This is an optimization exercise on Yosys and OpenROAD, whose aim is small area, a short achievable clock period and few clock cycles, not a production implementation. Only simulation tests tie the RTL to the original design; equivalence was not proved. Not every run is shown, and edits may drop behaviour that the tests do not exercise.

Run 1, register map, names as in the netlist:
Scale: 2 px per um. Other sequential cells in the stronger gray, the rest of the logic in the fainter gray.
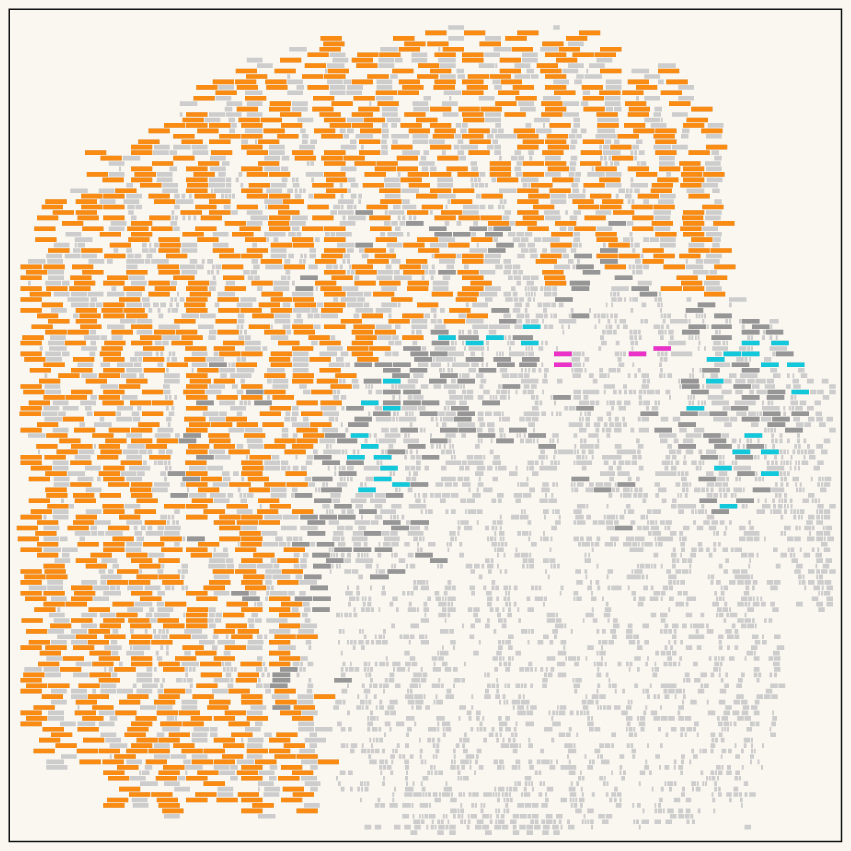
Run 1, signal metal coverage by tile:
Scale: 1 px per um. The die is cut into 21 by 21 equal tiles; white is low, dark blue is high, scaled to the fullest tile. Values are wire area over tile area, all layers added.
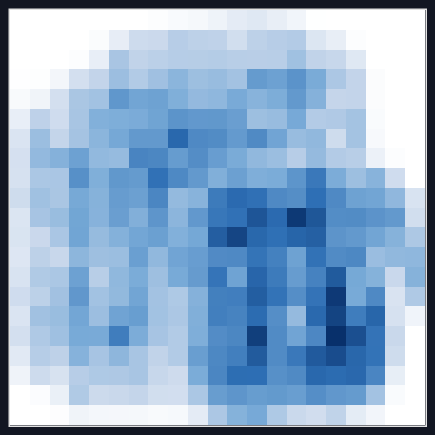
Run 1, the metal 2 layer:
Scale: 1.5 px per um.
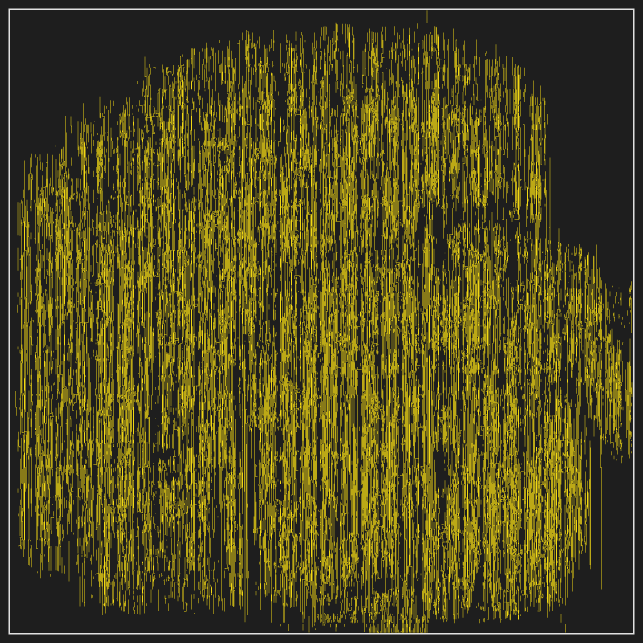
==> flow/design.v <==
module multiplexer #(
    parameter  WIDTH    = 32,
    parameter  CHANNELS = 2) (
        input  [(CHANNELS * WIDTH) - 1:0]   in_bus,
        input  [$clog2(CHANNELS) - 1:0]     sel,
        output [WIDTH - 1:0]                out
);
    genvar ig;
    logic  [WIDTH - 1:0] input_array [0:CHANNELS - 1];
    assign out = input_array[sel];
    for(ig = 0; ig < CHANNELS; ig = ig + 1) begin: array_assignments
        assign input_array[(CHANNELS - 1) - ig] = in_bus[(ig * WIDTH) +: WIDTH];
    end
endmodule
module multiplexer2 #(
    parameter  WIDTH = 32
) (
    input  [WIDTH-1:0] in0,
    input  [WIDTH-1:0] in1,
    input              sel,
    output [WIDTH-1:0] out
);
    multiplexer #(
        .WIDTH(WIDTH),
        .CHANNELS(2)
    ) multiplexer (
        .in_bus({in0, in1}),
        .sel(sel),
        .out(out)
    );
endmodule
module multiplexer4 #(
    parameter  WIDTH = 32
) (
    input  [WIDTH-1:0] in0,
    input  [WIDTH-1:0] in1,
    input  [WIDTH-1:0] in2,
    input  [WIDTH-1:0] in3,
    input  [1:0]       sel,
    output [WIDTH-1:0] out
);
    multiplexer #(
        .WIDTH(WIDTH),
        .CHANNELS(4)
    ) multiplexer (
        .in_bus({in0, in1, in2, in3}),
        .sel(sel),
        .out(out)
    );
endmodule
module multiplexer8 #(
    parameter  WIDTH = 32
) (
    input  [WIDTH-1:0] in0,
    input  [WIDTH-1:0] in1,
    input  [WIDTH-1:0] in2,
    input  [WIDTH-1:0] in3,
    input  [WIDTH-1:0] in4,
    input  [WIDTH-1:0] in5,
    input  [WIDTH-1:0] in6,
    input  [WIDTH-1:0] in7,
    input  [2:0]       sel,
    output [WIDTH-1:0] out
);
    multiplexer #(
        .WIDTH(WIDTH),
        .CHANNELS(8)
    ) multiplexer (
        .in_bus({in0, in1, in2, in3, in4, in5, in6, in7}),
        .sel(sel),
        .out(out)
    );
endmodule
module alu (
    input        [4:0]  alu_function,
    input signed [31:0] operand_a,
    input signed [31:0] operand_b,
    output logic [31:0] result,
    output              result_equal_zero
);
    assign result_equal_zero = (result == 32'b0);
    always_comb begin
        result = 32'b0;
        case (alu_function)
            5'b00001:   result = operand_a +    operand_b;
            5'b00010:   result = operand_a -    operand_b;
            5'b00011:   result = operand_a <<   operand_b[4:0];
            5'b00100:   result = operand_a >>   operand_b[4:0];
            5'b00101:   result = operand_a >>>  operand_b[4:0];
            5'b00110:   result = {31'b0, operand_a == operand_b};
            5'b00111:   result = {31'b0, operand_a < operand_b};
            5'b01000:  result = {31'b0, $unsigned(operand_a) < $unsigned(operand_b)};
            5'b01001:   result = operand_a ^    operand_b;
            5'b01010:    result = operand_a |    operand_b;
            5'b01011:   result = operand_a &    operand_b;
            default:
                result = 32'b0;
        endcase
    end
endmodule
module alu_control (
    input        [1:0] alu_op_type,
    input        [2:0] inst_funct3,
    input        [6:0] inst_funct7,
    output logic [4:0] alu_function
);
    logic [4:0] default_funct;
    logic [4:0] secondary_funct;
    logic [4:0] op_funct;
    logic [4:0] op_imm_funct;
    logic [4:0] branch_funct;
    always_comb
        case (alu_op_type)
            2'b00:           alu_function = 5'b00001;
            2'b10:            alu_function = op_funct;
            2'b11:        alu_function = op_imm_funct;
            2'b01:        alu_function = branch_funct;
            default:                alu_function = 5'bx;
        endcase
    always_comb
        if (inst_funct7[5])     op_funct = secondary_funct;
        else                    op_funct = default_funct;
    always_comb
        if (inst_funct7[5] && inst_funct3[1:0] == 2'b01)
                op_imm_funct = secondary_funct;
        else    op_imm_funct = default_funct;
    always_comb
        case (inst_funct3)
            3'b000:    default_funct = 5'b00001;
            3'b001:        default_funct = 5'b00011;
            3'b010:        default_funct = 5'b00111;
            3'b011:       default_funct = 5'b01000;
            3'b100:        default_funct = 5'b01001;
            3'b101:     default_funct = 5'b00100;
            3'b110:         default_funct = 5'b01010;
            3'b111:        default_funct = 5'b01011;
            default:                default_funct = 5'bx;
        endcase
    always_comb
        case (inst_funct3)
            3'b000:    secondary_funct = 5'b00010;
            3'b101:     secondary_funct = 5'b00101;
            default:                secondary_funct = 5'bx;
        endcase
    always_comb
        case (inst_funct3)
            3'b000:  branch_funct = 5'b00110;
            3'b001:  branch_funct = 5'b00110;
            3'b100:  branch_funct = 5'b00111;
            3'b101:  branch_funct = 5'b00111;
            3'b110: branch_funct = 5'b01000;
            3'b111: branch_funct = 5'b01000;
            default:            branch_funct = 5'bx;
        endcase
endmodule
module control_transfer (
    input  result_equal_zero,
    input  [2:0] inst_funct3,
    output logic take_branch
);
    always_comb
        case (inst_funct3)
            3'b000:  take_branch = !result_equal_zero;
            3'b001:  take_branch = result_equal_zero;
            3'b100:  take_branch = !result_equal_zero;
            3'b101:  take_branch = result_equal_zero;
            3'b110: take_branch = !result_equal_zero;
            3'b111: take_branch = result_equal_zero;
            default: take_branch = 1'bx;
        endcase
endmodule
module immediate_generator (
    input        [31:0] inst,
    output logic [31:0] immediate
);
    always_comb begin
        immediate = 32'b0;
        case (inst[6:0])  
            7'b0000011,
            7'b0000111,
            7'b0010011,
            7'b1100111:    
                immediate = { {21{inst[31]}}, inst[30:25], inst[24:20] };
            7'b0100111,
            7'b0100011:   
                immediate = { {21{inst[31]}}, inst[30:25], inst[11:7] };
            7'b1100011:  
                immediate = { {20{inst[31]}}, inst[7], inst[30:25], inst[11:8], 1'b0 };
            7'b0010111,
            7'b0110111:     
                immediate = { {1{inst[31]}}, inst[30:20], inst[19:12], 12'b0 };
            7'b1101111:     
                immediate = { {12{inst[31]}}, inst[19:12], inst[20], inst[30:25], inst[24:21], 1'b0 };
            default: immediate = 32'b0;
        endcase
    end
endmodule
module instruction_decoder(
    input [31:0] inst,
    output [6:0] inst_opcode,
    output [2:0] inst_funct3,
    output [6:0] inst_funct7,
    output [4:0] inst_rd,
    output [4:0] inst_rs1,
    output [4:0] inst_rs2
);
    assign inst_opcode = inst[6:0];
    assign inst_funct3 = inst[14:12];
    assign inst_funct7 = inst[31:25];
    assign inst_rd     = inst[11:7];
    assign inst_rs1    = inst[19:15];
    assign inst_rs2    = inst[24:20];
endmodule
module regfile (
    input  clock,
    input  write_enable,
    input  [4:0] rd_address,
    input  [4:0] rs1_address,
    input  [4:0] rs2_address,
    input  [31:0] rd_data,
    output [31:0] rs1_data,
    output [31:0] rs2_data
);
    logic [31:0] register [1:31];
    assign rs1_data = rs1_address == 5'b0 ? 32'b0 : register[rs1_address];
    assign rs2_data = rs2_address == 5'b0 ? 32'b0 : register[rs2_address];
    always_ff @(posedge clock)
        if (write_enable)
            if (rd_address != 5'b0) register[rd_address] <= rd_data;
endmodule
module register #(
    parameter  WIDTH    = 32,
    parameter  INITIAL  = 0
) (
    input  clock,
    input  reset,
    input  write_enable,
    input  [WIDTH-1:0] next,
    output logic [WIDTH-1:0] value
);
   always_ff @ (posedge clock or posedge reset)
       if (reset) value <= INITIAL;
       else if (write_enable) value <= next;
endmodule
module data_memory_interface (
    input  clock,
    input  read_enable,
    input  write_enable,
    input  [2:0]  data_format,
    input  [31:0] address,
    input  [31:0] write_data,
    output [31:0] read_data,
    output       [31:0] bus_address,
    input        [31:0] bus_read_data,
    output       [31:0] bus_write_data,
    output logic [3:0]  bus_byte_enable,
    output              bus_read_enable,
    output              bus_write_enable
);
    logic [31:0] position_fix;
    logic [31:0] sign_fix;
    assign bus_address      = address;
    assign bus_write_enable = write_enable;
    assign bus_read_enable  = read_enable;
    assign bus_write_data   = write_data << (8*address[1:0]);
    always_comb begin
       bus_byte_enable = 4'b0000;
       case (data_format[1:0])
           2'b00:   bus_byte_enable = 4'b0001 << address[1:0];
           2'b01:   bus_byte_enable = 4'b0011 << address[1:0];
           2'b10:   bus_byte_enable = 4'b1111 << address[1:0];
           default: bus_byte_enable = 4'b0000;
       endcase
    end
    always_comb begin
       position_fix = bus_read_data >> (8*address[1:0]);
    end
    always_comb begin
       case (data_format[1:0])
           2'b00:   sign_fix = {{24{~data_format[2] & position_fix[7]}}, position_fix[7:0]};
           2'b01:   sign_fix = {{16{~data_format[2] & position_fix[15]}}, position_fix[15:0]};
           2'b10:   sign_fix = position_fix[31:0];
           default: sign_fix = 32'bx;
       endcase
    end
    assign read_data = sign_fix;
endmodule
module multicycle_control (
    input  clock,
    input  reset,
    input [6:0] inst_opcode,
    input take_branch,
    output logic [1:0] alu_op_type,
    output logic [1:0] alu_operand_a_select,
    output logic [1:0] alu_operand_b_select,
    output logic pc_write_enable,
    output logic last_pc_write_enable,
    output logic alu_out_write_enable,
    output logic inst_write_enable,
    output logic data_write_enable,
    output logic regfile_write_enable,
    output logic mem_write_enable,
    output logic mem_read_enable,
    output logic [2:0] reg_writeback_select,
    output logic inst_or_data,
    output logic next_pc_select
);
    logic [3:0] state;
    always_ff @(posedge clock or posedge reset)
        if (reset) state <= 4'd0;
        else case (state)
            4'd0: state <= 4'd1;
            4'd1:
                case (inst_opcode)
                    7'b0000011, 7'b0100011: state <= 4'd4;
                    7'b1100011: state <= 4'd8;
                    7'b1101111: state <= 4'd10;
                    7'b1100111: state <= 4'd11;
                    7'b0110011: state <= 4'd2;
                    7'b0010011: state <= 4'd12;
                    7'b0110111: state <= 4'd9;
                    7'b0010111: state <= 4'd3;
                    7'b0001111: state <= 4'd0;
                    default: state <= 4'bx;
                endcase
            4'd2: state <= 4'd3;
            4'd12: state <= 4'd3;
            4'd9: state <= 4'd0;
            4'd10: state <= 4'd0;
            4'd11: state <= 4'd0;
            4'd3: state <= 4'd0;
            4'd4: 
                case (inst_opcode)
                    7'b0000011: state <= 4'd5;
                    7'b0100011: state <= 4'd6;
                    default: state <= 4'bx;
                endcase
            4'd5: state <= 4'd7;
            4'd6: state <= 4'd0;
            4'd7: state <= 4'd0;
            4'd8: state <= 4'd0;
            default: state <= 4'bx;
        endcase
    always_comb
        case (state)
            4'd0:  pc_write_enable = 1'b1;
            4'd8: pc_write_enable = take_branch;
            4'd10:    pc_write_enable = 1'b1;
            4'd11:   pc_write_enable = 1'b1;
            default: pc_write_enable = 1'b0;
        endcase
    always_comb begin
        alu_op_type             = 2'bx;
        last_pc_write_enable    = 1'b0;
        alu_out_write_enable    = 1'b0;
        inst_write_enable       = 1'b0;
        data_write_enable       = 1'b0;
        regfile_write_enable    = 1'b0;
        mem_read_enable         = 1'b0;
        mem_write_enable        = 1'b0;
        reg_writeback_select    = 3'bx;
        inst_or_data            = 1'bx;
        alu_operand_a_select    = 2'bx;
        alu_operand_b_select    = 2'bx;
        next_pc_select          = 1'bx;
        case (state)
            4'd0: begin
                mem_read_enable         = 1'b1;
                inst_or_data            = 1'b0;
                inst_write_enable       = 1'b1;
                alu_op_type             = 2'b00;
                alu_operand_a_select    = 2'b01;
                alu_operand_b_select    = 2'b10;
                last_pc_write_enable    = 1'b1;
                next_pc_select          = 1'b0;
            end
            4'd1: begin
                alu_op_type             = 2'b00;
                alu_operand_a_select    = 2'b10;
                alu_operand_b_select    = 2'b01;
                alu_out_write_enable    = 1'b1;
            end
            4'd2: begin
                alu_out_write_enable    = 1'b1;
                alu_op_type             = 2'b10;
                alu_operand_a_select    = 2'b00;
                alu_operand_b_select    = 2'b00;
            end
            4'd12: begin
                alu_out_write_enable    = 1'b1;
                alu_op_type             = 2'b11;
                alu_operand_a_select    = 2'b00;
                alu_operand_b_select    = 2'b01;
            end
            4'd9: begin
                regfile_write_enable    = 1'b1;
                reg_writeback_select    = 3'b011;
            end
            4'd3: begin
                regfile_write_enable    = 1'b1;
                reg_writeback_select    = 3'b000;
            end
            4'd4: begin
                alu_out_write_enable    = 1'b1;
                alu_op_type             = 2'b00;
                alu_operand_a_select    = 2'b00;
                alu_operand_b_select    = 2'b01;
            end
            4'd6: begin
                inst_or_data            = 1'b1;
                mem_write_enable        = 1'b1;
            end
            4'd5: begin
                inst_or_data            = 1'b1;
                mem_read_enable         = 1'b1;
                data_write_enable       = 1'b1;
            end
            4'd7: begin
                regfile_write_enable    = 1'b1;
                reg_writeback_select    = 3'b001;
            end
            4'd8: begin
                alu_op_type             = 2'b01;
                alu_operand_a_select    = 2'b00;
                alu_operand_b_select    = 2'b00;
                next_pc_select          = 1'b1;
            end
            4'd10: begin
                regfile_write_enable    = 1'b1;
                reg_writeback_select    = 3'b010;
                next_pc_select          = 1'b1;
            end
            4'd11: begin
                regfile_write_enable    = 1'b1;
                reg_writeback_select    = 3'b010;
                alu_op_type             = 2'b00;
                alu_operand_a_select    = 2'b00;
                alu_operand_b_select    = 2'b01;
                next_pc_select          = 1'b0;
            end
            default: begin
                alu_out_write_enable    = 1'bx;
                inst_write_enable       = 1'bx;
                data_write_enable       = 1'bx;
                regfile_write_enable    = 1'bx;
            end
        endcase
    end
endmodule
module multicycle_ctlpath (
    input  clock,
    input  reset,
    input [6:0] inst_opcode,
    input [2:0] inst_funct3,
    input [6:0] inst_funct7,
    input alu_result_equal_zero,
    output [4:0] alu_function,
    output [1:0] alu_operand_a_select,
    output [1:0] alu_operand_b_select,
    output next_pc_select,
    output pc_write_enable,
    output last_pc_write_enable,
    output alu_out_write_enable,
    output inst_write_enable,
    output data_write_enable,
    output regfile_write_enable,
    output mem_read_enable,
    output mem_write_enable,
    output [2:0] reg_writeback_select,
    output inst_or_data,
    output [2:0] data_format
);
    logic [1:0] alu_op_type;
    logic take_branch;
    multicycle_control multicycle_control(
        .clock                  (clock),
        .reset                  (reset),
        .inst_opcode            (inst_opcode),
        .pc_write_enable        (pc_write_enable),
        .last_pc_write_enable   (last_pc_write_enable),
        .alu_out_write_enable   (alu_out_write_enable),
        .alu_operand_a_select   (alu_operand_a_select),
        .alu_operand_b_select   (alu_operand_b_select),
        .inst_write_enable      (inst_write_enable),
        .data_write_enable      (data_write_enable),
        .regfile_write_enable   (regfile_write_enable),
        .mem_read_enable        (mem_read_enable),
        .mem_write_enable       (mem_write_enable),
        .reg_writeback_select   (reg_writeback_select),
        .inst_or_data           (inst_or_data),
        .alu_op_type            (alu_op_type),
        .next_pc_select         (next_pc_select),
        .take_branch            (take_branch)
    );
    control_transfer control_transfer (
        .result_equal_zero  (alu_result_equal_zero),
        .inst_funct3        (inst_funct3),
        .take_branch        (take_branch)
    );
    alu_control alu_control(
        .alu_op_type        (alu_op_type),
        .inst_funct3        (inst_funct3),
        .inst_funct7        (inst_funct7),
        .alu_function       (alu_function)
    );
    assign data_format = inst_or_data ? inst_funct3 : 3'b010;
endmodule
module multicycle_datapath (
    input  clock,
    input  reset,
    input  [31:0] mem_read_data,
    output [31:0] mem_address,
    output [31:0] mem_write_data,
    output [31:0] inst,
    output [31:0] pc,
    output [6:0] inst_opcode,
    output [2:0] inst_funct3,
    output [6:0] inst_funct7,
    output alu_result_equal_zero,
    input [4:0] alu_function,
    input [1:0] alu_operand_a_select,
    input [1:0] alu_operand_b_select,
    input next_pc_select,
    input pc_write_enable,
    input last_pc_write_enable,
    input alu_out_write_enable,
    input inst_write_enable,
    input data_write_enable,
    input regfile_write_enable,
    input [2:0] reg_writeback_select,
    input inst_or_data
);
    logic [31:0] immediate;
    logic [31:0] alu_operand_a;
    logic [31:0] alu_operand_b;
    logic [31:0] alu_result;
    logic [31:0] alu_out;
    logic [4:0] inst_rd;
    logic [4:0] inst_rs1;
    logic [4:0] inst_rs2;
    logic [31:0] rd_data;
    logic [31:0] rs1_data;
    logic [31:0] rs2_data;
    logic [31:0] rs1_out;
    logic [31:0] rs2_out;
    logic [31:0] next_pc;
    logic [31:0] last_pc;
    logic [31:0] data;
    assign mem_write_data = rs2_out;
    immediate_generator immediate_generator(
        .inst                   (inst),
        .immediate              (immediate)
    );
    instruction_decoder instruction_decoder(
        .inst                   (inst),
        .inst_opcode            (inst_opcode),
        .inst_funct7            (inst_funct7),
        .inst_funct3            (inst_funct3),
        .inst_rd                (inst_rd),
        .inst_rs1               (inst_rs1),
        .inst_rs2               (inst_rs2)
    );
    alu alu(
        .alu_function       (alu_function),
        .operand_a          (alu_operand_a),
        .operand_b          (alu_operand_b),
        .result             (alu_result),
        .result_equal_zero  (alu_result_equal_zero)
    );
    register #(
        .WIDTH(32),
        .INITIAL(32'h00400000)
    ) program_counter(
        .clock              (clock),
        .reset              (reset),
        .write_enable       (pc_write_enable),
        .next               (next_pc),
        .value              (pc)
    );
    register #(
        .WIDTH(32),
        .INITIAL(32'h00400000)
    ) last_pc_register(
        .clock              (clock),
        .reset              (reset),
        .write_enable       (last_pc_write_enable),
        .next               (pc),
        .value              (last_pc)
    );
    register #(
        .WIDTH(32)
    ) alu_out_register(
        .clock              (clock),
        .reset              (reset),
        .write_enable       (alu_out_write_enable),
        .next               (alu_result),
        .value              (alu_out)
    );
    register #(
        .WIDTH(32)
    ) inst_register(
        .clock              (clock),
        .reset              (reset),
        .write_enable       (inst_write_enable),
        .next               (mem_read_data),
        .value              (inst)
    );
    register #(
        .WIDTH(32)
    ) data_register(
        .clock              (clock),
        .reset              (reset),
        .write_enable       (data_write_enable),
        .next               (mem_read_data),
        .value              (data)
    );
    register #(
        .WIDTH(32)
    ) rs1_register(
        .clock              (clock),
        .reset              (reset),
        .write_enable       (1'b1),
        .next               (rs1_data),
        .value              (rs1_out)
    );
    register #(
        .WIDTH(32)
    ) rs2_register(
        .clock              (clock),
        .reset              (reset),
        .write_enable       (1'b1),
        .next               (rs2_data),
        .value              (rs2_out)
    );
    multiplexer2 #(
        .WIDTH(32)
    ) mux_mem_address (
        .in0                (pc),
        .in1                (alu_out),
        .sel                (inst_or_data),
        .out                (mem_address)
    );
    multiplexer8 #(
        .WIDTH(32)
    ) mux_mem_to_reg (
        .in0                (alu_out),
        .in1                (data),
        .in2                (pc),
        .in3                (immediate),
        .in4                (32'b0),
        .in5                (32'b0),
        .in6                (32'b0),
        .in7                (32'b0),
        .sel                (reg_writeback_select),
        .out                (rd_data)
    );
    multiplexer4 #(
        .WIDTH(32)
    ) mux_alu_operand_a (
        .in0                (rs1_out),
        .in1                (pc),
        .in2                (last_pc),
        .in3                (32'b0),
        .sel                (alu_operand_a_select),
        .out                (alu_operand_a)
    );
    multiplexer4 #(
        .WIDTH(32)
    ) mux_alu_operand_b (
        .in0                (rs2_out),
        .in1                (immediate),
        .in2                (32'd4),
        .in3                (32'd0),
        .sel                (alu_operand_b_select),
        .out                (alu_operand_b)
    );
    multiplexer2 #(
        .WIDTH(32)
    ) mux_next_pc (
        .in0                ({alu_result[31:1], 1'b0}),
        .in1                (alu_out),
        .sel                (next_pc_select),
        .out                (next_pc)
    );
    regfile regfile(
        .clock              (clock),
        .write_enable       (regfile_write_enable),
        .rd_address         (inst_rd),
        .rs1_address        (inst_rs1),
        .rs2_address        (inst_rs2),
        .rd_data            (rd_data),
        .rs1_data           (rs1_data),
        .rs2_data           (rs2_data)
    );
endmodule
module riscv_core (
    input  clock,
    input  reset,
    output [31:0] bus_address,
    input  [31:0] bus_read_data,
    output [31:0] bus_write_data,
    output [3:0]  bus_byte_enable,
    output        bus_read_enable,
    output        bus_write_enable,
    output [31:0] inst,
    output [31:0] pc
);
    logic [4:0] alu_function;
    logic pc_write_enable;
    logic last_pc_write_enable;
    logic next_pc_select;
    logic alu_out_write_enable;
    logic [1:0] alu_operand_a_select;
    logic [1:0] alu_operand_b_select;
    logic inst_write_enable;
    logic data_write_enable;
    logic regfile_write_enable;
    logic [2:0] reg_writeback_select;
    logic inst_or_data;
    logic [6:0] inst_opcode;
    logic [2:0] inst_funct3;
    logic [6:0] inst_funct7;
    logic alu_result_equal_zero;
    logic [31:0] address;
    logic [31:0] read_data;
    logic [31:0] write_data;
    logic [2:0] data_format;
    logic read_enable;
    logic write_enable;
    multicycle_datapath multicycle_datapath (
        .clock                  (clock),
        .reset                  (reset),
        .alu_function           (alu_function),
        .alu_operand_a_select   (alu_operand_a_select),
        .alu_operand_b_select   (alu_operand_b_select),
        .next_pc_select         (next_pc_select),
        .pc_write_enable        (pc_write_enable),
        .last_pc_write_enable   (last_pc_write_enable),
        .alu_out_write_enable   (alu_out_write_enable),
        .inst_write_enable      (inst_write_enable),
        .data_write_enable      (data_write_enable),
        .regfile_write_enable   (regfile_write_enable),
        .reg_writeback_select   (reg_writeback_select),
        .inst_or_data           (inst_or_data),
        .mem_address            (address),
        .mem_read_data          (read_data),
        .mem_write_data         (write_data),
        .pc                     (pc),
        .inst                   (inst),
        .inst_opcode            (inst_opcode),
        .inst_funct3            (inst_funct3),
        .inst_funct7            (inst_funct7),
        .alu_result_equal_zero  (alu_result_equal_zero)
    );
    multicycle_ctlpath multicycle_ctlpath(
        .clock                  (clock),
        .reset                  (reset),
        .alu_function           (alu_function),
        .alu_operand_a_select   (alu_operand_a_select),
        .alu_operand_b_select   (alu_operand_b_select),
        .next_pc_select         (next_pc_select),
        .pc_write_enable        (pc_write_enable),
        .last_pc_write_enable   (last_pc_write_enable),
        .alu_out_write_enable   (alu_out_write_enable),
        .inst_write_enable      (inst_write_enable),
        .data_write_enable      (data_write_enable),
        .regfile_write_enable   (regfile_write_enable),
        .reg_writeback_select   (reg_writeback_select),
        .inst_or_data           (inst_or_data),
        .inst_opcode            (inst_opcode),
        .inst_funct3            (inst_funct3),
        .inst_funct7            (inst_funct7),
        .alu_result_equal_zero  (alu_result_equal_zero),
        .mem_read_enable        (read_enable),
        .mem_write_enable       (write_enable),
        .data_format            (data_format)
    );
    data_memory_interface data_memory_interface (
        .clock                  (clock),
        .read_enable            (read_enable),
        .write_enable           (write_enable),
        .data_format            (data_format),
        .address                (address),
        .write_data             (write_data),
        .read_data              (read_data),
        .bus_address            (bus_address),
        .bus_read_data          (bus_read_data),
        .bus_write_data         (bus_write_data),
        .bus_read_enable        (bus_read_enable),
        .bus_write_enable       (bus_write_enable),
        .bus_byte_enable        (bus_byte_enable)
    );
endmodule
module riscv_multicycle (
    input  clock,
    input  reset,
    output [31:0] bus_address,
    input  [31:0] bus_read_data,
    output [31:0] bus_write_data,
    output [3:0]  bus_byte_enable,
    output        bus_read_enable,
    output        bus_write_enable
);
    logic [31:0] inst;
    logic [31:0] pc;
    riscv_core riscv_core (
        .clock                  (clock),
        .reset                  (reset),
        .bus_address            (bus_address),
        .bus_read_data          (bus_read_data),
        .bus_write_data         (bus_write_data),
        .bus_byte_enable        (bus_byte_enable),
        .bus_read_enable        (bus_read_enable),
        .bus_write_enable       (bus_write_enable),
        .inst                   (inst),
        .pc                     (pc)
    );
endmodule
==> flow/run.sh <==
#!/bin/bash
# synth_recipe.tcl (not shown) runs the flow's synth.tcl, then flattens the netlist and writes it again
# the make line also repeats each setting of config.mk as NAME=value (left out here)
make -C /OpenROAD-flow-scripts/flow DESIGN_CONFIG=/design/flow/config.mk WORK_HOME=/design/flow/orfs CLKGATE_MAP_FILE= SYNTH_SCRIPT=/design/flow/synth_recipe.tcl finish
==> flow/config.mk <==
export PLATFORM = sky130hd
export DESIGN_NAME = riscv_multicycle
export DESIGN_NICKNAME = riscv_multicycle
export VERILOG_FILES = /design/flow/design.v
export SDC_FILE = /design/flow/constraint.sdc
export NUM_CORES = 8
export LEC_CHECK = 0
export CAP_MARGIN = 20
export CORE_MARGIN = 2
export CORE_UTILIZATION = 40
export SLEW_MARGIN = 20
==> flow/constraint.sdc <==
create_clock -name core_clock -period 9.0 [get_ports {clock}]
set_input_delay 1.8000 -clock core_clock [delete_from_list [all_inputs] [get_ports {clock}]]
set_output_delay 1.8000 -clock core_clock [all_outputs]
set_load 0.01 [all_outputs]
==> impl_metrics.json, run 1 <==
{
  "worst_r2r_path_depth": 25,
  "nClkBuffers": 177,
  "largest_reg_flops": 992,
  "status": "finished clean",
  "slew_headroom": 0.140,
  "clock_latency_ns": 0.80,
  "finalSetupViolCount": 0,
  "holdWs_ns": 0.463,
  "core_region_area_um2": 168000,
  "crit_slowest_cell": "nor3_1",
  "seq-cell-share": 0.466,
  "antenna_found_initial": 22,
  "final.setup.tns_ns": 0,
  "synth-simple-area-share": 0.0738,
  "cts_setup_buffers": 0,
  "comb.multi_input.count": 3316,
  "synth-edff-count": 992,
  "tightest_slew_ns": 1.28,
  "stdcell_count": 7393,
  "post-route-min-period_ns": 8.47,
  "ff_latch_area_um2": 35500,
  "stdcell_area_um2": 76300,
  "critPathMaxFanout": 25,
  "nWellTaps": 2204,
  "slew_viol_final": 0,
  "multi_input_area_um2": 30600,
  "die-area_um2": 173000,
  "utilization": 0.455,
  "required_ns": 9.65,
  "portBuffers": 103,
  "rows": 150,
  "synth_common_cells": "992 x edfxtp_1, 448 x mux4_2, 436 x nand2_1",
  "synth_compound_area_frac": 0.112,
  "highest_layer": "met5",
  "ctsHoldBuffers": 0,
  "initial_core_util": 0.404,
  "fillers": 14926,
  "syn_to_final_growth_pct": 12.6,
  "final-nonclk-buf-share": 0.0321,
  "grt_max_degree": 159,
  "globalplace.congestion": 1.08,
  "synth-xor-area-share": 0.00168,
  "multi_input_area_share": 0.401,
  "finalHoldViolations": 0,
  "min_path_cells": 2,
  "mostFrequentLayoutCells": "992 x edfxtp_1, 448 x mux4_2, 431 x nand2_1",
  "inverters": 117,
  "rsz0062_at_grt": "no",
  "tritoncts": "done",
  "io-pin-count": 104,
  "buffers": 285,
  "finalCritPeriodShare": 0.941,
  "async_reset_ff_frac": 0.187,
  "r2r_slack_ns": 0.53,
  "grt_use_met2": 0.477,
  "top_register": "riscv_core.multicycle_datapath.regfile.register",
  "die_y_um": 415,
  "clk_share": 0.0589,
  "nFlopsAndLatches": 1220,
  "dpl.cell_count": 7141,
  "muxShareOfSynthArea": 0.235,
  "drc": 0,
  "overflow": 0,
  "wl_met2_mm": 124,
  "worstPathArrival_ns": 9.11,
  "path_buf_inv": 5
}
Testbench counts for the RTL of run 1, summed over its fixed seeds: cycles 454,543.
Notes on 'register map, names as in the netlist' above:
Key: riscv_core.multicycle_ctlpath.multicycle_control.state = magenta [flops 4]; riscv_core.multicycle_datapath.data_register.value = cyan [flops 32]; riscv_core.multicycle_datapath.regfile.register = orange [flops 992]
Another 192 sequential cells are not colored.

Notes on 'signal metal coverage by tile' above:
36% of the tiles are over half the peak. The fullest tile reaches 0.71. The emptiest ninth of the die: top right. The mean over all tiles is 0.28. The densest ninth of the die: middle.
GRT Total Usage: 0.320
WL per Instance: 38.1 um
total wire length after detailed routing: 282 mm
total number of vias: 50155

Notes on 'the metal 2 layer' above:
4498 nets have wire on it. The layer carries 124 mm of wire. The layer holds 44% of the routed length. The wires run mostly vertical.

## Run 2: files that changed since run 1, shown whole
==> flow/design.v <==
module regfile (
    input  clock,
    input  write_enable,
    input  [4:0] rd_address,
    input  [4:0] rs1_address,
    input  [4:0] rs2_address,
    input  [31:0] rd_data,
    output [31:0] rs1_data,
    output [31:0] rs2_data
);
    logic [31:0] register [1:31];
    assign rs1_data = rs1_address == 5'b0 ? 32'b0 : register[rs1_address];
    assign rs2_data = rs2_address == 5'b0 ? 32'b0 : register[rs2_address];
    always_ff @(posedge clock)
        if (write_enable && rd_address != 5'b0) register[rd_address] <= rd_data;
endmodule
module riscv_multicycle (
    input  clock,
    input  reset,
    output [31:0] bus_address,
    input  [31:0] bus_read_data,
    output [31:0] bus_write_data,
    output [3:0]  bus_byte_enable,
    output        bus_read_enable,
    output        bus_write_enable
);
    logic [31:2] pc_f;
    logic [31:0] ir;
    logic [31:2] pc_d;
    logic        v_d;
    logic        v_e;
    logic [31:0] op_a, op_b, alt;
    logic [4:0]  rd_e;
    logic        e_wr;        
    logic        e_ldw;       
    logic        e_load, e_store, e_branch, e_jalr, e_pred;
    logic        e_sel_alt;   
    logic [2:0]  e_fn;        
    logic        e_sub;       
    logic        e_sra;       
    logic [2:0]  e_f3;        
    logic        fix_a, fix_b, fix_s;   
    logic        m_load, m_store;
    logic [31:2] m_addr;
    logic [1:0]  m_off;
    logic [2:0]  m_f3;
    logic [4:0]  m_rd;
    logic [3:0]  m_be;
    logic        w_we;
    logic [4:0]  w_rd;
    logic [31:0] w_val;
    wire m_act = m_load | m_store;
    wire adv = !m_act;
    assign bus_address      = m_act ? {m_addr, 2'b00} : {pc_f, 2'b00};
    assign bus_read_enable  = !m_store;
    assign bus_write_enable = m_store;
    assign bus_write_data   = w_val;
    assign bus_byte_enable  = m_be;
    logic [7:0]  ld_b;
    logic [15:0] ld_h;
    logic [31:0] ld_data;
    always_comb begin
        case (m_off)
            2'd0: ld_b = bus_read_data[7:0];
            2'd1: ld_b = bus_read_data[15:8];
            2'd2: ld_b = bus_read_data[23:16];
            default: ld_b = bus_read_data[31:24];
        endcase
        ld_h = m_off[1] ? bus_read_data[31:16] : bus_read_data[15:0];
        case (m_f3[1:0])
            2'b00:   ld_data = {{24{ld_b[7] & !m_f3[2]}}, ld_b};
            2'b01:   ld_data = {{16{ld_h[15] & !m_f3[2]}}, ld_h};
            default: ld_data = bus_read_data;
        endcase
    end
    wire [4:0] opc = ir[6:2];
    wire [4:0] rs1 = ir[19:15];
    wire [4:0] rs2 = ir[24:20];
    wire [4:0] rd  = ir[11:7];
    wire [2:0] f3  = ir[14:12];
    wire is_load   = opc == 5'b00000;
    wire is_opimm  = opc == 5'b00100;
    wire is_auipc  = opc == 5'b00101;
    wire is_store  = opc == 5'b01000;
    wire is_op     = opc == 5'b01100;
    wire is_lui    = opc == 5'b01101;
    wire is_branch = opc == 5'b11000;
    wire is_jalr   = opc == 5'b11001;
    wire is_jal    = opc == 5'b11011;
    wire [31:0] imm_i = {{21{ir[31]}}, ir[30:20]};
    wire [31:0] imm_s = {{21{ir[31]}}, ir[30:25], ir[11:7]};
    wire [31:0] imm_b = {{20{ir[31]}}, ir[7], ir[30:25], ir[11:8], 1'b0};
    wire [31:0] imm_u = {ir[31:12], 12'b0};
    wire [31:0] imm_j = {{12{ir[31]}}, ir[19:12], ir[20], ir[30:21], 1'b0};
    wire [31:0] t_imm  = is_branch ? imm_b : is_jal ? imm_j : imm_u;
    wire [31:2] t_base = is_lui ? 30'b0 : pc_d;
    wire [31:2] tadd   = t_base + t_imm[31:2];
    wire pred_taken = is_jal | (is_branch & ir[31]);
    logic [31:0] rf_rs1, rf_rs2;
    regfile regfile (
        .clock          (clock),
        .write_enable   (w_we),
        .rd_address     (w_rd),
        .rs1_address    (rs1),
        .rs2_address    (rs2),
        .rd_data        (w_val),
        .rs1_data       (rf_rs1),
        .rs2_data       (rf_rs2)
    );
    logic [31:0] e_result;
    wire e_fwd = v_e & e_wr;
    wire e_ldf = v_e & e_ldw;
    wire [31:0] byp1 = (e_fwd && rs1 == rd_e) ? e_result :
                       (w_we && rs1 == w_rd)  ? w_val : rf_rs1;
    wire [31:0] byp2 = (e_fwd && rs2 == rd_e) ? e_result :
                       (w_we && rs2 == w_rd)  ? w_val : rf_rs2;
    wire [32:0] as_sum = {1'b0, op_a} + {1'b0, op_b ^ {32{e_sub}}} + {32'b0, e_sub};
    wire [31:0] as_res = as_sum[31:0];
    wire ltu = !as_sum[32];
    wire lt  = (op_a[31] ^ op_b[31]) ? op_a[31] : as_sum[31];
    wire eq  = op_a == op_b;
    logic [31:0] sh_in, sh_rev, shl;
    always_comb
        for (int i = 0; i < 32; i++) sh_in[i] = e_fn[2] ? op_a[i] : op_a[31 - i];
    wire signed [32:0] sh_ext = {e_sra & e_fn[2] & op_a[31], sh_in};
    wire [32:0] shr = sh_ext >>> op_b[4:0];
    always_comb
        for (int i = 0; i < 32; i++) shl[i] = shr[31 - i];
    logic [31:0] alu;
    always_comb
        case (e_fn)
            3'b000:  alu = as_res;
            3'b001:  alu = shl;
            3'b010:  alu = {31'b0, lt};
            3'b011:  alu = {31'b0, ltu};
            3'b100:  alu = op_a ^ op_b;
            3'b101:  alu = shr[31:0];
            3'b110:  alu = op_a | op_b;
            default: alu = op_a & op_b;
        endcase
    wire [31:0] alt_v = !e_store     ? alt :
                        e_f3[1:0] == 2'b00 ? {4{alt[7:0]}} :
                        e_f3[1:0] == 2'b01 ? {2{alt[15:0]}} : alt;
    assign e_result = e_sel_alt ? alt_v : alu;
    wire cond  = e_f3[2] ? (e_f3[1] ? ltu : lt) : eq;
    wire taken = cond ^ e_f3[0];
    wire redir_e = adv & v_e & ((e_branch & (taken ^ e_pred)) | e_jalr);
    wire [31:2] e_target = e_jalr ? as_res[31:2] : alt[31:2];
    wire redir_d = adv & v_d & pred_taken;
    logic [3:0] st_be;
    always_comb
        case (e_f3[1:0])
            2'b00:   st_be = 4'b0001 << as_res[1:0];
            2'b01:   st_be = as_res[1] ? 4'b1100 : 4'b0011;
            default: st_be = 4'b1111;
        endcase
    always_ff @(posedge clock or posedge reset)
        if (reset) begin
            pc_f    <= 30'h00100000;    
            v_d     <= 1'b0;
            v_e     <= 1'b0;
            m_load  <= 1'b0;
            m_store <= 1'b0;
            w_we    <= 1'b0;
        end else begin
            if (adv) begin
                pc_f <= redir_e ? e_target : redir_d ? tadd : pc_f + 30'd1;
                v_d  <= !(redir_e | redir_d);
                v_e  <= v_d & !redir_e;
            end
            m_load  <= adv & v_e & e_load;
            m_store <= adv & v_e & e_store;
            w_we    <= adv ? e_fwd : (m_load && m_rd != 5'b0);
        end
    always_ff @(posedge clock)
        if (adv) begin
            ir   <= bus_read_data;
            pc_d <= pc_f;
        end
    always_ff @(posedge clock)
        if (adv) begin
            op_a      <= byp1;
            op_b      <= (is_op | is_branch) ? byp2 : is_store ? imm_s : imm_i;
            alt       <= is_store ? byp2 :
                         (is_jal | is_jalr | (is_branch & ir[31])) ? {pc_f, 2'b00} :
                         {tadd, 2'b00};
            rd_e      <= rd;
            e_wr      <= (is_op | is_opimm | is_lui | is_auipc | is_jal | is_jalr) && rd != 5'b0;
            e_ldw     <= is_load && rd != 5'b0;
            e_load    <= is_load;
            e_store   <= is_store;
            e_branch  <= is_branch;
            e_jalr    <= is_jalr;
            e_pred    <= ir[31];
            e_sel_alt <= is_lui | is_auipc | is_jal | is_jalr | is_store;
            e_fn      <= (is_op | is_opimm) ? f3 : 3'b000;
            e_sub     <= is_branch | ((is_op | is_opimm) & (f3 == 3'b010 || f3 == 3'b011)) |
                         (is_op & f3 == 3'b000 & ir[30]);
            e_sra     <= ir[30];
            e_f3      <= f3;
            fix_a     <= e_ldf && rs1 == rd_e;
            fix_b     <= e_ldf && rs2 == rd_e && (is_op | is_branch);
            fix_s     <= e_ldf && rs2 == rd_e && is_store;
        end else if (m_load) begin
            if (fix_a) op_a <= ld_data;
            if (fix_b) op_b <= ld_data;
            if (fix_s) alt  <= ld_data;
        end
    always_ff @(posedge clock)
        if (adv) begin
            m_addr <= as_res[31:2];
            m_off  <= as_res[1:0];
            m_f3   <= e_f3;
            m_rd   <= rd_e;
            m_be   <= st_be;
        end
    always_ff @(posedge clock)
        if (adv) begin
            w_rd  <= rd_e;
            w_val <= e_result;
        end else if (m_load) begin
            w_rd  <= m_rd;
            w_val <= ld_data;
        end
endmodule
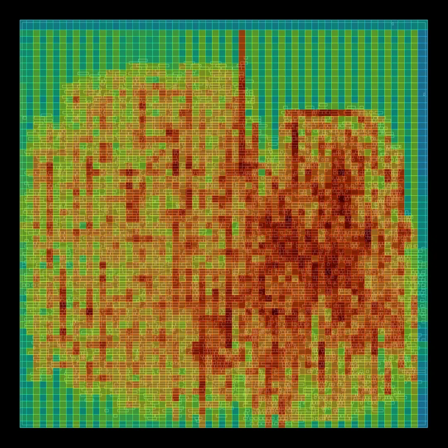
Run 2: track usage over the die
GRT met3 Usage: 0.0634
M1 GR Usage: 0.372
Most Crowded Layer GR: met2

==> run 2 against run 1 <==
  * Design area increased by 3.9%
  * First-iteration DRC count is 6.2% lower
  * Critical path depth shrank 19
  * Highest routed layer unchanged
  * Setup slack better by 2.8 ns
  * Largest cell class unchanged
  * Hold slack improved by 0.033 ns
  * Clock skew is 0.012 ns higher
  * Routed wire length is 9.4% lower
  * Die area grew 4.3%
  * Still clean
==> impl_metrics.json, run 2 <==
{
  "status": "finished clean",
  "crit_path_start": "m_store",
  "initial_core_util": 0.402,
  "yosysSeqAreaShare": 0.548,
  "grt_max_degree": 104,
  "clk_share": 0.0581,
  "synth_top_family_by_area": "multiplexers",
  "diodes": 1,
  "cp_top_family": "buffers and inverters",
  "finClkSkew_ns": 0.0573,
  "dpl.hpwl_mm": 162,
  "post_cts_resized": 0,
  "ant_nets": 0,
  "io-pin-count": 104,
  "path_common_cell": "nand2_1",
  "holdWs_ns": 0.496,
  "wl_met3_mm": 25.2,
  "grt_pass1_vias": 46723,
  "multi_input_area_um2": 30300,
  "synth_area_leaders": "edfxtp_1 53%, mux4_2 19%, mux2i_1 3.1%, nand2_1 2.3%, ha_1 2.2%",
  "rr_startpoint": "ir[4]",
  "largest_cell_class": "flip-flops and latches",
  "placed_cell_area_um2": 74600,
  "crit_end": "bus_address[29]",
  "drtPass1Iterations": 8,
  "fmax_mhz": 177,
  "root_buffer": "clkbuf_16",
  "clkTransAtPathRegs_ns": 0.06,
  "syn_to_final_growth_pct": 12.2,
  "clockBufferDepth": 3,
  "critPathKind": "reg2out",
  "r2r_end": "alt[29]",
  "critPathMaxFanout": 78,
  "hold_path_class": "reg2reg",
  "async_reset_ff_frac": 0.0270,
  "path_buf_inv": 3,
  "synth_fa_ha_area_frac": 0.0227,
  "highest_layer": "met5",
  "overflow": 0,
  "vias_per_cell": 6.53,
  "inverters": 117,
  "drt-wirelength-per-cell_um": 34.5,
  "yosysWarnings": 2,
  "postSynthAreaPerCell_um2": 14.4,
  "largest_reg_flops": 992,
  "yosys.cell_types.count": 92,
  "portBuffers": 101,
  "rows": 154,
  "yosys_register_bits": 1298,
  "wl_met1_mm": 97.8,
  "drive_above_1_share": 0.214,
  "clock_latency_ns": 0.81,
  "drc": 0,
  "cp_cell_sequence": "or2_4 -> inv_8 -> buf_4 -> nand2_1 -> nand2_1 -> clkdlybuf4s50_1",
  "post-route-min-period_ns": 5.66,
  "layout_setup_ws_ns": 3.34,
  "synth-simple-area-share": 0.0641,
  "die_w_um": 424,
  "cts_made_buffers": 143,
  "nWellTaps": 2340,
  "globalplace.congestion": 1.02,
  "antenna_found_initial": 8,
  "synth_compound_area_frac": 0.0907,
  "final_common_cell": "edfxtp_1",
  "wl_met2_mm": 116,
  "cts.sinks": 1298,
  "stdcell_area_um2": 79300,
  "cp_slowest_stage_delay_ns": 0.63,
  "via_count": 48355,
  "finalCritPeriodShare": 0.629,
  "tightest_slew_ns": 1.24,
  "min_path_cells": 1,
  "slew_headroom": 0.176,
  "final.setup.tns_ns": 0,
  "yosysTopAreaCell": "edfxtp_1",
  "htree_num_levels": 4,
  "stdcell_count": 7405,
  "required_ns": 7.20,
  "grt_use_met2": 0.429,
  "fillers": 15507,
  "synth_most_common_cell": "edfxtp_1",
  "grt_pass1_wl_mm": 358,
  "comb.multi_input.count": 3135,
  "nFlopsAndLatches": 1298,
  "mostFrequentLayoutCells": "1253 x edfxtp_1, 607 x mux4_2, 438 x nand2_1",
  "fin_nets": 5109,
  "finalSetupViolCount": 0,
  "synth_common_cells": "1253 x edfxtp_1, 607 x mux4_2, 439 x nand2_1",
  "die_y_um": 424,
  "slew_viol_final": 0,
  "ys.flop_type": "edfxtp_1",
  "track_usage": 0.280,
  "finalHoldViolations": 0,
  "end_kind": "output port",
  "utilization": 0.451,
  "muxShareOfSynthArea": 0.232,
  "rsz0062_at_grt": "no",
  "r2r_slack_ns": 3.54,
  "top_register": "regfile.register",
  "syn_area_um2": 70600,
  "crit_cells": 6,
  "ff_latch_area_um2": 38700,
  "seq-cell-share": 0.489,
  "tritoncts": "done",
  "hold_end": "m_store",
  "synth_top_area_share": 0.533,
  "synthCells": 4913,
  "dpl.cell_count": 7141,
  "crit_slowest_cell": "buf_4",
  "nClkBuffers": 184,
  "die-area_um2": 180000,
  "buffers": 253,
  "ctsHoldBuffers": 0,
  "core_region_area_um2": 176000,
  "synth-xor-area-share": 0.0155,
  "drt_wl_total_mm": 255,
  "critPathLaunchType": "flip-flop",
  "final-nonclk-buf-share": 0.0283,
  "hold_start": "e_store",
  "dpl_worst_slack_ns": 3.70,
  "multi_input_area_share": 0.382,
  "synth-edff-count": 1253,
  "cts_setup_buffers": 0,
  "worst_r2r_path_depth": 18,
  "max_cap_viol_count": 0,
  "worstPathArrival_ns": 3.86,
  "drt_iter0_drc": 7006
}
Testbench counts for the RTL of run 2, summed over its fixed seeds: cycles 162,825.
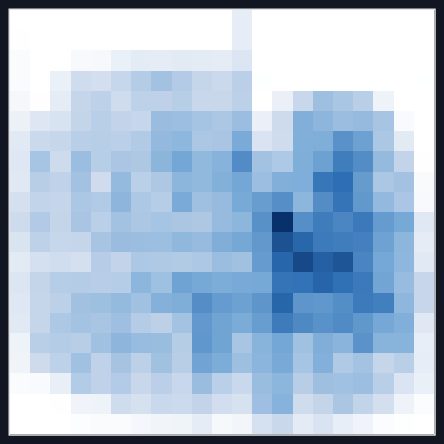
Run 2: signal metal coverage by tile
Scale: 1 px per um. The die is cut into 21 by 21 equal tiles; white is low, dark blue is high, scaled to the fullest tile. Values are wire area over tile area, all layers added.
18% of the tiles are nearly empty. The mean over all tiles is 0.24. The densest ninth of the die: right middle. 17% of the tiles are over half the peak.

==> run 2 -> run 3 <==
--- a/flow/design.v
+++ b/flow/design.v
@@ -24,10 +24,8 @@
     output        bus_read_enable,
     output        bus_write_enable
 );
-    logic [31:2] pc_f;
-    logic [31:0] ir;
-    logic [31:2] pc_d;
-    logic        v_d;
+    logic [31:2] pc_f;        
+    logic [31:2] a_q;         
     logic        v_e;
     logic [31:0] op_a, op_b, alt;
     logic [4:0]  rd_e;
@@ -41,7 +39,6 @@
     logic [2:0]  e_f3;        
     logic        fix_a, fix_b, fix_s;   
     logic        m_load, m_store;
-    logic [31:2] m_addr;
     logic [1:0]  m_off;
     logic [2:0]  m_f3;
     logic [4:0]  m_rd;
@@ -51,7 +48,7 @@
     logic [31:0] w_val;
     wire m_act = m_load | m_store;
     wire adv = !m_act;
-    assign bus_address      = m_act ? {m_addr, 2'b00} : {pc_f, 2'b00};
+    assign bus_address      = {a_q, 2'b00};
     assign bus_read_enable  = !m_store;
     assign bus_write_enable = m_store;
     assign bus_write_data   = w_val;
@@ -73,6 +70,7 @@
             default: ld_data = bus_read_data;
         endcase
     end
+    wire [31:0] ir = bus_read_data;
     wire [4:0] opc = ir[6:2];
     wire [4:0] rs1 = ir[19:15];
     wire [4:0] rs2 = ir[24:20];
@@ -92,9 +90,9 @@
     wire [31:0] imm_b = {{20{ir[31]}}, ir[7], ir[30:25], ir[11:8], 1'b0};
     wire [31:0] imm_u = {ir[31:12], 12'b0};
     wire [31:0] imm_j = {{12{ir[31]}}, ir[19:12], ir[20], ir[30:21], 1'b0};
-    wire [31:0] t_imm  = is_branch ? imm_b : is_jal ? imm_j : imm_u;
-    wire [31:2] t_base = is_lui ? 30'b0 : pc_d;
-    wire [31:2] tadd   = t_base + t_imm[31:2];
+    wire [31:0] t_imm = ir[6] ? (ir[3] ? imm_j : imm_b) : imm_u;
+    wire [31:2] tadd  = pc_f + t_imm[31:2];
+    wire [31:2] inc   = pc_f + 30'd1;
     wire pred_taken = is_jal | (is_branch & ir[31]);
     logic [31:0] rf_rs1, rf_rs2;
     regfile regfile (
@@ -119,7 +117,7 @@
     wire ltu = !as_sum[32];
     wire lt  = (op_a[31] ^ op_b[31]) ? op_a[31] : as_sum[31];
     wire eq  = op_a == op_b;
-    logic [31:0] sh_in, sh_rev, shl;
+    logic [31:0] sh_in, shl;
     always_comb
         for (int i = 0; i < 32; i++) sh_in[i] = e_fn[2] ? op_a[i] : op_a[31 - i];
     wire signed [32:0] sh_ext = {e_sra & e_fn[2] & op_a[31], sh_in};
@@ -144,9 +142,10 @@
     assign e_result = e_sel_alt ? alt_v : alu;
     wire cond  = e_f3[2] ? (e_f3[1] ? ltu : lt) : eq;
     wire taken = cond ^ e_f3[0];
-    wire redir_e = adv & v_e & ((e_branch & (taken ^ e_pred)) | e_jalr);
+    wire redir_e = v_e & ((e_branch & (taken ^ e_pred)) | e_jalr);
     wire [31:2] e_target = e_jalr ? as_res[31:2] : alt[31:2];
-    wire redir_d = adv & v_d & pred_taken;
+    wire e_mem = v_e & (e_load | e_store);
+    wire [31:2] npc = redir_e ? e_target : pred_taken ? tadd : inc;
     logic [3:0] st_be;
     always_comb
         case (e_f3[1:0])
@@ -157,33 +156,29 @@
     always_ff @(posedge clock or posedge reset)
         if (reset) begin
             pc_f    <= 30'h00100000;    
-            v_d     <= 1'b0;
+            a_q     <= 30'h00100000;
             v_e     <= 1'b0;
             m_load  <= 1'b0;
             m_store <= 1'b0;
             w_we    <= 1'b0;
         end else begin
             if (adv) begin
-                pc_f <= redir_e ? e_target : redir_d ? tadd : pc_f + 30'd1;
-                v_d  <= !(redir_e | redir_d);
-                v_e  <= v_d & !redir_e;
-            end
+                pc_f <= npc;
+                a_q  <= e_mem ? as_res[31:2] : npc;
+                v_e  <= !redir_e;
+            end else
+                a_q  <= pc_f;
             m_load  <= adv & v_e & e_load;
             m_store <= adv & v_e & e_store;
             w_we    <= adv ? e_fwd : (m_load && m_rd != 5'b0);
         end
     always_ff @(posedge clock)
         if (adv) begin
-            ir   <= bus_read_data;
-            pc_d <= pc_f;
-        end
-    always_ff @(posedge clock)
-        if (adv) begin
             op_a      <= byp1;
             op_b      <= (is_op | is_branch) ? byp2 : is_store ? imm_s : imm_i;
             alt       <= is_store ? byp2 :
-                         (is_jal | is_jalr | (is_branch & ir[31])) ? {pc_f, 2'b00} :
-                         {tadd, 2'b00};
+                         (is_jal | is_jalr | (is_branch & ir[31])) ? {inc, 2'b00} :
+                         is_lui ? imm_u : {tadd, 2'b00};
             rd_e      <= rd;
             e_wr      <= (is_op | is_opimm | is_lui | is_auipc | is_jal | is_jalr) && rd != 5'b0;
             e_ldw     <= is_load && rd != 5'b0;
@@ -206,20 +201,14 @@
             if (fix_b) op_b <= ld_data;
             if (fix_s) alt  <= ld_data;
         end
-    always_ff @(posedge clock)
-        if (adv) begin
-            m_addr <= as_res[31:2];
-            m_off  <= as_res[1:0];
-            m_f3   <= e_f3;
-            m_rd   <= rd_e;
-            m_be   <= st_be;
-        end
-    always_ff @(posedge clock)
-        if (adv) begin
-            w_rd  <= rd_e;
-            w_val <= e_result;
-        end else if (m_load) begin
-            w_rd  <= m_rd;
-            w_val <= ld_data;
-        end
+    always_ff @(posedge clock) begin
+        m_off <= as_res[1:0];
+        m_f3  <= e_f3;
+        m_rd  <= rd_e;
+        m_be  <= st_be;
+    end
+    always_ff @(posedge clock) begin
+        w_rd  <= adv ? rd_e : m_rd;
+        w_val <= adv ? e_result : ld_data;
+    end
 endmodule
--- a/flow/config.mk
+++ b/flow/config.mk
@@ -8,4 +8,5 @@
 export CAP_MARGIN = 20
 export CORE_MARGIN = 2
 export CORE_UTILIZATION = 40
+export SETUP_SLACK_MARGIN = 5
 export SLEW_MARGIN = 20
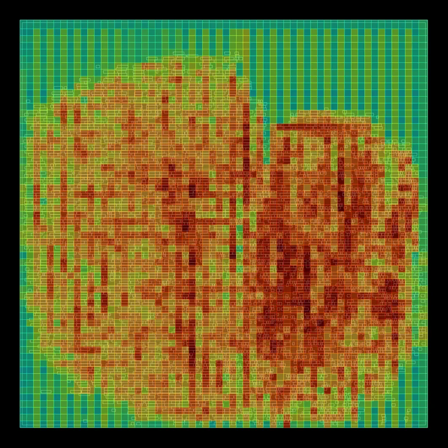
Run 3: track usage over the die
M1 GR Usage: 0.408
GRT met3 Usage: 0.0642
WL per Instance: 36.0 um
GRT Total Usage: 0.302

==> run 3 against run 2 <==
  * Global-route usage grew 2.2 points
  * Critical path depth up 8
  * Die area shrank 3.8%
  * Setup slack improved by 1.4 ns
  * Synthesized area shrank 3.8%
  * Hold slack worse by 0.059 ns
  * Non-clock buffer count is 216 higher
  * Count of clock-buffer cells in the layout down 15
  * Critical path type is now in2reg
  * Largest cell class unchanged
==> impl_metrics.json, run 3 <==
{
  "top_register": "regfile.register",
  "drive_above_1_share": 0.324,
  "syn_to_final_growth_pct": 21.1,
  "mostFrequentLayoutCells": "1112 x edfxtp_1, 599 x mux4_2, 362 x nand2_1",
  "largest_reg_flops": 992,
  "synth_area_leaders": "edfxtp_1 49%, mux4_2 20%, mux2i_1 3.0%, a21oi_1 2.4%, ha_1 2.3%",
  "final.setup.tns_ns": 0,
  "synthCells": 4845,
  "yosys.cell_types.count": 99,
  "max_cap_viol_count": 0,
  "placed_cell_area_um2": 71800,
  "clock_latency_ns": 0.81,
  "fillers": 14371,
  "globalplace.congestion": 1.03,
  "post-route-min-period_ns": 4.23,
  "required_ns": 9.65,
  "rows": 151,
  "hold_start": "m_rd[1]",
  "highest_layer": "met5",
  "ff_latch_area_um2": 36000,
  "htree_num_levels": 4,
  "die_w_um": 416,
  "cp_slowest_stage_delay_ns": 0.42,
  "rsz0062_at_grt": "yes",
  "multi_input_area_um2": 33000,
  "slew_headroom": 0.227,
  "root_buffer": "clkbuf_16",
  "vias_per_cell": 6.69,
  "largest_cell_class": "flip-flops and latches",
  "grt-busiest-layer": "met2",
  "synth_top_family_by_area": "multiplexers",
  "synth_compound_area_frac": 0.0991,
  "finalHoldViolations": 0,
  "synth_top_area_share": 0.491,
  "drc": 0,
  "hold_end": "w_rd[1]",
  "critPathMaxFanout": 7,
  "worstPathArrival_ns": 4.88,
  "drt_iter0_drc": 7403,
  "synth_fa_ha_area_frac": 0.0236,
  "grt_use_met2": 0.460,
  "drt_wl_total_mm": 267,
  "synth-simple-area-share": 0.0624,
  "nClkBuffers": 169,
  "finalSetupViolCount": 0,
  "antenna_found_initial": 9,
  "muxShareOfSynthArea": 0.239,
  "crit_path_start": "bus_read_data[13]",
  "status": "finished clean",
  "synth_common_cells": "1112 x edfxtp_1, 597 x mux4_2, 383 x nand2_1",
  "cts_made_buffers": 137,
  "initial_core_util": 0.402,
  "hold_path_class": "reg2reg",
  "clk_share": 0.0563,
  "postSynthAreaPerCell_um2": 14.0,
  "layout_setup_ws_ns": 4.77,
  "min_path_cells": 2,
  "inverters": 130,
  "worst_r2r_path_depth": 14,
  "core_region_area_um2": 169000,
  "wl_met3_mm": 30.3,
  "finClkSkew_ns": 0.0613,
  "ant_nets": 0,
  "synth_most_common_cell": "edfxtp_1",
  "syn_area_um2": 67900,
  "comb.multi_input.count": 3137,
  "cp_top_family": "compound AO/OA/AOI/OAI gates",
  "crit_end": "a_q[31]",
  "path_buf_inv": 1,
  "multi_input_area_share": 0.401,
  "post_cts_resized": 492,
  "final-nonclk-buf-share": 0.0647,
  "yosysWarnings": 2,
  "via_count": 49731,
  "critPathKind": "in2reg",
  "io-pin-count": 104,
  "grt_max_degree": 89,
  "buffers": 469,
  "final_common_cell": "edfxtp_1",
  "finalCritPeriodShare": 0.470,
  "yosysSeqAreaShare": 0.530,
  "synth-edff-count": 1112,
  "nWellTaps": 2218,
  "async_reset_ff_frac": 0.0522,
  "synth-xor-area-share": 0.0159,
  "cts_setup_buffers": 102,
  "r2r_slack_ns": 4.88,
  "ys.flop_type": "edfxtp_1",
  "clkTransAtPathRegs_ns": 0.06,
  "portBuffers": 101,
  "drtPass1Iterations": 8,
  "cp_cell_sequence": "clkdlybuf4s18_2 -> o21ai_2 -> nand2_4 -> ha_4 -> and4_4 -> nand2_2 -> or3_4 -> a2111oi_4 -> o2111ai_4 -> a21bo_2 -> a31oi_4 -> xnor2_2 -> a221oi_2 -> o31ai_2",
  "crit_slowest_cell": "a2111oi_4",
  "cts.sinks": 1227,
  "yosysTopAreaCell": "edfxtp_1",
  "stdcell_area_um2": 82300,
  "holdWs_ns": 0.437,
  "seq-cell-share": 0.438,
  "wl_met1_mm": 99.6
}
Testbench counts for the RTL of run 3, summed over its fixed seeds: cycles 139,551.
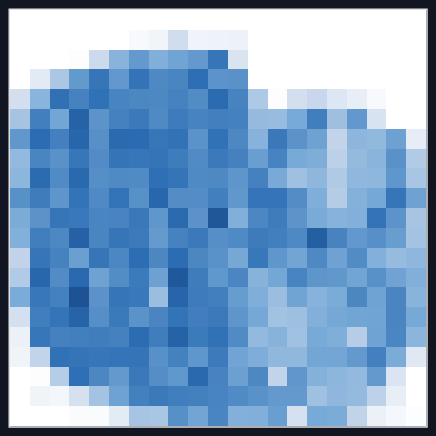
Run 3: cell density map
Scale: 1 px per um. The die is cut into 21 by 21 equal tiles; white is low, dark blue is high, 0 to 100% covered.
The fullest tile reaches 86%. The emptiest ninth of the die: top right. 17% of the tiles are nearly empty.

==> run 3 -> run 4 <==
--- a/flow/design.v
+++ b/flow/design.v
@@ -35,6 +35,7 @@
     logic        e_sel_alt;   
     logic [2:0]  e_fn;        
     logic        e_sub;       
+    logic        e_add;       
     logic        e_sra;       
     logic [2:0]  e_f3;        
     logic        fix_a, fix_b, fix_s;   
@@ -90,8 +91,9 @@
     wire [31:0] imm_b = {{20{ir[31]}}, ir[7], ir[30:25], ir[11:8], 1'b0};
     wire [31:0] imm_u = {ir[31:12], 12'b0};
     wire [31:0] imm_j = {{12{ir[31]}}, ir[19:12], ir[20], ir[30:21], 1'b0};
-    wire [31:0] t_imm = ir[6] ? (ir[3] ? imm_j : imm_b) : imm_u;
-    wire [31:2] tadd  = pc_f + t_imm[31:2];
+    wire [31:2] tgt_b = pc_f + imm_b[31:2];
+    wire [31:2] tgt_j = pc_f + imm_j[31:2];
+    wire [31:2] tadd  = ir[3] ? tgt_j : tgt_b;
     wire [31:2] inc   = pc_f + 30'd1;
     wire pred_taken = is_jal | (is_branch & ir[31]);
     logic [31:0] rf_rs1, rf_rs2;
@@ -105,18 +107,25 @@
         .rs1_data       (rf_rs1),
         .rs2_data       (rf_rs2)
     );
-    logic [31:0] e_result;
+    logic [31:0] e_result, e_other, as_res;
     wire e_fwd = v_e & e_wr;
     wire e_ldf = v_e & e_ldw;
-    wire [31:0] byp1 = (e_fwd && rs1 == rd_e) ? e_result :
-                       (w_we && rs1 == w_rd)  ? w_val : rf_rs1;
-    wire [31:0] byp2 = (e_fwd && rs2 == rd_e) ? e_result :
-                       (w_we && rs2 == w_rd)  ? w_val : rf_rs2;
-    wire [32:0] as_sum = {1'b0, op_a} + {1'b0, op_b ^ {32{e_sub}}} + {32'b0, e_sub};
-    wire [31:0] as_res = as_sum[31:0];
-    wire ltu = !as_sum[32];
-    wire lt  = (op_a[31] ^ op_b[31]) ? op_a[31] : as_sum[31];
-    wire eq  = op_a == op_b;
+    wire e1 = e_fwd && rs1 == rd_e && !is_auipc;
+    wire e2 = e_fwd && rs2 == rd_e;
+    wire [31:0] nb1 = is_auipc ? {pc_f, 2'b00} : (w_we && rs1 == w_rd) ? w_val : rf_rs1;
+    wire [31:0] nb2 = (w_we && rs2 == w_rd) ? w_val : rf_rs2;
+    wire [31:0] byp1 = !e1 ? nb1 : e_add ? as_res : e_other;
+    wire [31:0] byp2 = !e2 ? nb2 : e_add ? as_res : e_other;
+    wire sub_next = is_op & f3 == 3'b000 & ir[30];
+    wire [31:0] imm_b_next = is_store ? imm_s : is_auipc ? imm_u : imm_i;
+    wire [31:0] opb_next = (is_op | is_branch) ? (byp2 ^ {32{sub_next}}) :
+                           (imm_b_next ^ {32{sub_next}});
+    assign as_res = op_a + op_b + {31'b0, e_sub};
+    wire lt31 = op_a[30:0] < op_b[30:0];
+    wire sdif = op_a[31] ^ op_b[31];
+    wire ltu  = sdif ? op_b[31] : lt31;
+    wire lt   = sdif ? op_a[31] : lt31;
+    wire eq   = op_a == op_b;
     logic [31:0] sh_in, shl;
     always_comb
         for (int i = 0; i < 32; i++) sh_in[i] = e_fn[2] ? op_a[i] : op_a[31 - i];
@@ -127,7 +136,6 @@
     logic [31:0] alu;
     always_comb
         case (e_fn)
-            3'b000:  alu = as_res;
             3'b001:  alu = shl;
             3'b010:  alu = {31'b0, lt};
             3'b011:  alu = {31'b0, ltu};
@@ -139,13 +147,17 @@
     wire [31:0] alt_v = !e_store     ? alt :
                         e_f3[1:0] == 2'b00 ? {4{alt[7:0]}} :
                         e_f3[1:0] == 2'b01 ? {2{alt[15:0]}} : alt;
-    assign e_result = e_sel_alt ? alt_v : alu;
+    assign e_other  = e_sel_alt ? alt_v : alu;
+    assign e_result = e_add ? as_res : e_other;
     wire cond  = e_f3[2] ? (e_f3[1] ? ltu : lt) : eq;
     wire taken = cond ^ e_f3[0];
-    wire redir_e = v_e & ((e_branch & (taken ^ e_pred)) | e_jalr);
-    wire [31:2] e_target = e_jalr ? as_res[31:2] : alt[31:2];
-    wire e_mem = v_e & (e_load | e_store);
-    wire [31:2] npc = redir_e ? e_target : pred_taken ? tadd : inc;
+    wire redir_b = v_e & e_branch & (taken ^ e_pred);
+    wire e_jr    = v_e & e_jalr;
+    wire e_mem   = v_e & (e_load | e_store);
+    wire redir_e = redir_b | e_jr;
+    wire [31:2] npc_f = e_jr ? as_res[31:2] : pred_taken ? tadd : inc;
+    wire [31:2] npc   = redir_b ? alt[31:2] : npc_f;
+    wire [31:2] na_q  = redir_b ? alt[31:2] : e_mem ? as_res[31:2] : npc_f;
     logic [3:0] st_be;
     always_comb
         case (e_f3[1:0])
@@ -164,7 +176,7 @@
         end else begin
             if (adv) begin
                 pc_f <= npc;
-                a_q  <= e_mem ? as_res[31:2] : npc;
+                a_q  <= na_q;
                 v_e  <= !redir_e;
             end else
                 a_q  <= pc_f;
@@ -175,10 +187,10 @@
     always_ff @(posedge clock)
         if (adv) begin
             op_a      <= byp1;
-            op_b      <= (is_op | is_branch) ? byp2 : is_store ? imm_s : imm_i;
+            op_b      <= opb_next;
             alt       <= is_store ? byp2 :
                          (is_jal | is_jalr | (is_branch & ir[31])) ? {inc, 2'b00} :
-                         is_lui ? imm_u : {tadd, 2'b00};
+                         is_lui ? imm_u : {tgt_b, 2'b00};
             rd_e      <= rd;
             e_wr      <= (is_op | is_opimm | is_lui | is_auipc | is_jal | is_jalr) && rd != 5'b0;
             e_ldw     <= is_load && rd != 5'b0;
@@ -187,18 +199,18 @@
             e_branch  <= is_branch;
             e_jalr    <= is_jalr;
             e_pred    <= ir[31];
-            e_sel_alt <= is_lui | is_auipc | is_jal | is_jalr | is_store;
-            e_fn      <= (is_op | is_opimm) ? f3 : 3'b000;
-            e_sub     <= is_branch | ((is_op | is_opimm) & (f3 == 3'b010 || f3 == 3'b011)) |
-                         (is_op & f3 == 3'b000 & ir[30]);
+            e_sel_alt <= is_lui | is_jal | is_jalr | is_store;
+            e_add     <= ((is_op | is_opimm) & f3 == 3'b000) | is_auipc;
+            e_fn      <= f3;
+            e_sub     <= sub_next;
             e_sra     <= ir[30];
             e_f3      <= f3;
-            fix_a     <= e_ldf && rs1 == rd_e;
+            fix_a     <= e_ldf && rs1 == rd_e && !is_auipc;
             fix_b     <= e_ldf && rs2 == rd_e && (is_op | is_branch);
             fix_s     <= e_ldf && rs2 == rd_e && is_store;
         end else if (m_load) begin
             if (fix_a) op_a <= ld_data;
-            if (fix_b) op_b <= ld_data;
+            if (fix_b) op_b <= ld_data ^ {32{e_sub}};
             if (fix_s) alt  <= ld_data;
         end
     always_ff @(posedge clock) begin
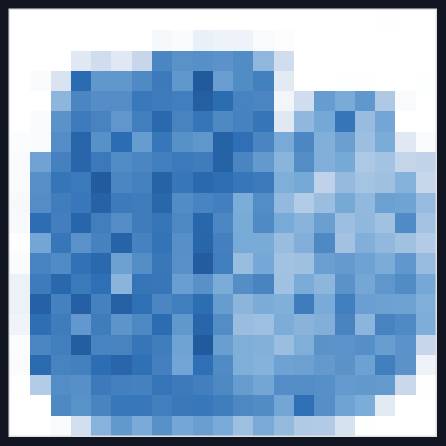
Run 4: cell density map
Scale: 1 px per um. The die is cut into 21 by 21 equal tiles; white is low, dark blue is high, 0 to 100% covered.
17% of the tiles are nearly empty. The mean over all tiles is 45%. The emptiest ninth of the die: top right. 7.7% of the tiles are over 75% full.
starting utilization of the core area: 0.403
fin util: 0.481
core area: 176000 um2

==> run 4 against run 3 <==
  * Setup slack better by 0.023 ns
  * Synthesized cell count is 11% higher
  * Register-to-register slack got worse by 0.09 ns
==> impl_metrics.json, run 4 <==
{
  "drive_above_1_share": 0.284,
  "critPathKind": "reg2reg",
  "cp_cell_sequence": "inv_1 -> ha_4 -> o21ai_0 -> o21bai_2 -> a211oi_1 -> o31ai_2 -> mux2_2 -> nor4_4 -> a22oi_2 -> buf_4 -> a21oi_2 -> mux2_1 -> a22oi_2",
  "hold_end": "w_rd[3]",
  "drt-wirelength-per-cell_um": 37.5,
  "yosysSeqAreaShare": 0.506,
  "status": "finished clean",
  "hold_start": "m_rd[3]",
  "synth_common_cells": "1110 x edfxtp_1, 579 x mux4_2, 428 x a21oi_1",
  "use_met3": 0.0836,
  "async_reset_ff_frac": 0.0522,
  "nWellTaps": 2340,
  "htree_num_levels": 4,
  "clock_latency_ns": 0.80,
  "stdcell_count": 8031,
  "highest_layer": "met5",
  "ff_latch_area_um2": 36000,
  "synth_fa_ha_area_frac": 0.0252,
  "placed_cell_area_um2": 75100,
  "root_buffer": "clkbuf_16",
  "antenna_found_initial": 9,
  "rsz0062_at_grt": "yes",
  "mostFrequentLayoutCells": "1110 x edfxtp_1, 581 x mux4_2, 385 x a21oi_1",
  "grt_use_met2": 0.495,
  "slew_headroom": 0.267,
  "synth-xor-area-share": 0.0208,
  "muxShareOfSynthArea": 0.222,
  "multi_input_area_um2": 35300,
  "worstPathArrival_ns": 4.79,
  "hold_path_class": "reg2reg",
  "critPathLaunchType": "flip-flop",
  "vias_per_cell": 6.87,
  "required_ns": 9.59,
  "portBuffers": 101,
  "cts_setup_buffers": 95,
  "holdWs_ns": 0.452,
  "finalSetupViolCount": 0,
  "end_kind": "flip-flop",
  "yosysTopAreaCell": "edfxtp_1",
  "finClkSkew_ns": 0.0499,
  "track_usage": 0.323,
  "cts_made_buffers": 136,
  "dpl_worst_slack_ns": 2.74,
  "final-nonclk-buf-share": 0.0675,
  "crit_end": "op_b[31]",
  "synth_most_common_cell": "edfxtp_1",
  "final.setup.tns_ns": 0,
  "synth_compound_area_frac": 0.121,
  "yosysWarnings": 2,
  "nClkBuffers": 165,
  "critPathMaxFanout": 13,
  "met1_usage": 0.418,
  "die-area_um2": 181000,
  "layout_setup_ws_ns": 4.79,
  "max_cap_viol_count": 0,
  "cp_slowest_stage_delay_ns": 0.54,
  "clk_share": 0.0524,
  "largest_reg_flops": 992,
  "ctsHoldBuffers": 0,
  "synth_top_family_by_area": "multiplexers",
  "wl_met1_mm": 109,
  "drt_iter0_drc": 8635,
  "crit_slowest_cell": "edfxtp_1",
  "ant_nets": 0,
  "stdcell_area_um2": 84800,
  "worst_r2r_path_depth": 13,
  "io-pin-count": 104,
  "synth_top_area_share": 0.469,
  "finalHoldViolations": 0,
  "drtPass1Iterations": 9,
  "cts.sinks": 1225,
  "overflow": 0,
  "drc": 0,
  "buffers": 475,
  "yosys.cell_types.count": 99,
  "rr_startpoint": "op_b[25]",
  "synth-simple-area-share": 0.0723,
  "post_cts_resized": 388,
  "yosys_register_bits": 1225,
  "slew_viol_final": 0,
  "clkTransAtPathRegs_ns": 0.06,
  "dpl.hpwl_mm": 185,
  "inverters": 113,
  "synth-edff-count": 1110,
  "fmax_mhz": 238,
  "finalCritPeriodShare": 0.468,
  "multi_input_area_share": 0.416,
  "syn_area_um2": 71100,
  "die_w_um": 426,
  "comb.multi_input.count": 3632,
  "r2r_slack_ns": 4.79,
  "top_register": "regfile.register",
  "clockBufferDepth": 3,
  "post-route-min-period_ns": 4.21,
  "cp_top_family": "compound AO/OA/AOI/OAI gates",
  "final_common_cell": "edfxtp_1",
  "crit_path_start": "op_b[25]",
  "fillers": 15164,
  "path_buf_inv": 2,
  "grt-busiest-layer": "met2",
  "seq-cell-share": 0.424,
  "rows": 154,
  "synth_area_leaders": "edfxtp_1 47%, mux4_2 18%, mux2i_1 3.1%, a21oi_1 3.0%, ha_1 2.4%",
  "grt_pass1_wl_mm": 413,
  "min_path_cells": 2,
  "ys.flop_type": "edfxtp_1",
  "syn_to_final_growth_pct": 19.4,
  "path_common_cell": "a22oi_2",
  "largest_cell_class": "flip-flops and latches",
  "synthCells": 5400,
  "grt_max_degree": 67,
  "globalplace.congestion": 1.05,
  "postSynthAreaPerCell_um2": 13.2
}
Testbench counts for the RTL of run 4, summed over its fixed seeds: cycles 139,551.
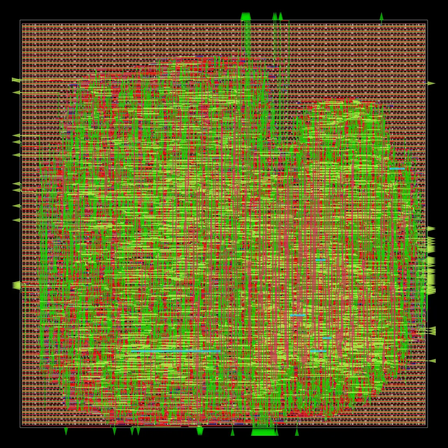
Run 4: signal routing as the flow saved it
met2 WL: 135 mm
WL met3: 35.4 mm
total number of vias: 55201
total wire length after detailed routing: 301 mm

==> run 5: a larger rewrite; changed files in full <==
==> flow/design.v <==
module regfile (
    input  clock,
    input  write_enable,
    input  [4:0] rd_address,
    input  [4:0] rs1_address,
    input  [4:0] rs2_address,
    input  [31:0] rd_data,
    output logic [31:0] rs1_data,
    output logic [31:0] rs2_data
);
    logic [31:0] register [1:31];
    logic [31:0] t1 [0:3];
    logic [31:0] t2 [0:3];
    always_comb begin
        for (int q = 0; q < 4; q++) begin
            t1[q] = 32'b0; t2[q] = 32'b0;
            for (int k = 8*q; k < 8*q+8; k++) if (k > 0) begin
                t1[q] = t1[q] | ({32{rs1_address == 5'(k)}} & register[k]);
                t2[q] = t2[q] | ({32{rs2_address == 5'(k)}} & register[k]);
            end
        end
        rs1_data = (t1[0] | t1[1]) | (t1[2] | t1[3]);
        rs2_data = (t2[0] | t2[1]) | (t2[2] | t2[3]);
    end
    always_ff @(posedge clock)
        if (write_enable && rd_address != 5'b0) register[rd_address] <= rd_data;
endmodule
module riscv_multicycle (
    input  clock,
    input  reset,
    output [31:0] bus_address,
    input  [31:0] bus_read_data,
    output [31:0] bus_write_data,
    output [3:0]  bus_byte_enable,
    output        bus_read_enable,
    output        bus_write_enable
);
    logic [31:2] pc_f;        
    logic [31:2] a_q;         
    logic        v_e;
    logic [31:0] op_a, op_b, alt;
    logic [4:0]  rd_e;
    logic        e_wr;        
    logic        e_ldw;       
    logic        e_load, e_store, e_branch, e_jalr, e_pred;
    logic        e_sel_alt;   
    logic [2:0]  e_fn;        
    logic        e_sub;       
    logic        e_sra;       
    logic [2:0]  e_f3;        
    logic        fwd_a, fwd_b, fwd_s;   
    logic        m_load, m_store;
    logic [1:0]  m_off;
    logic [2:0]  m_f3;
    logic [4:0]  m_rd;
    logic [3:0]  m_be;
    logic        w_we;
    logic [4:0]  w_rd;
    logic [31:0] w_val;
    wire m_act = m_load | m_store;
    wire adv = !m_act;
    assign bus_address      = {a_q, 2'b00};
    assign bus_read_enable  = !m_store;
    assign bus_write_enable = m_store;
    assign bus_write_data   = w_val;
    assign bus_byte_enable  = m_be;
    logic [7:0]  ld_b;
    logic [15:0] ld_h;
    logic [31:0] ld_data;
    always_comb begin
        case (m_off)
            2'd0: ld_b = bus_read_data[7:0];
            2'd1: ld_b = bus_read_data[15:8];
            2'd2: ld_b = bus_read_data[23:16];
            default: ld_b = bus_read_data[31:24];
        endcase
        ld_h = m_off[1] ? bus_read_data[31:16] : bus_read_data[15:0];
        case (m_f3[1:0])
            2'b00:   ld_data = {{24{ld_b[7] & !m_f3[2]}}, ld_b};
            2'b01:   ld_data = {{16{ld_h[15] & !m_f3[2]}}, ld_h};
            default: ld_data = bus_read_data;
        endcase
    end
    wire [31:0] ir = bus_read_data;
    wire [4:0] opc = ir[6:2];
    wire [4:0] rs1 = ir[19:15];
    wire [4:0] rs2 = ir[24:20];
    wire [4:0] rd  = ir[11:7];
    wire [2:0] f3  = ir[14:12];
    wire is_load   = opc == 5'b00000;
    wire is_opimm  = opc == 5'b00100;
    wire is_auipc  = opc == 5'b00101;
    wire is_store  = opc == 5'b01000;
    wire is_op     = opc == 5'b01100;
    wire is_lui    = opc == 5'b01101;
    wire is_branch = opc == 5'b11000;
    wire is_jalr   = opc == 5'b11001;
    wire is_jal    = opc == 5'b11011;
    wire [31:0] imm_i = {{21{ir[31]}}, ir[30:20]};
    wire [31:0] imm_s = {{21{ir[31]}}, ir[30:25], ir[11:7]};
    wire [31:0] imm_b = {{20{ir[31]}}, ir[7], ir[30:25], ir[11:8], 1'b0};
    wire [31:0] imm_u = {ir[31:12], 12'b0};
    wire [31:0] imm_j = {{12{ir[31]}}, ir[19:12], ir[20], ir[30:21], 1'b0};
    wire [31:0] t_imm = ir[6] ? (ir[3] ? imm_j : imm_b) : imm_u;
    wire [31:2] tadd  = pc_f + t_imm[31:2];
    wire [31:2] inc   = pc_f + 30'd1;
    wire pred_taken = is_jal | (is_branch & ir[31]);
    wire is_sub = is_op & f3 == 3'b000 & ir[30];
    logic [31:0] rf_rs1, rf_rs2;
    regfile regfile (
        .clock          (clock),
        .write_enable   (w_we),
        .rd_address     (w_rd),
        .rs1_address    (rs1),
        .rs2_address    (rs2),
        .rd_data        (w_val),
        .rs1_data       (rf_rs1),
        .rs2_data       (rf_rs2)
    );
    logic [31:0] e_result;
    wire e_fwd = v_e & e_wr;
    wire e_any = v_e & (e_wr | e_ldw);
    wire [31:0] byp1 = (w_we && rs1 == w_rd) ? w_val : rf_rs1;
    wire [31:0] byp2 = (w_we && rs2 == w_rd) ? w_val : rf_rs2;
    wire [31:0] a_e = fwd_a ? w_val : op_a;
    wire [31:0] b_e = fwd_b ? w_val : op_b;
    wire [31:0] s_e = fwd_s ? w_val : alt;
    wire [31:0] b_add = fwd_b ? (w_val ^ {32{e_sub}}) : op_b;
    wire [31:0] as_res = a_e + b_add + {31'b0, e_sub};
    wire lt31 = a_e[30:0] < b_e[30:0];
    wire sdif = a_e[31] ^ b_e[31];
    wire ltu  = sdif ? b_e[31] : lt31;
    wire lt   = sdif ? a_e[31] : lt31;
    wire eq   = a_e == b_e;
    logic [31:0] sh_in, shl;
    always_comb
        for (int i = 0; i < 32; i++) sh_in[i] = e_fn[2] ? a_e[i] : a_e[31 - i];
    wire signed [32:0] sh_ext = {e_sra & e_fn[2] & a_e[31], sh_in};
    wire [32:0] shr = sh_ext >>> b_e[4:0];
    always_comb
        for (int i = 0; i < 32; i++) shl[i] = shr[31 - i];
    logic [31:0] alu;
    always_comb
        case (e_fn)
            3'b000:  alu = as_res;
            3'b001:  alu = shl;
            3'b010:  alu = {31'b0, lt};
            3'b011:  alu = {31'b0, ltu};
            3'b100:  alu = a_e ^ b_e;
            3'b101:  alu = shr[31:0];
            3'b110:  alu = a_e | b_e;
            default: alu = a_e & b_e;
        endcase
    wire [31:0] alt_v = !e_store     ? alt :
                        e_f3[1:0] == 2'b00 ? {4{s_e[7:0]}} :
                        e_f3[1:0] == 2'b01 ? {2{s_e[15:0]}} : s_e;
    assign e_result = e_sel_alt ? alt_v : alu;
    wire cond  = e_f3[2] ? (e_f3[1] ? ltu : lt) : eq;
    wire taken = cond ^ e_f3[0];
    wire redir_b = v_e & e_branch & (taken ^ e_pred);
    wire e_jr    = v_e & e_jalr;
    wire e_mem   = v_e & (e_load | e_store);
    wire redir_e = redir_b | e_jr;
    wire [31:2] npc_f = e_jr ? as_res[31:2] : pred_taken ? tadd : inc;
    wire [31:2] npc   = redir_b ? alt[31:2] : npc_f;
    wire [31:2] na_q  = redir_b ? alt[31:2] : (e_jr | e_mem) ? as_res[31:2] : pred_taken ? tadd : inc;
    logic [3:0] st_be;
    always_comb
        case (e_f3[1:0])
            2'b00:   st_be = 4'b0001 << as_res[1:0];
            2'b01:   st_be = as_res[1] ? 4'b1100 : 4'b0011;
            default: st_be = 4'b1111;
        endcase
    always_ff @(posedge clock or posedge reset)
        if (reset) begin
            pc_f    <= 30'h00100000;    
            a_q     <= 30'h00100000;
            v_e     <= 1'b0;
            m_load  <= 1'b0;
            m_store <= 1'b0;
            w_we    <= 1'b0;
        end else begin
            if (adv) begin
                pc_f <= npc;
                a_q  <= na_q;
                v_e  <= !redir_e;
            end else
                a_q  <= pc_f;
            m_load  <= adv & v_e & e_load;
            m_store <= adv & v_e & e_store;
            w_we    <= adv ? e_fwd : (m_load && m_rd != 5'b0);
        end
    always_ff @(posedge clock)
        if (adv) begin
            op_a      <= byp1;
            op_b      <= (is_op | is_branch) ? (byp2 ^ {32{is_sub}}) : is_store ? imm_s : imm_i;
            alt       <= is_store ? byp2 :
                         (is_jal | is_jalr | (is_branch & ir[31])) ? {inc, 2'b00} :
                         is_lui ? imm_u : {tadd, 2'b00};
            rd_e      <= rd;
            e_wr      <= (is_op | is_opimm | is_lui | is_auipc | is_jal | is_jalr) && rd != 5'b0;
            e_ldw     <= is_load && rd != 5'b0;
            e_load    <= is_load;
            e_store   <= is_store;
            e_branch  <= is_branch;
            e_jalr    <= is_jalr;
            e_pred    <= ir[31];
            e_sel_alt <= is_lui | is_auipc | is_jal | is_jalr | is_store;
            e_fn      <= (is_op | is_opimm) ? f3 : 3'b000;
            e_sub     <= is_sub;
            e_sra     <= ir[30];
            e_f3      <= f3;
            fwd_a     <= e_any && rs1 == rd_e;
            fwd_b     <= e_any && rs2 == rd_e && (is_op | is_branch);
            fwd_s     <= e_any && rs2 == rd_e && is_store;
        end
    always_ff @(posedge clock) begin
        m_off <= as_res[1:0];
        m_f3  <= e_f3;
        m_rd  <= rd_e;
        m_be  <= st_be;
    end
    always_ff @(posedge clock) begin
        w_rd  <= adv ? rd_e : m_rd;
        w_val <= adv ? e_result : ld_data;
    end
endmodule
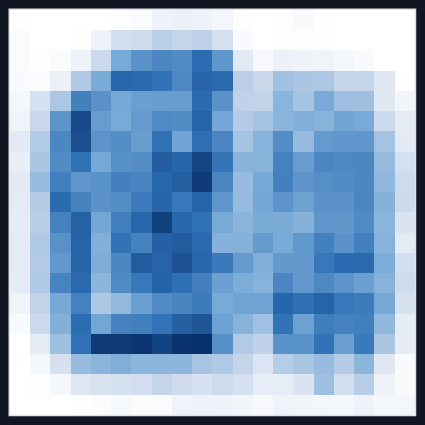
Run 5: signal metal coverage by tile
Scale: 1 px per um. The die is cut into 20 by 20 equal tiles; white is low, dark blue is high, scaled to the fullest tile. Values are wire area over tile area, all layers added.
WL per Instance: 44.6 um
total number of vias: 61320
total wire length after detailed routing: 358 mm
GRT Total Usage: 0.419

==> run 5 against run 4 <==
  * Flip-flop and latch count increased by 2
  * Critical path type is now in2reg
==> impl_metrics.json, run 5 <==
{
  "status": "finished clean",
  "syn_to_final_growth_pct": 26.4,
  "drtPass1Iterations": 17,
  "synthCells": 5424,
  "grt_max_degree": 67,
  "inverters": 121,
  "top_register": "regfile.register",
  "ant_nets": 0,
  "synth_compound_area_frac": 0.207,
  "finalCritPeriodShare": 0.470,
  "drc": 0,
  "fmax_mhz": 237,
  "synth_fa_ha_area_frac": 0.0311,
  "yosysTopAreaCell": "edfxtp_1",
  "async_reset_ff_frac": 0.0522,
  "synth_common_cells": "1128 x edfxtp_1, 446 x a22oi_1, 434 x nor2_1",
  "cp_top_family": "compound AO/OA/AOI/OAI gates",
  "clockBufferDepth": 3,
  "placed_cell_area_um2": 69000,
  "dpl_worst_slack_ns": 1.84,
  "grt_pass1_wl_mm": 471,
  "critPathKind": "in2reg",
  "met1_usage": 0.499,
  "dpl.hpwl_mm": 214,
  "synth-simple-area-share": 0.0908,
  "layout_setup_ws_ns": 4.77,
  "multi_input_area_um2": 30300,
  "max_cap_viol_count": 0,
  "r2r_slack_ns": 4.82,
  "antenna_found_initial": 24,
  "hold_path_class": "reg2reg",
  "cts.sinks": 1227,
  "highest_layer": "met5",
  "vias_per_cell": 7.64,
  "wl_met2_mm": 143,
  "final.setup.tns_ns": 0,
  "end_kind": "flip-flop",
  "cp_cell_sequence": "buf_2 -> clkinvlp_4 -> nor2_2 -> ha_1 -> o21a_1 -> o21a_1 -> o32a_1 -> a31oi_4 -> o211ai_1 -> a311oi_2 -> xnor2_2 -> mux2i_4 -> a21oi_2",
  "crit_slowest_cell": "a311oi_2",
  "post_cts_resized": 641,
  "drt_iter0_drc": 13330,
  "clk_share": 0.0588,
  "multi_input_area_share": 0.373,
  "mostFrequentLayoutCells": "1128 x edfxtp_1, 445 x a22oi_1, 376 x buf_4",
  "yosys.cell_types.count": 96,
  "critPathMaxFanout": 5,
  "wl_met3_mm": 59.4,
  "nWellTaps": 2086,
  "rsz0062_at_grt": "yes",
  "die_w_um": 405,
  "ctsHoldBuffers": 0,
  "path_buf_inv": 2,
  "yosysSeqAreaShare": 0.563,
  "overflow": 0,
  "die-area_um2": 164000,
  "synth_area_leaders": "edfxtp_1 53%, a22oi_1 5.2%, a221oi_1 3.4%, mux2i_1 3.4%, a22o_1 3.3%",
  "finClkSkew_ns": 0.0879,
  "io-pin-count": 104,
  "clock_latency_ns": 0.83,
  "use_met3": 0.191,
  "crit_end": "alt[26]",
  "globalplace.congestion": 1.07,
  "cts_setup_buffers": 211,
  "stdcell_count": 8030,
  "synth-xor-area-share": 0.0176,
  "hold_end": "w_rd[3]",
  "critPathLaunchType": "input port",
  "yosys_register_bits": 1227,
  "post-route-min-period_ns": 4.23,
  "finalSetupViolCount": 0,
  "drive_above_1_share": 0.249,
  "portBuffers": 101,
  "largest_reg_flops": 992,
  "grt_use_met2": 0.590,
  "final-nonclk-buf-share": 0.0832,
  "buffers": 650
}
Testbench counts for the RTL of run 5, summed over its fixed seeds: cycles 139,551.
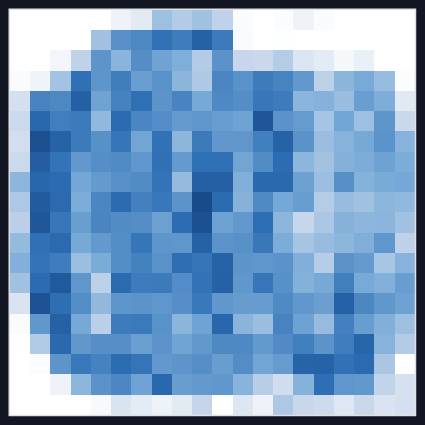
Run 5: cell density map
Scale: 1 px per um. The die is cut into 20 by 20 equal tiles; white is low, dark blue is high, 0 to 100% covered.
core area: 160000 um2
fin util: 0.507
starting utilization of the core area: 0.401

==> run 5 -> run 6 <==
--- a/flow/config.mk
+++ b/flow/config.mk
@@ -7,6 +7,7 @@
 export LEC_CHECK = 0
 export CAP_MARGIN = 20
 export CORE_MARGIN = 2
-export CORE_UTILIZATION = 40
+export CORE_UTILIZATION = 50
+export PLACE_DENSITY = 0.7
 export SETUP_SLACK_MARGIN = 5
 export SLEW_MARGIN = 20
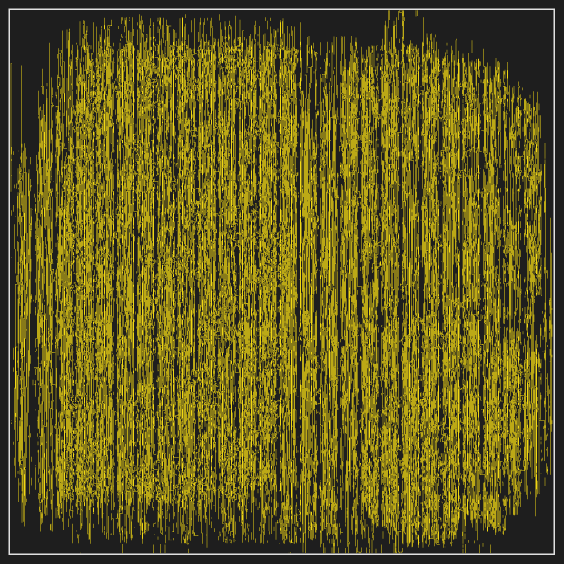
Run 6: the metal 2 layer
Scale: 1.5 px per um.
The wires run mostly vertical. The layer holds 39% of the routed length. 5189 nets have wire on it. The layer carries 134 mm of wire.

==> run 6 against run 5 <==
  * Clock skew fell by 0.0018 ns
  * Utilization rose by 12 points
  * Critical path depth fell by 3
  * Hold slack improved by 0.015 ns
  * Die area fell by 20%
  * Non-clock buffer count fell by 34
  * Count of clock-buffer cells in the layout fell by 20
  * Highest routed layer unchanged
==> impl_metrics.json, run 6 <==
{
  "status": "finished clean",
  "synth_fa_ha_area_frac": 0.0311,
  "layout_setup_ws_ns": 4.71,
  "dpl.hpwl_mm": 205,
  "synth-xor-area-share": 0.0176,
  "end_kind": "flip-flop",
  "path_buf_inv": 2,
  "crit_end": "w_val[28]",
  "async_reset_ff_frac": 0.0522,
  "die-area_um2": 131000,
  "wl_met3_mm": 61.3,
  "final.setup.tns_ns": 0,
  "rsz0062_at_grt": "yes",
  "met1_usage": 0.595,
  "drtPass1Iterations": 14,
  "fmax_mhz": 233,
  "antenna_found_initial": 17,
  "die_w_um": 362,
  "track_usage": 0.502,
  "drt-wirelength-per-cell_um": 45.6,
  "via_count": 61432,
  "hold_end": "w_rd[2]",
  "buffers": 616,
  "cp_top_family": "compound AO/OA/AOI/OAI gates",
  "portBuffers": 101,
  "drc": 0,
  "yosys.cell_types.count": 96,
  "r2r_slack_ns": 4.71,
  "final-nonclk-buf-share": 0.0782,
  "critPathKind": "reg2reg",
  "synthCells": 5424,
  "core_region_area_um2": 128000,
  "ant_nets": 0,
  "post_cts_resized": 608,
  "drt_iter0_drc": 14946,
  "grt_pass1_wl_mm": 454,
  "globalplace.congestion": 1.05,
  "finClkSkew_ns": 0.0861,
  "clock_latency_ns": 0.83,
  "drive_above_1_share": 0.256,
  "cp_cell_sequence": "buf_4 -> buf_4 -> nand3_1 -> a21oi_1 -> o21ai_0 -> nand2_1 -> o21ai_0 -> mux2i_1 -> a21oi_1 -> a222oi_1",
  "largest_reg_flops": 992,
  "synth_area_leaders": "edfxtp_1 53%, a22oi_1 5.2%, a221oi_1 3.4%, mux2i_1 3.4%, a22o_1 3.3%",
  "post-route-min-period_ns": 4.29,
  "grt_max_degree": 65,
  "highest_layer": "met5",
  "critPathMaxFanout": 41,
  "nWellTaps": 1662,
  "max_cap_viol_count": 0,
  "yosysTopAreaCell": "edfxtp_1",
  "critPathLaunchType": "flip-flop",
  "use_met3": 0.235,
  "hold_path_class": "reg2reg",
  "multi_input_area_um2": 30700,
  "clk_share": 0.0556,
  "dpl_worst_slack_ns": 1.91
}
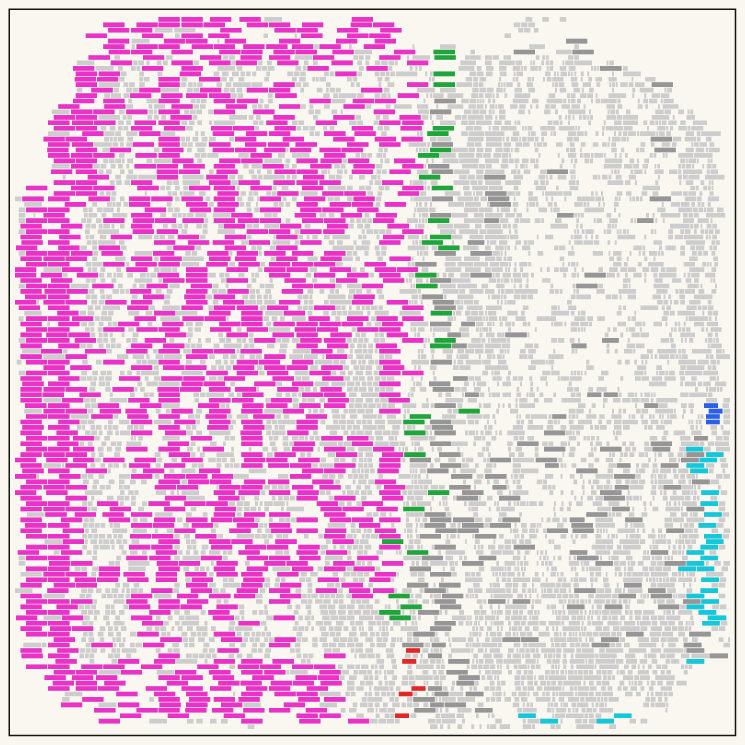
Run 6: register map, names as in the netlist
Scale: 2 px per um. Other sequential cells in the stronger gray, the rest of the logic in the fainter gray.
Key: regfile.register = magenta [flops 992]; op_a = green [flops 32, where a column down the middle]; w_rd = red [flops 5, where bottom middle]; a_q = cyan [flops 30]; m_be = blue [flops 4, where right middle]
storage element area: 36200 um2
fin util: 0.629
sequential share of cell area: 0.451

==> run 6 -> run 7 <==
==> flow/flow/run.sh (new file) <==
#!/bin/bash
# Own layout flow: the standard flow (standard.sh, unchanged synthesis,
# floorplan, placement, CTS and routing), except that the input and output
# ports are buffered with sky130_fd_sc_hd__buf_8 rather than the delay buffer
# that buffer_ports picks by default. Every port still gets its own buffer.
set -euo pipefail
export BUFFER_PORTS_ARGS="-buffer_cell sky130_fd_sc_hd__buf_8"
bash standard.sh finish > standard_sh.log 2>&1
==> flow/standard.sh (new file) <==
#!/bin/bash
# synth_recipe.tcl (not shown) runs the flow's synth.tcl, then flattens the netlist and writes it again
# the make line also repeats each setting of config.mk as NAME=value (left out here)
make -C /OpenROAD-flow-scripts/flow DESIGN_CONFIG=/design/flow/config.mk WORK_HOME=/design/flow/orfs CLKGATE_MAP_FILE= SYNTH_SCRIPT=/design/flow/synth_recipe.tcl "${@:-finish}"
--- a/flow/config.mk
+++ b/flow/config.mk
@@ -7,7 +7,7 @@
 export LEC_CHECK = 0
 export CAP_MARGIN = 20
 export CORE_MARGIN = 2
-export CORE_UTILIZATION = 50
+export CORE_UTILIZATION = 40
 export PLACE_DENSITY = 0.7
 export SETUP_SLACK_MARGIN = 5
 export SLEW_MARGIN = 20
removed: flow/run.sh
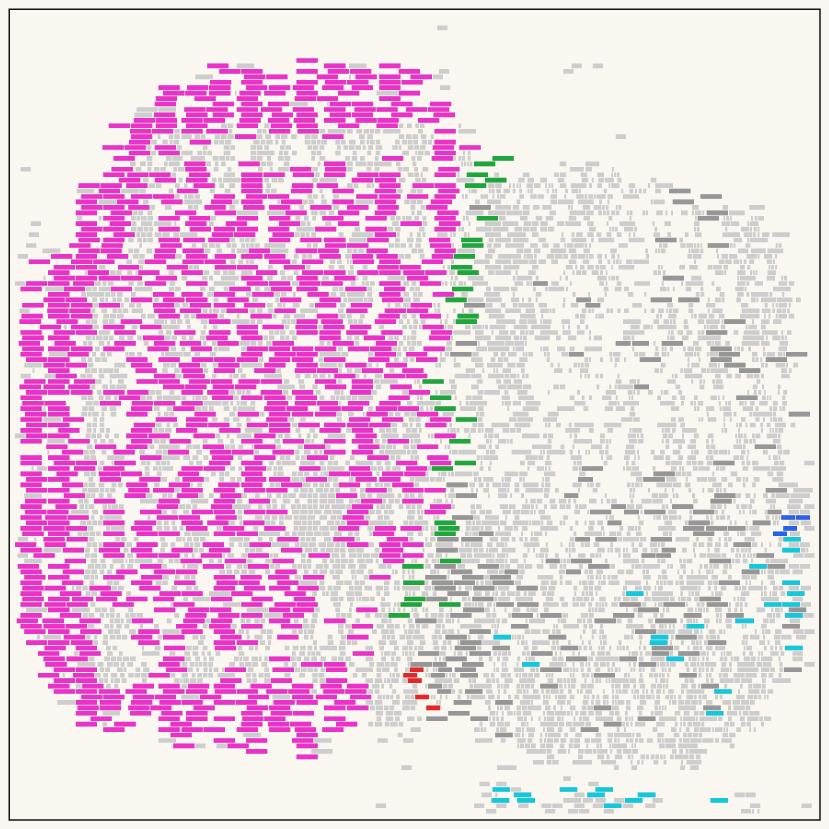
Run 7: register map, names as in the netlist
Scale: 2 px per um. Other sequential cells in the stronger gray, the rest of the logic in the fainter gray.
Key: m_be = blue [flops 4]; op_a = green [flops 32]; a_q = cyan [flops 30, where bottom right]; regfile.register = magenta [flops 992]; w_rd = red [flops 5, where bottom middle]
Another 164 sequential cells are not colored.

==> run 7 against run 6 <==
  * Critical endpoint is now a_q[9]
  * Final cell count rose by 4.5%
  * Critical path type unchanged
  * Die area up 25%
  * Synthesized area unchanged
  * Fmax up 0.48%
==> impl_metrics.json, run 7 <==
{
  "met1_usage": 0.457,
  "diodes": 14,
  "fillers": 13840,
  "track_usage": 0.391,
  "cts.sinks": 1227,
  "inverters": 120,
  "placed_cell_area_um2": 69300,
  "clockBufferDepth": 3,
  "synth_most_common_cell": "edfxtp_1",
  "drc": 0,
  "top_register": "regfile.register",
  "status": "finished clean",
  "buffers": 534,
  "syn_area_um2": 64200,
  "cts_setup_buffers": 101,
  "vias_per_cell": 7.65,
  "finalHoldViolations": 0,
  "synth_top_area_share": 0.527,
  "nFlopsAndLatches": 1227,
  "dpl_worst_slack_ns": 3.18,
  "path_buf_inv": 5,
  "crit_slowest_cell": "a2111o_1",
  "synth_area_leaders": "edfxtp_1 53%, a22oi_1 5.2%, a221oi_1 3.4%, mux2i_1 3.4%, a22o_1 3.3%",
  "hold_end": "w_rd[4]",
  "comb.multi_input.count": 3673,
  "layout_setup_ws_ns": 4.73,
  "muxShareOfSynthArea": 0.0579,
  "mostFrequentLayoutCells": "1128 x edfxtp_1, 445 x a22oi_1, 359 x buf_4",
  "rsz0062_at_grt": "yes",
  "drt_iter0_drc": 15424,
  "yosysSeqAreaShare": 0.563,
  "synth-simple-area-share": 0.0908,
  "finClkSkew_ns": 0.0720,
  "yosys_register_bits": 1227,
  "fin_nets": 5869,
  "largest_reg_flops": 992,
  "ant_nets": 0,
  "stdcell_area_um2": 78300,
  "overflow": 0,
  "clkTransAtPathRegs_ns": 0.07,
  "antenna_found_initial": 20,
  "largest_cell_class": "flip-flops and latches",
  "r2r_slack_ns": 4.73,
  "root_buffer": "clkbuf_16",
  "synth_compound_area_frac": 0.207,
  "max_cap_viol_count": 0,
  "synthCells": 5424,
  "yosys.cell_types.count": 96,
  "die_y_um": 405,
  "grt-busiest-layer": "met2",
  "crit_end": "a_q[9]",
  "clock_latency_ns": 0.83,
  "synth_fa_ha_area_frac": 0.0311,
  "dpl.hpwl_mm": 200,
  "postSynthAreaPerCell_um2": 11.8,
  "r2r_end": "a_q[9]",
  "synth-xor-area-share": 0.0176,
  "seq-cell-share": 0.462,
  "grt_pass1_vias": 55627,
  "drt_wl_total_mm": 334,
  "grt_use_met2": 0.543,
  "wl_met3_mm": 58.3,
  "rows": 147,
  "yosysTopAreaCell": "edfxtp_1",
  "final.setup.tns_ns": 0,
  "post_cts_resized": 248,
  "grt_max_degree": 82,
  "dpl.cell_count": 7429,
  "synth-edff-count": 1128,
  "cp_top_family": "compound AO/OA/AOI/OAI gates",
  "via_count": 60299,
  "use_met3": 0.192,
  "stdcell_count": 7879,
  "utilization": 0.490,
  "drive_above_1_share": 0.228,
  "syn_to_final_growth_pct": 22.0,
  "die-area_um2": 164000,
  "ff_latch_area_um2": 36200,
  "die_w_um": 405,
  "drtPass1Iterations": 17,
  "nClkBuffers": 138,
  "cp_cell_sequence": "buf_4 -> buf_12 -> clkbuf_16 -> mux2i_4 -> ha_4 -> nor4_4 -> buf_4 -> a221oi_2 -> o31ai_1 -> a2111o_1 -> nand3b_1 -> a211o_4 -> buf_12 -> or2_4 -> o31a_1",
  "initial_core_util": 0.401,
  "critPathLaunchType": "flip-flop",
  "clk_share": 0.0528,
  "drt-wirelength-per-cell_um": 42.4,
  "final-nonclk-buf-share": 0.0712,
  "globalplace.congestion": 1.04,
  "wl_met1_mm": 106,
  "async_reset_ff_frac": 0.0522,
  "nWellTaps": 2086,
  "final_common_cell": "edfxtp_1",
  "end_kind": "flip-flop",
  "finalSetupViolCount": 0,
  "critPathKind": "reg2reg",
  "core_region_area_um2": 160000,
  "hold_path_class": "reg2reg",
  "cp_slowest_stage_delay_ns": 0.51,
  "critPathMaxFanout": 10,
  "fmax_mhz": 234,
  "multi_input_area_um2": 29300,
  "tritoncts": "done",
  "highest_layer": "met5",
  "synth_top_family_by_area": "compound AO/OA/AOI/OAI gates",
  "grt_pass1_wl_mm": 445,
  "crit_path_start": "fwd_b",
  "required_ns": 9.64,
  "holdWs_ns": 0.446,
  "htree_num_levels": 3,
  "portBuffers": 101,
  "post-route-min-period_ns": 4.27,
  "ctsHoldBuffers": 0
}
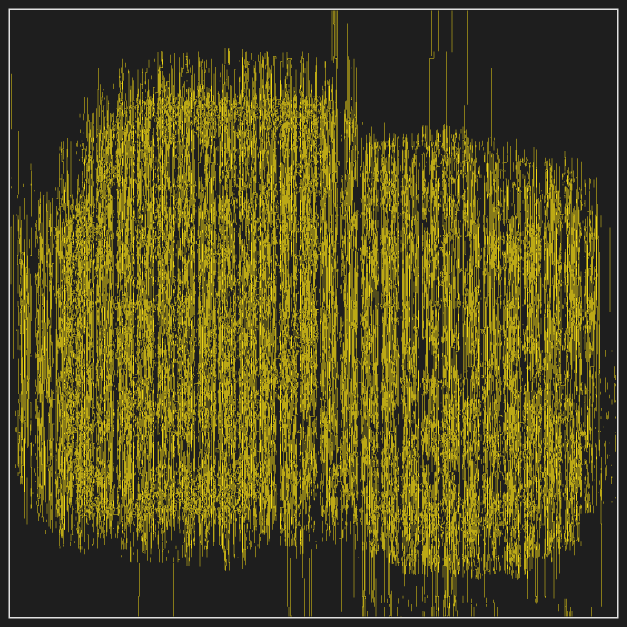
Run 7: the metal 2 layer
Scale: 1.5 px per um.
The wires run mostly vertical. The layer holds 39% of the routed length. The layer carries 131 mm of wire. 5063 nets have wire on it.

==> run 7 -> run 8 <==
--- a/flow/config.mk
+++ b/flow/config.mk
@@ -8,6 +8,8 @@
 export CAP_MARGIN = 20
 export CORE_MARGIN = 2
 export CORE_UTILIZATION = 40
+export CTS_CLUSTER_DIAMETER = 60
+export CTS_CLUSTER_SIZE = 30
 export PLACE_DENSITY = 0.7
 export SETUP_SLACK_MARGIN = 5
 export SLEW_MARGIN = 20
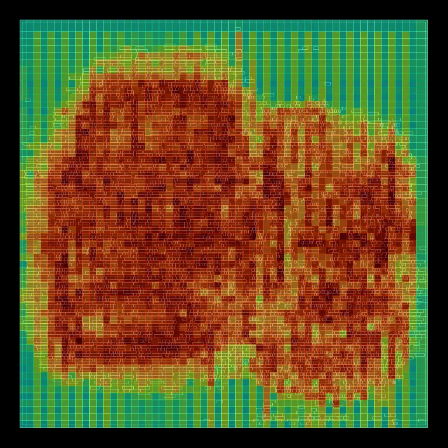
Run 8: track usage over the die
GRT Total Usage: 0.389
grt met2 use: 0.540
fin util: 0.490
GRT met3 Usage: 0.187
WL per Instance: 42.7 um

==> run 8 against run 7 <==
  * Still clean
  * Final cell count fell by 0.62%
  * Count of clock-buffer cells in the layout shrank 36
  * Clock skew up 0.038 ns
  * Fmax grew 0.76%
  * Utilization is 0.095 points higher
  * Via count shrank 0.58%
  * Highest routed layer unchanged
==> impl_metrics.json, run 8 <==
{
  "status": "finished clean",
  "dpl.hpwl_mm": 200,
  "die_y_um": 405,
  "yosys_register_bits": 1227,
  "critPathLaunchType": "input port",
  "critPathKind": "in2reg",
  "rows": 147,
  "r2r_slack_ns": 4.84,
  "drive_above_1_share": 0.234,
  "cts_setup_buffers": 83,
  "cp_cell_sequence": "buf_8 -> inv_1 -> nor2_1 -> ha_1 -> o21a_1 -> o21a_1 -> o32a_1 -> a31oi_4 -> o211ai_1 -> a311oi_2 -> xnor2_2 -> mux2i_1 -> a21oi_1",
  "finClkSkew_ns": 0.110,
  "drc": 0,
  "grt_pass1_vias": 55363,
  "required_ns": 9.49,
  "syn_to_final_growth_pct": 22.2,
  "synth_area_leaders": "edfxtp_1 53%, a22oi_1 5.2%, a221oi_1 3.4%, mux2i_1 3.4%, a22o_1 3.3%",
  "buffers": 533,
  "grt_max_degree": 82,
  "tritoncts": "done",
  "layout_setup_ws_ns": 4.76,
  "finalSetupViolCount": 0,
  "multi_input_area_um2": 29500,
  "crit_end": "alt[26]",
  "syn_area_um2": 64200,
  "postSynthAreaPerCell_um2": 11.8,
  "placed_cell_area_um2": 69300,
  "ant_nets": 0,
  "inverters": 120,
  "fin_nets": 5842,
  "stdcell_area_um2": 78500,
  "mostFrequentLayoutCells": "1128 x edfxtp_1, 445 x a22oi_1, 334 x nor2_1",
  "synth_top_area_share": 0.527,
  "drtPass1Iterations": 17,
  "fillers": 13777,
  "synth_most_common_cell": "edfxtp_1",
  "synth_compound_area_frac": 0.207,
  "yosysTopAreaCell": "edfxtp_1",
  "synth-simple-area-share": 0.0908,
  "synth-xor-area-share": 0.0176,
  "die-area_um2": 164000,
  "post-route-min-period_ns": 4.24,
  "drt_iter0_drc": 15358,
  "rsz0062_at_grt": "yes",
  "stdcell_count": 7830,
  "clk_share": 0.0475,
  "antenna_found_initial": 23,
  "initial_core_util": 0.401,
  "synth_fa_ha_area_frac": 0.0311,
  "grt_pass1_wl_mm": 443,
  "portBuffers": 101,
  "hold_path_class": "reg2reg",
  "wl_met1_mm": 106,
  "hold_end": "w_rd[4]",
  "largest_cell_class": "flip-flops and latches",
  "synth_top_family_by_area": "compound AO/OA/AOI/OAI gates",
  "dpl_worst_slack_ns": 3.18,
  "largest_reg_flops": 992,
  "synth-edff-count": 1128,
  "nFlopsAndLatches": 1227,
  "diodes": 10,
  "finalHoldViolations": 0,
  "highest_layer": "met5",
  "crit_path_start": "bus_read_data[29]",
  "final_common_cell": "edfxtp_1",
  "core_region_area_um2": 160000,
  "post_cts_resized": 264,
  "vias_per_cell": 7.66,
  "holdWs_ns": 0.453,
  "htree_num_levels": 3,
  "max_cap_viol_count": 0,
  "top_register": "regfile.register"
}
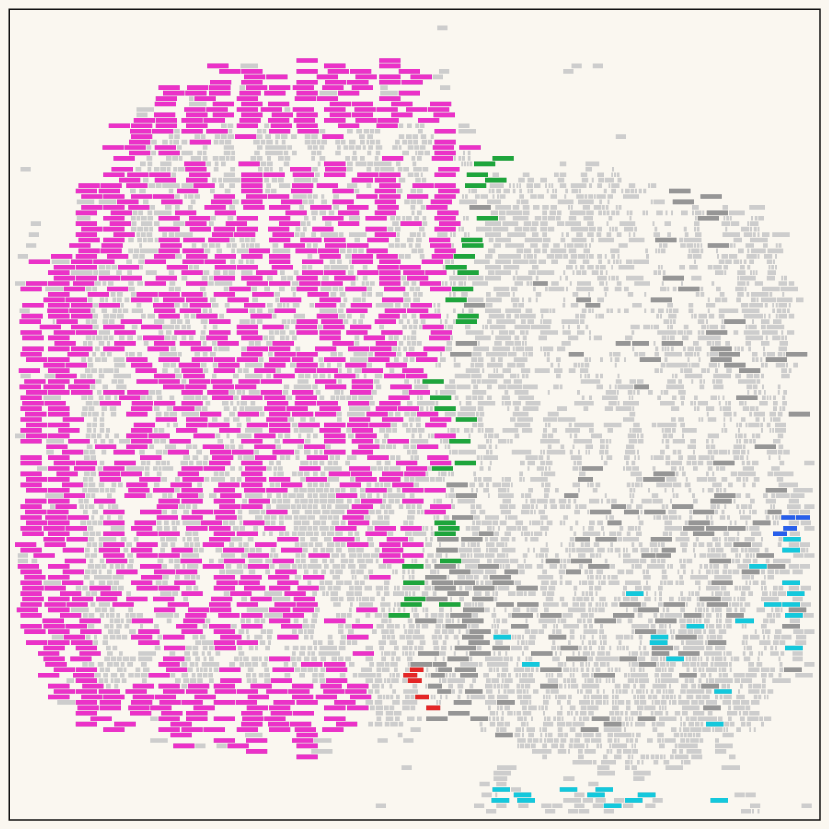
Run 8: register map, names as in the netlist
Scale: 2 px per um. Other sequential cells in the stronger gray, the rest of the logic in the fainter gray.
Key: a_q = cyan [flops 30, where bottom right]; m_be = blue [flops 4]; w_rd = red [flops 5, where bottom middle]; regfile.register = magenta [flops 992]; op_a = green [flops 32]
storage element area: 36200 um2
sequential share of cell area: 0.461

==> run 8 -> run 9 <==
--- a/flow/config.mk
+++ b/flow/config.mk
@@ -7,9 +7,7 @@
 export LEC_CHECK = 0
 export CAP_MARGIN = 20
 export CORE_MARGIN = 2
-export CORE_UTILIZATION = 40
-export CTS_CLUSTER_DIAMETER = 60
-export CTS_CLUSTER_SIZE = 30
+export CORE_UTILIZATION = 50
 export PLACE_DENSITY = 0.7
 export SETUP_SLACK_MARGIN = 5
 export SLEW_MARGIN = 20
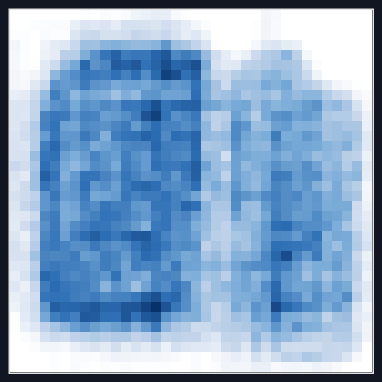
Run 9: signal metal coverage by tile
Scale: 1 px per um. The die is cut into 36 by 36 equal tiles; white is low, dark blue is high, scaled to the fullest tile. Values are wire area over tile area, all layers added.
The emptiest ninth of the die: top right. 42% of the tiles are over half the peak. 11% of the tiles are nearly empty.
total number of vias: 59751
WL per Instance: 43.8 um

==> run 9 against run 8 <==
  * Non-clock buffer count is 95 lower
  * Register-to-register slack better by 0.03 ns
  * Via count is 0.34% lower
  * Final cell count is 5.8% lower
  * Die area is 20% lower
  * Critical path type unchanged
  * Count of clock-buffer cells in the layout is 60 higher
  * Routed wire length is 3.5% lower
==> impl_metrics.json, run 9 <==
{
  "status": "finished clean",
  "wl_met1_mm": 101,
  "synth-simple-area-share": 0.0908,
  "largest_cell_class": "flip-flops and latches",
  "top_register": "regfile.register",
  "synthCells": 5424,
  "diodes": 15,
  "portBuffers": 101,
  "highest_layer": "met5",
  "synth_fa_ha_area_frac": 0.0311,
  "syn_area_um2": 64200,
  "grt_use_met2": 0.653,
  "drc": 0,
  "seq-cell-share": 0.470,
  "placed_cell_area_um2": 68500,
  "r2r_slack_ns": 4.87,
  "syn_to_final_growth_pct": 19.9,
  "stdcell_area_um2": 77000,
  "grt_pass1_wl_mm": 435,
  "ant_nets": 0,
  "stdcell_count": 7372,
  "grt_pass1_vias": 54513,
  "synth_compound_area_frac": 0.207,
  "critPathLaunchType": "input port",
  "post-route-min-period_ns": 4.27,
  "synth-xor-area-share": 0.0176,
  "fin_nets": 5782,
  "fillers": 9932,
  "max_cap_viol_count": 0,
  "holdWs_ns": 0.462,
  "finClkSkew_ns": 0.0388,
  "vias_per_cell": 8.11,
  "synth_top_family_by_area": "compound AO/OA/AOI/OAI gates",
  "required_ns": 9.61,
  "cts_setup_buffers": 62,
  "synth_top_area_share": 0.527,
  "drtPass1Iterations": 23,
  "rows": 131,
  "layout_setup_ws_ns": 4.73,
  "finalHoldViolations": 0,
  "buffers": 438,
  "finalSetupViolCount": 0,
  "grt_max_degree": 149,
  "yosysTopAreaCell": "edfxtp_1",
  "crit_path_start": "bus_read_data[17]",
  "largest_reg_flops": 992,
  "use_met3": 0.243,
  "multi_input_area_um2": 29200,
  "postSynthAreaPerCell_um2": 11.8,
  "crit_end": "op_a[9]",
  "yosys_register_bits": 1227,
  "drt_iter0_drc": 15678,
  "die_y_um": 362,
  "final_common_cell": "edfxtp_1",
  "cp_cell_sequence": "buf_8 -> nand3b_1 -> nor2_4 -> buf_4 -> a22o_1 -> a221oi_1 -> nand4_1 -> nor3_1 -> a21oi_1",
  "synth_area_leaders": "edfxtp_1 53%, a22oi_1 5.2%, a221oi_1 3.4%, mux2i_1 3.4%, a22o_1 3.3%",
  "inverters": 120,
  "die-area_um2": 131000,
  "synth_most_common_cell": "edfxtp_1",
  "synth-edff-count": 1128,
  "wl_met2_mm": 126,
  "nFlopsAndLatches": 1227,
  "dpl_worst_slack_ns": 2.93,
  "antenna_found_initial": 24,
  "clk_share": 0.0557,
  "post_cts_resized": 253,
  "ff_latch_area_um2": 36200,
  "htree_num_levels": 4
}
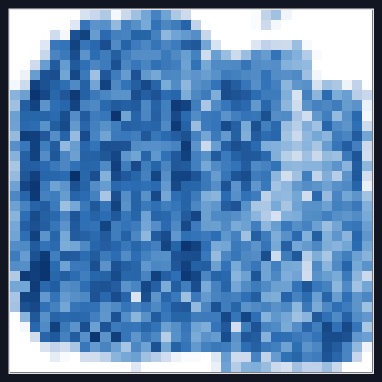
Run 9: cell density map
Scale: 1 px per um. The die is cut into 36 by 36 equal tiles; white is low, dark blue is high, 0 to 100% covered.
core area: 128000 um2
starting utilization of the core area: 0.504
fin util: 0.604


==> screenshots <==
The metal 2 layer.
Scale: 1.5 px per um.
panel A
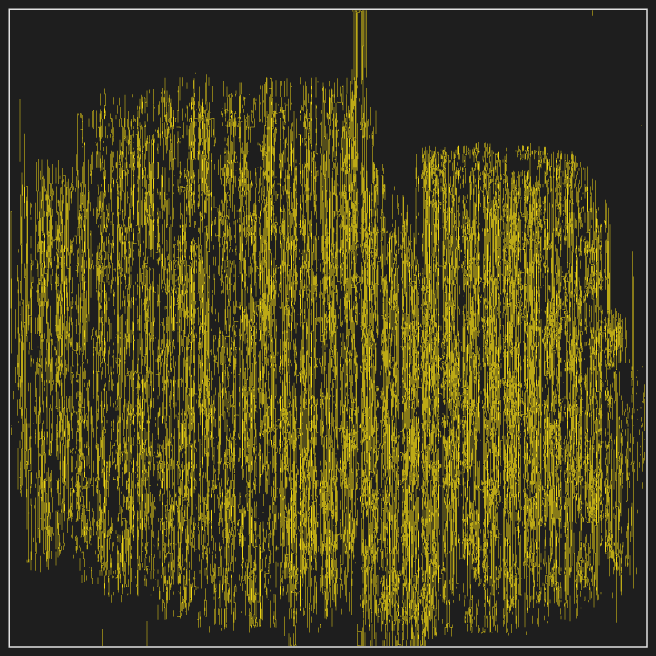
panel B
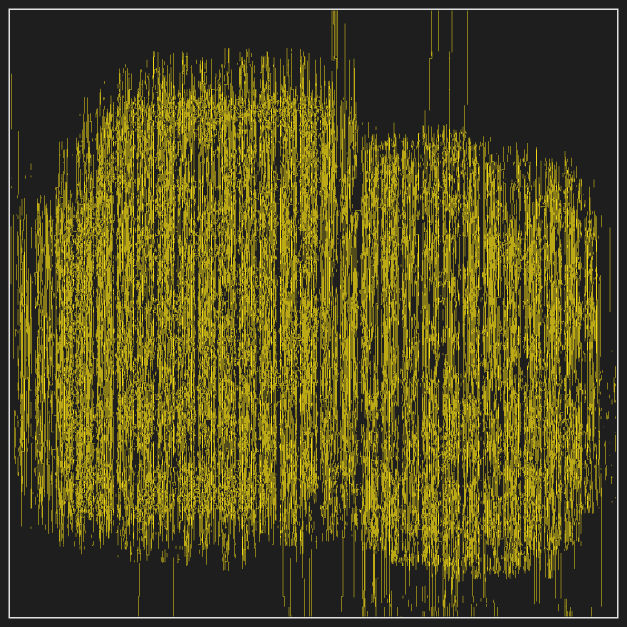
panel C
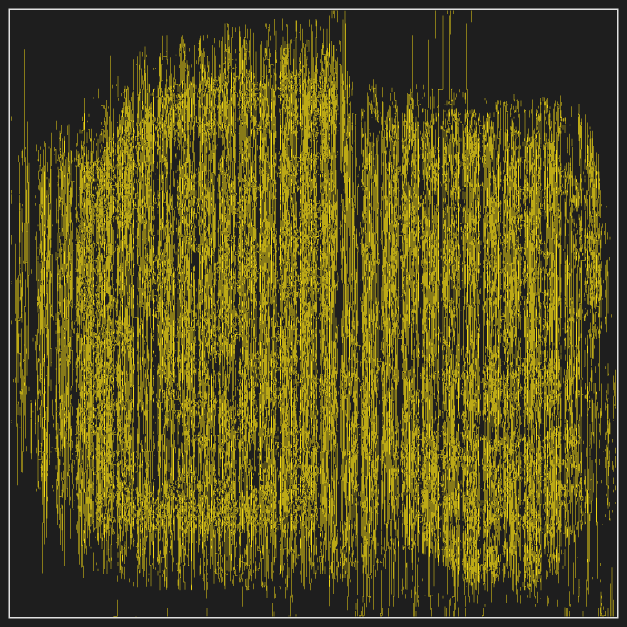
panel A: run 2
panel C: run 5
panel B: run 8


==> screenshots <==
Signal routing as the flow saved it.
picture 1
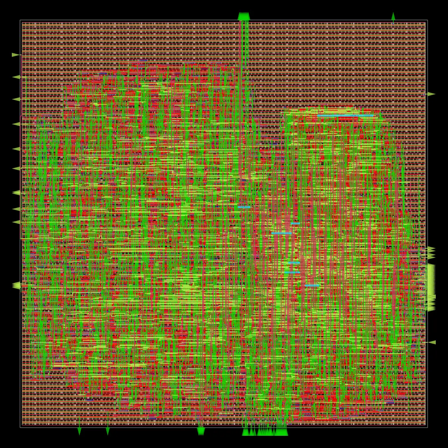
picture 2
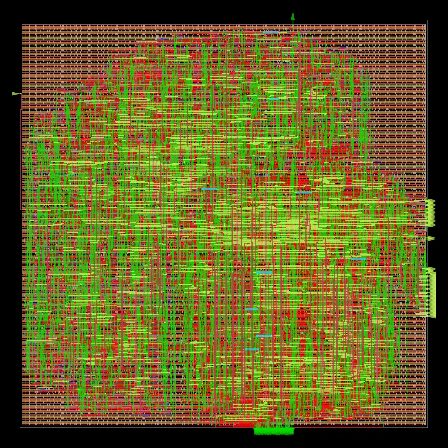
picture 3
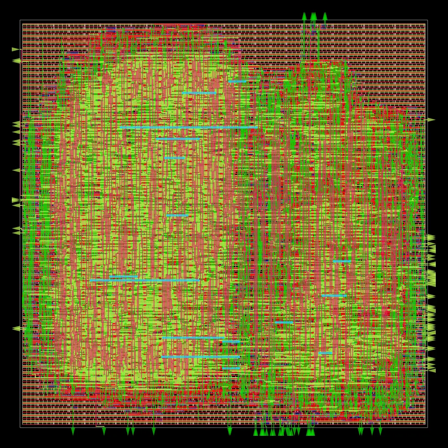
Run 2 is picture 1.
Run 9 is picture 3.
Run 1 is picture 2.
The one with the highest track usage is picture 3.

[what the ideal ports hide]
No port has a modelled driver above. Below, the same layouts with a new extraction and two added sets of constraints. Step 1: set_driving_cell puts a clkbuf_16 on clock and a buf_2 on each other input, an assumption about the parent block. Step 2 times the ports against the registers' clock, not the clock port: input delays grow and output delays shrink by t, the midpoint of the rising clock arrivals with the driver on. Three values: ideal, step 1, step 2; two values: the first two.
| run | t, ns | slack for setup (ns) | hold slack, ns |
|---|---|---|---|
| run 1 | 0.849 | 0.535 / 0.535 / 0.535 | 0.463 / 0.463 / 0.463 |
| run 2 | 0.871 | 3.342 / 3.256 / 3.544 | 0.496 / 0.496 / 0.496 |
| run 3 | 0.863 | 4.769 / 4.673 / 3.809 | 0.437 / 0.437 / 0.437 |
| run 4 | 0.867 | 4.792 / 4.758 / 3.891 | 0.452 / 0.452 / 0.452 |
| run 5 | 0.871 | 4.772 / 4.699 / 3.829 | 0.442 / 0.442 / 0.442 |
| run 6 | 0.862 | 4.707 / 4.707 / 3.939 | 0.457 / 0.457 / 0.457 |
| run 7 | 0.879 | 4.728 / 4.728 / 3.934 | 0.446 / 0.446 / 0.446 |
| run 8 | 0.869 | 4.760 / 4.703 / 3.835 | 0.453 / 0.453 / 0.453 |
| run 9 | 0.859 | 4.730 / 4.602 / 3.742 | 0.462 / 0.462 / 0.462 |
After both steps every run listed still meets setup and hold. For run 9, which loses most, drivers alone change the setup slack by -0.128 ns; drivers and shift together by -0.988 ns.
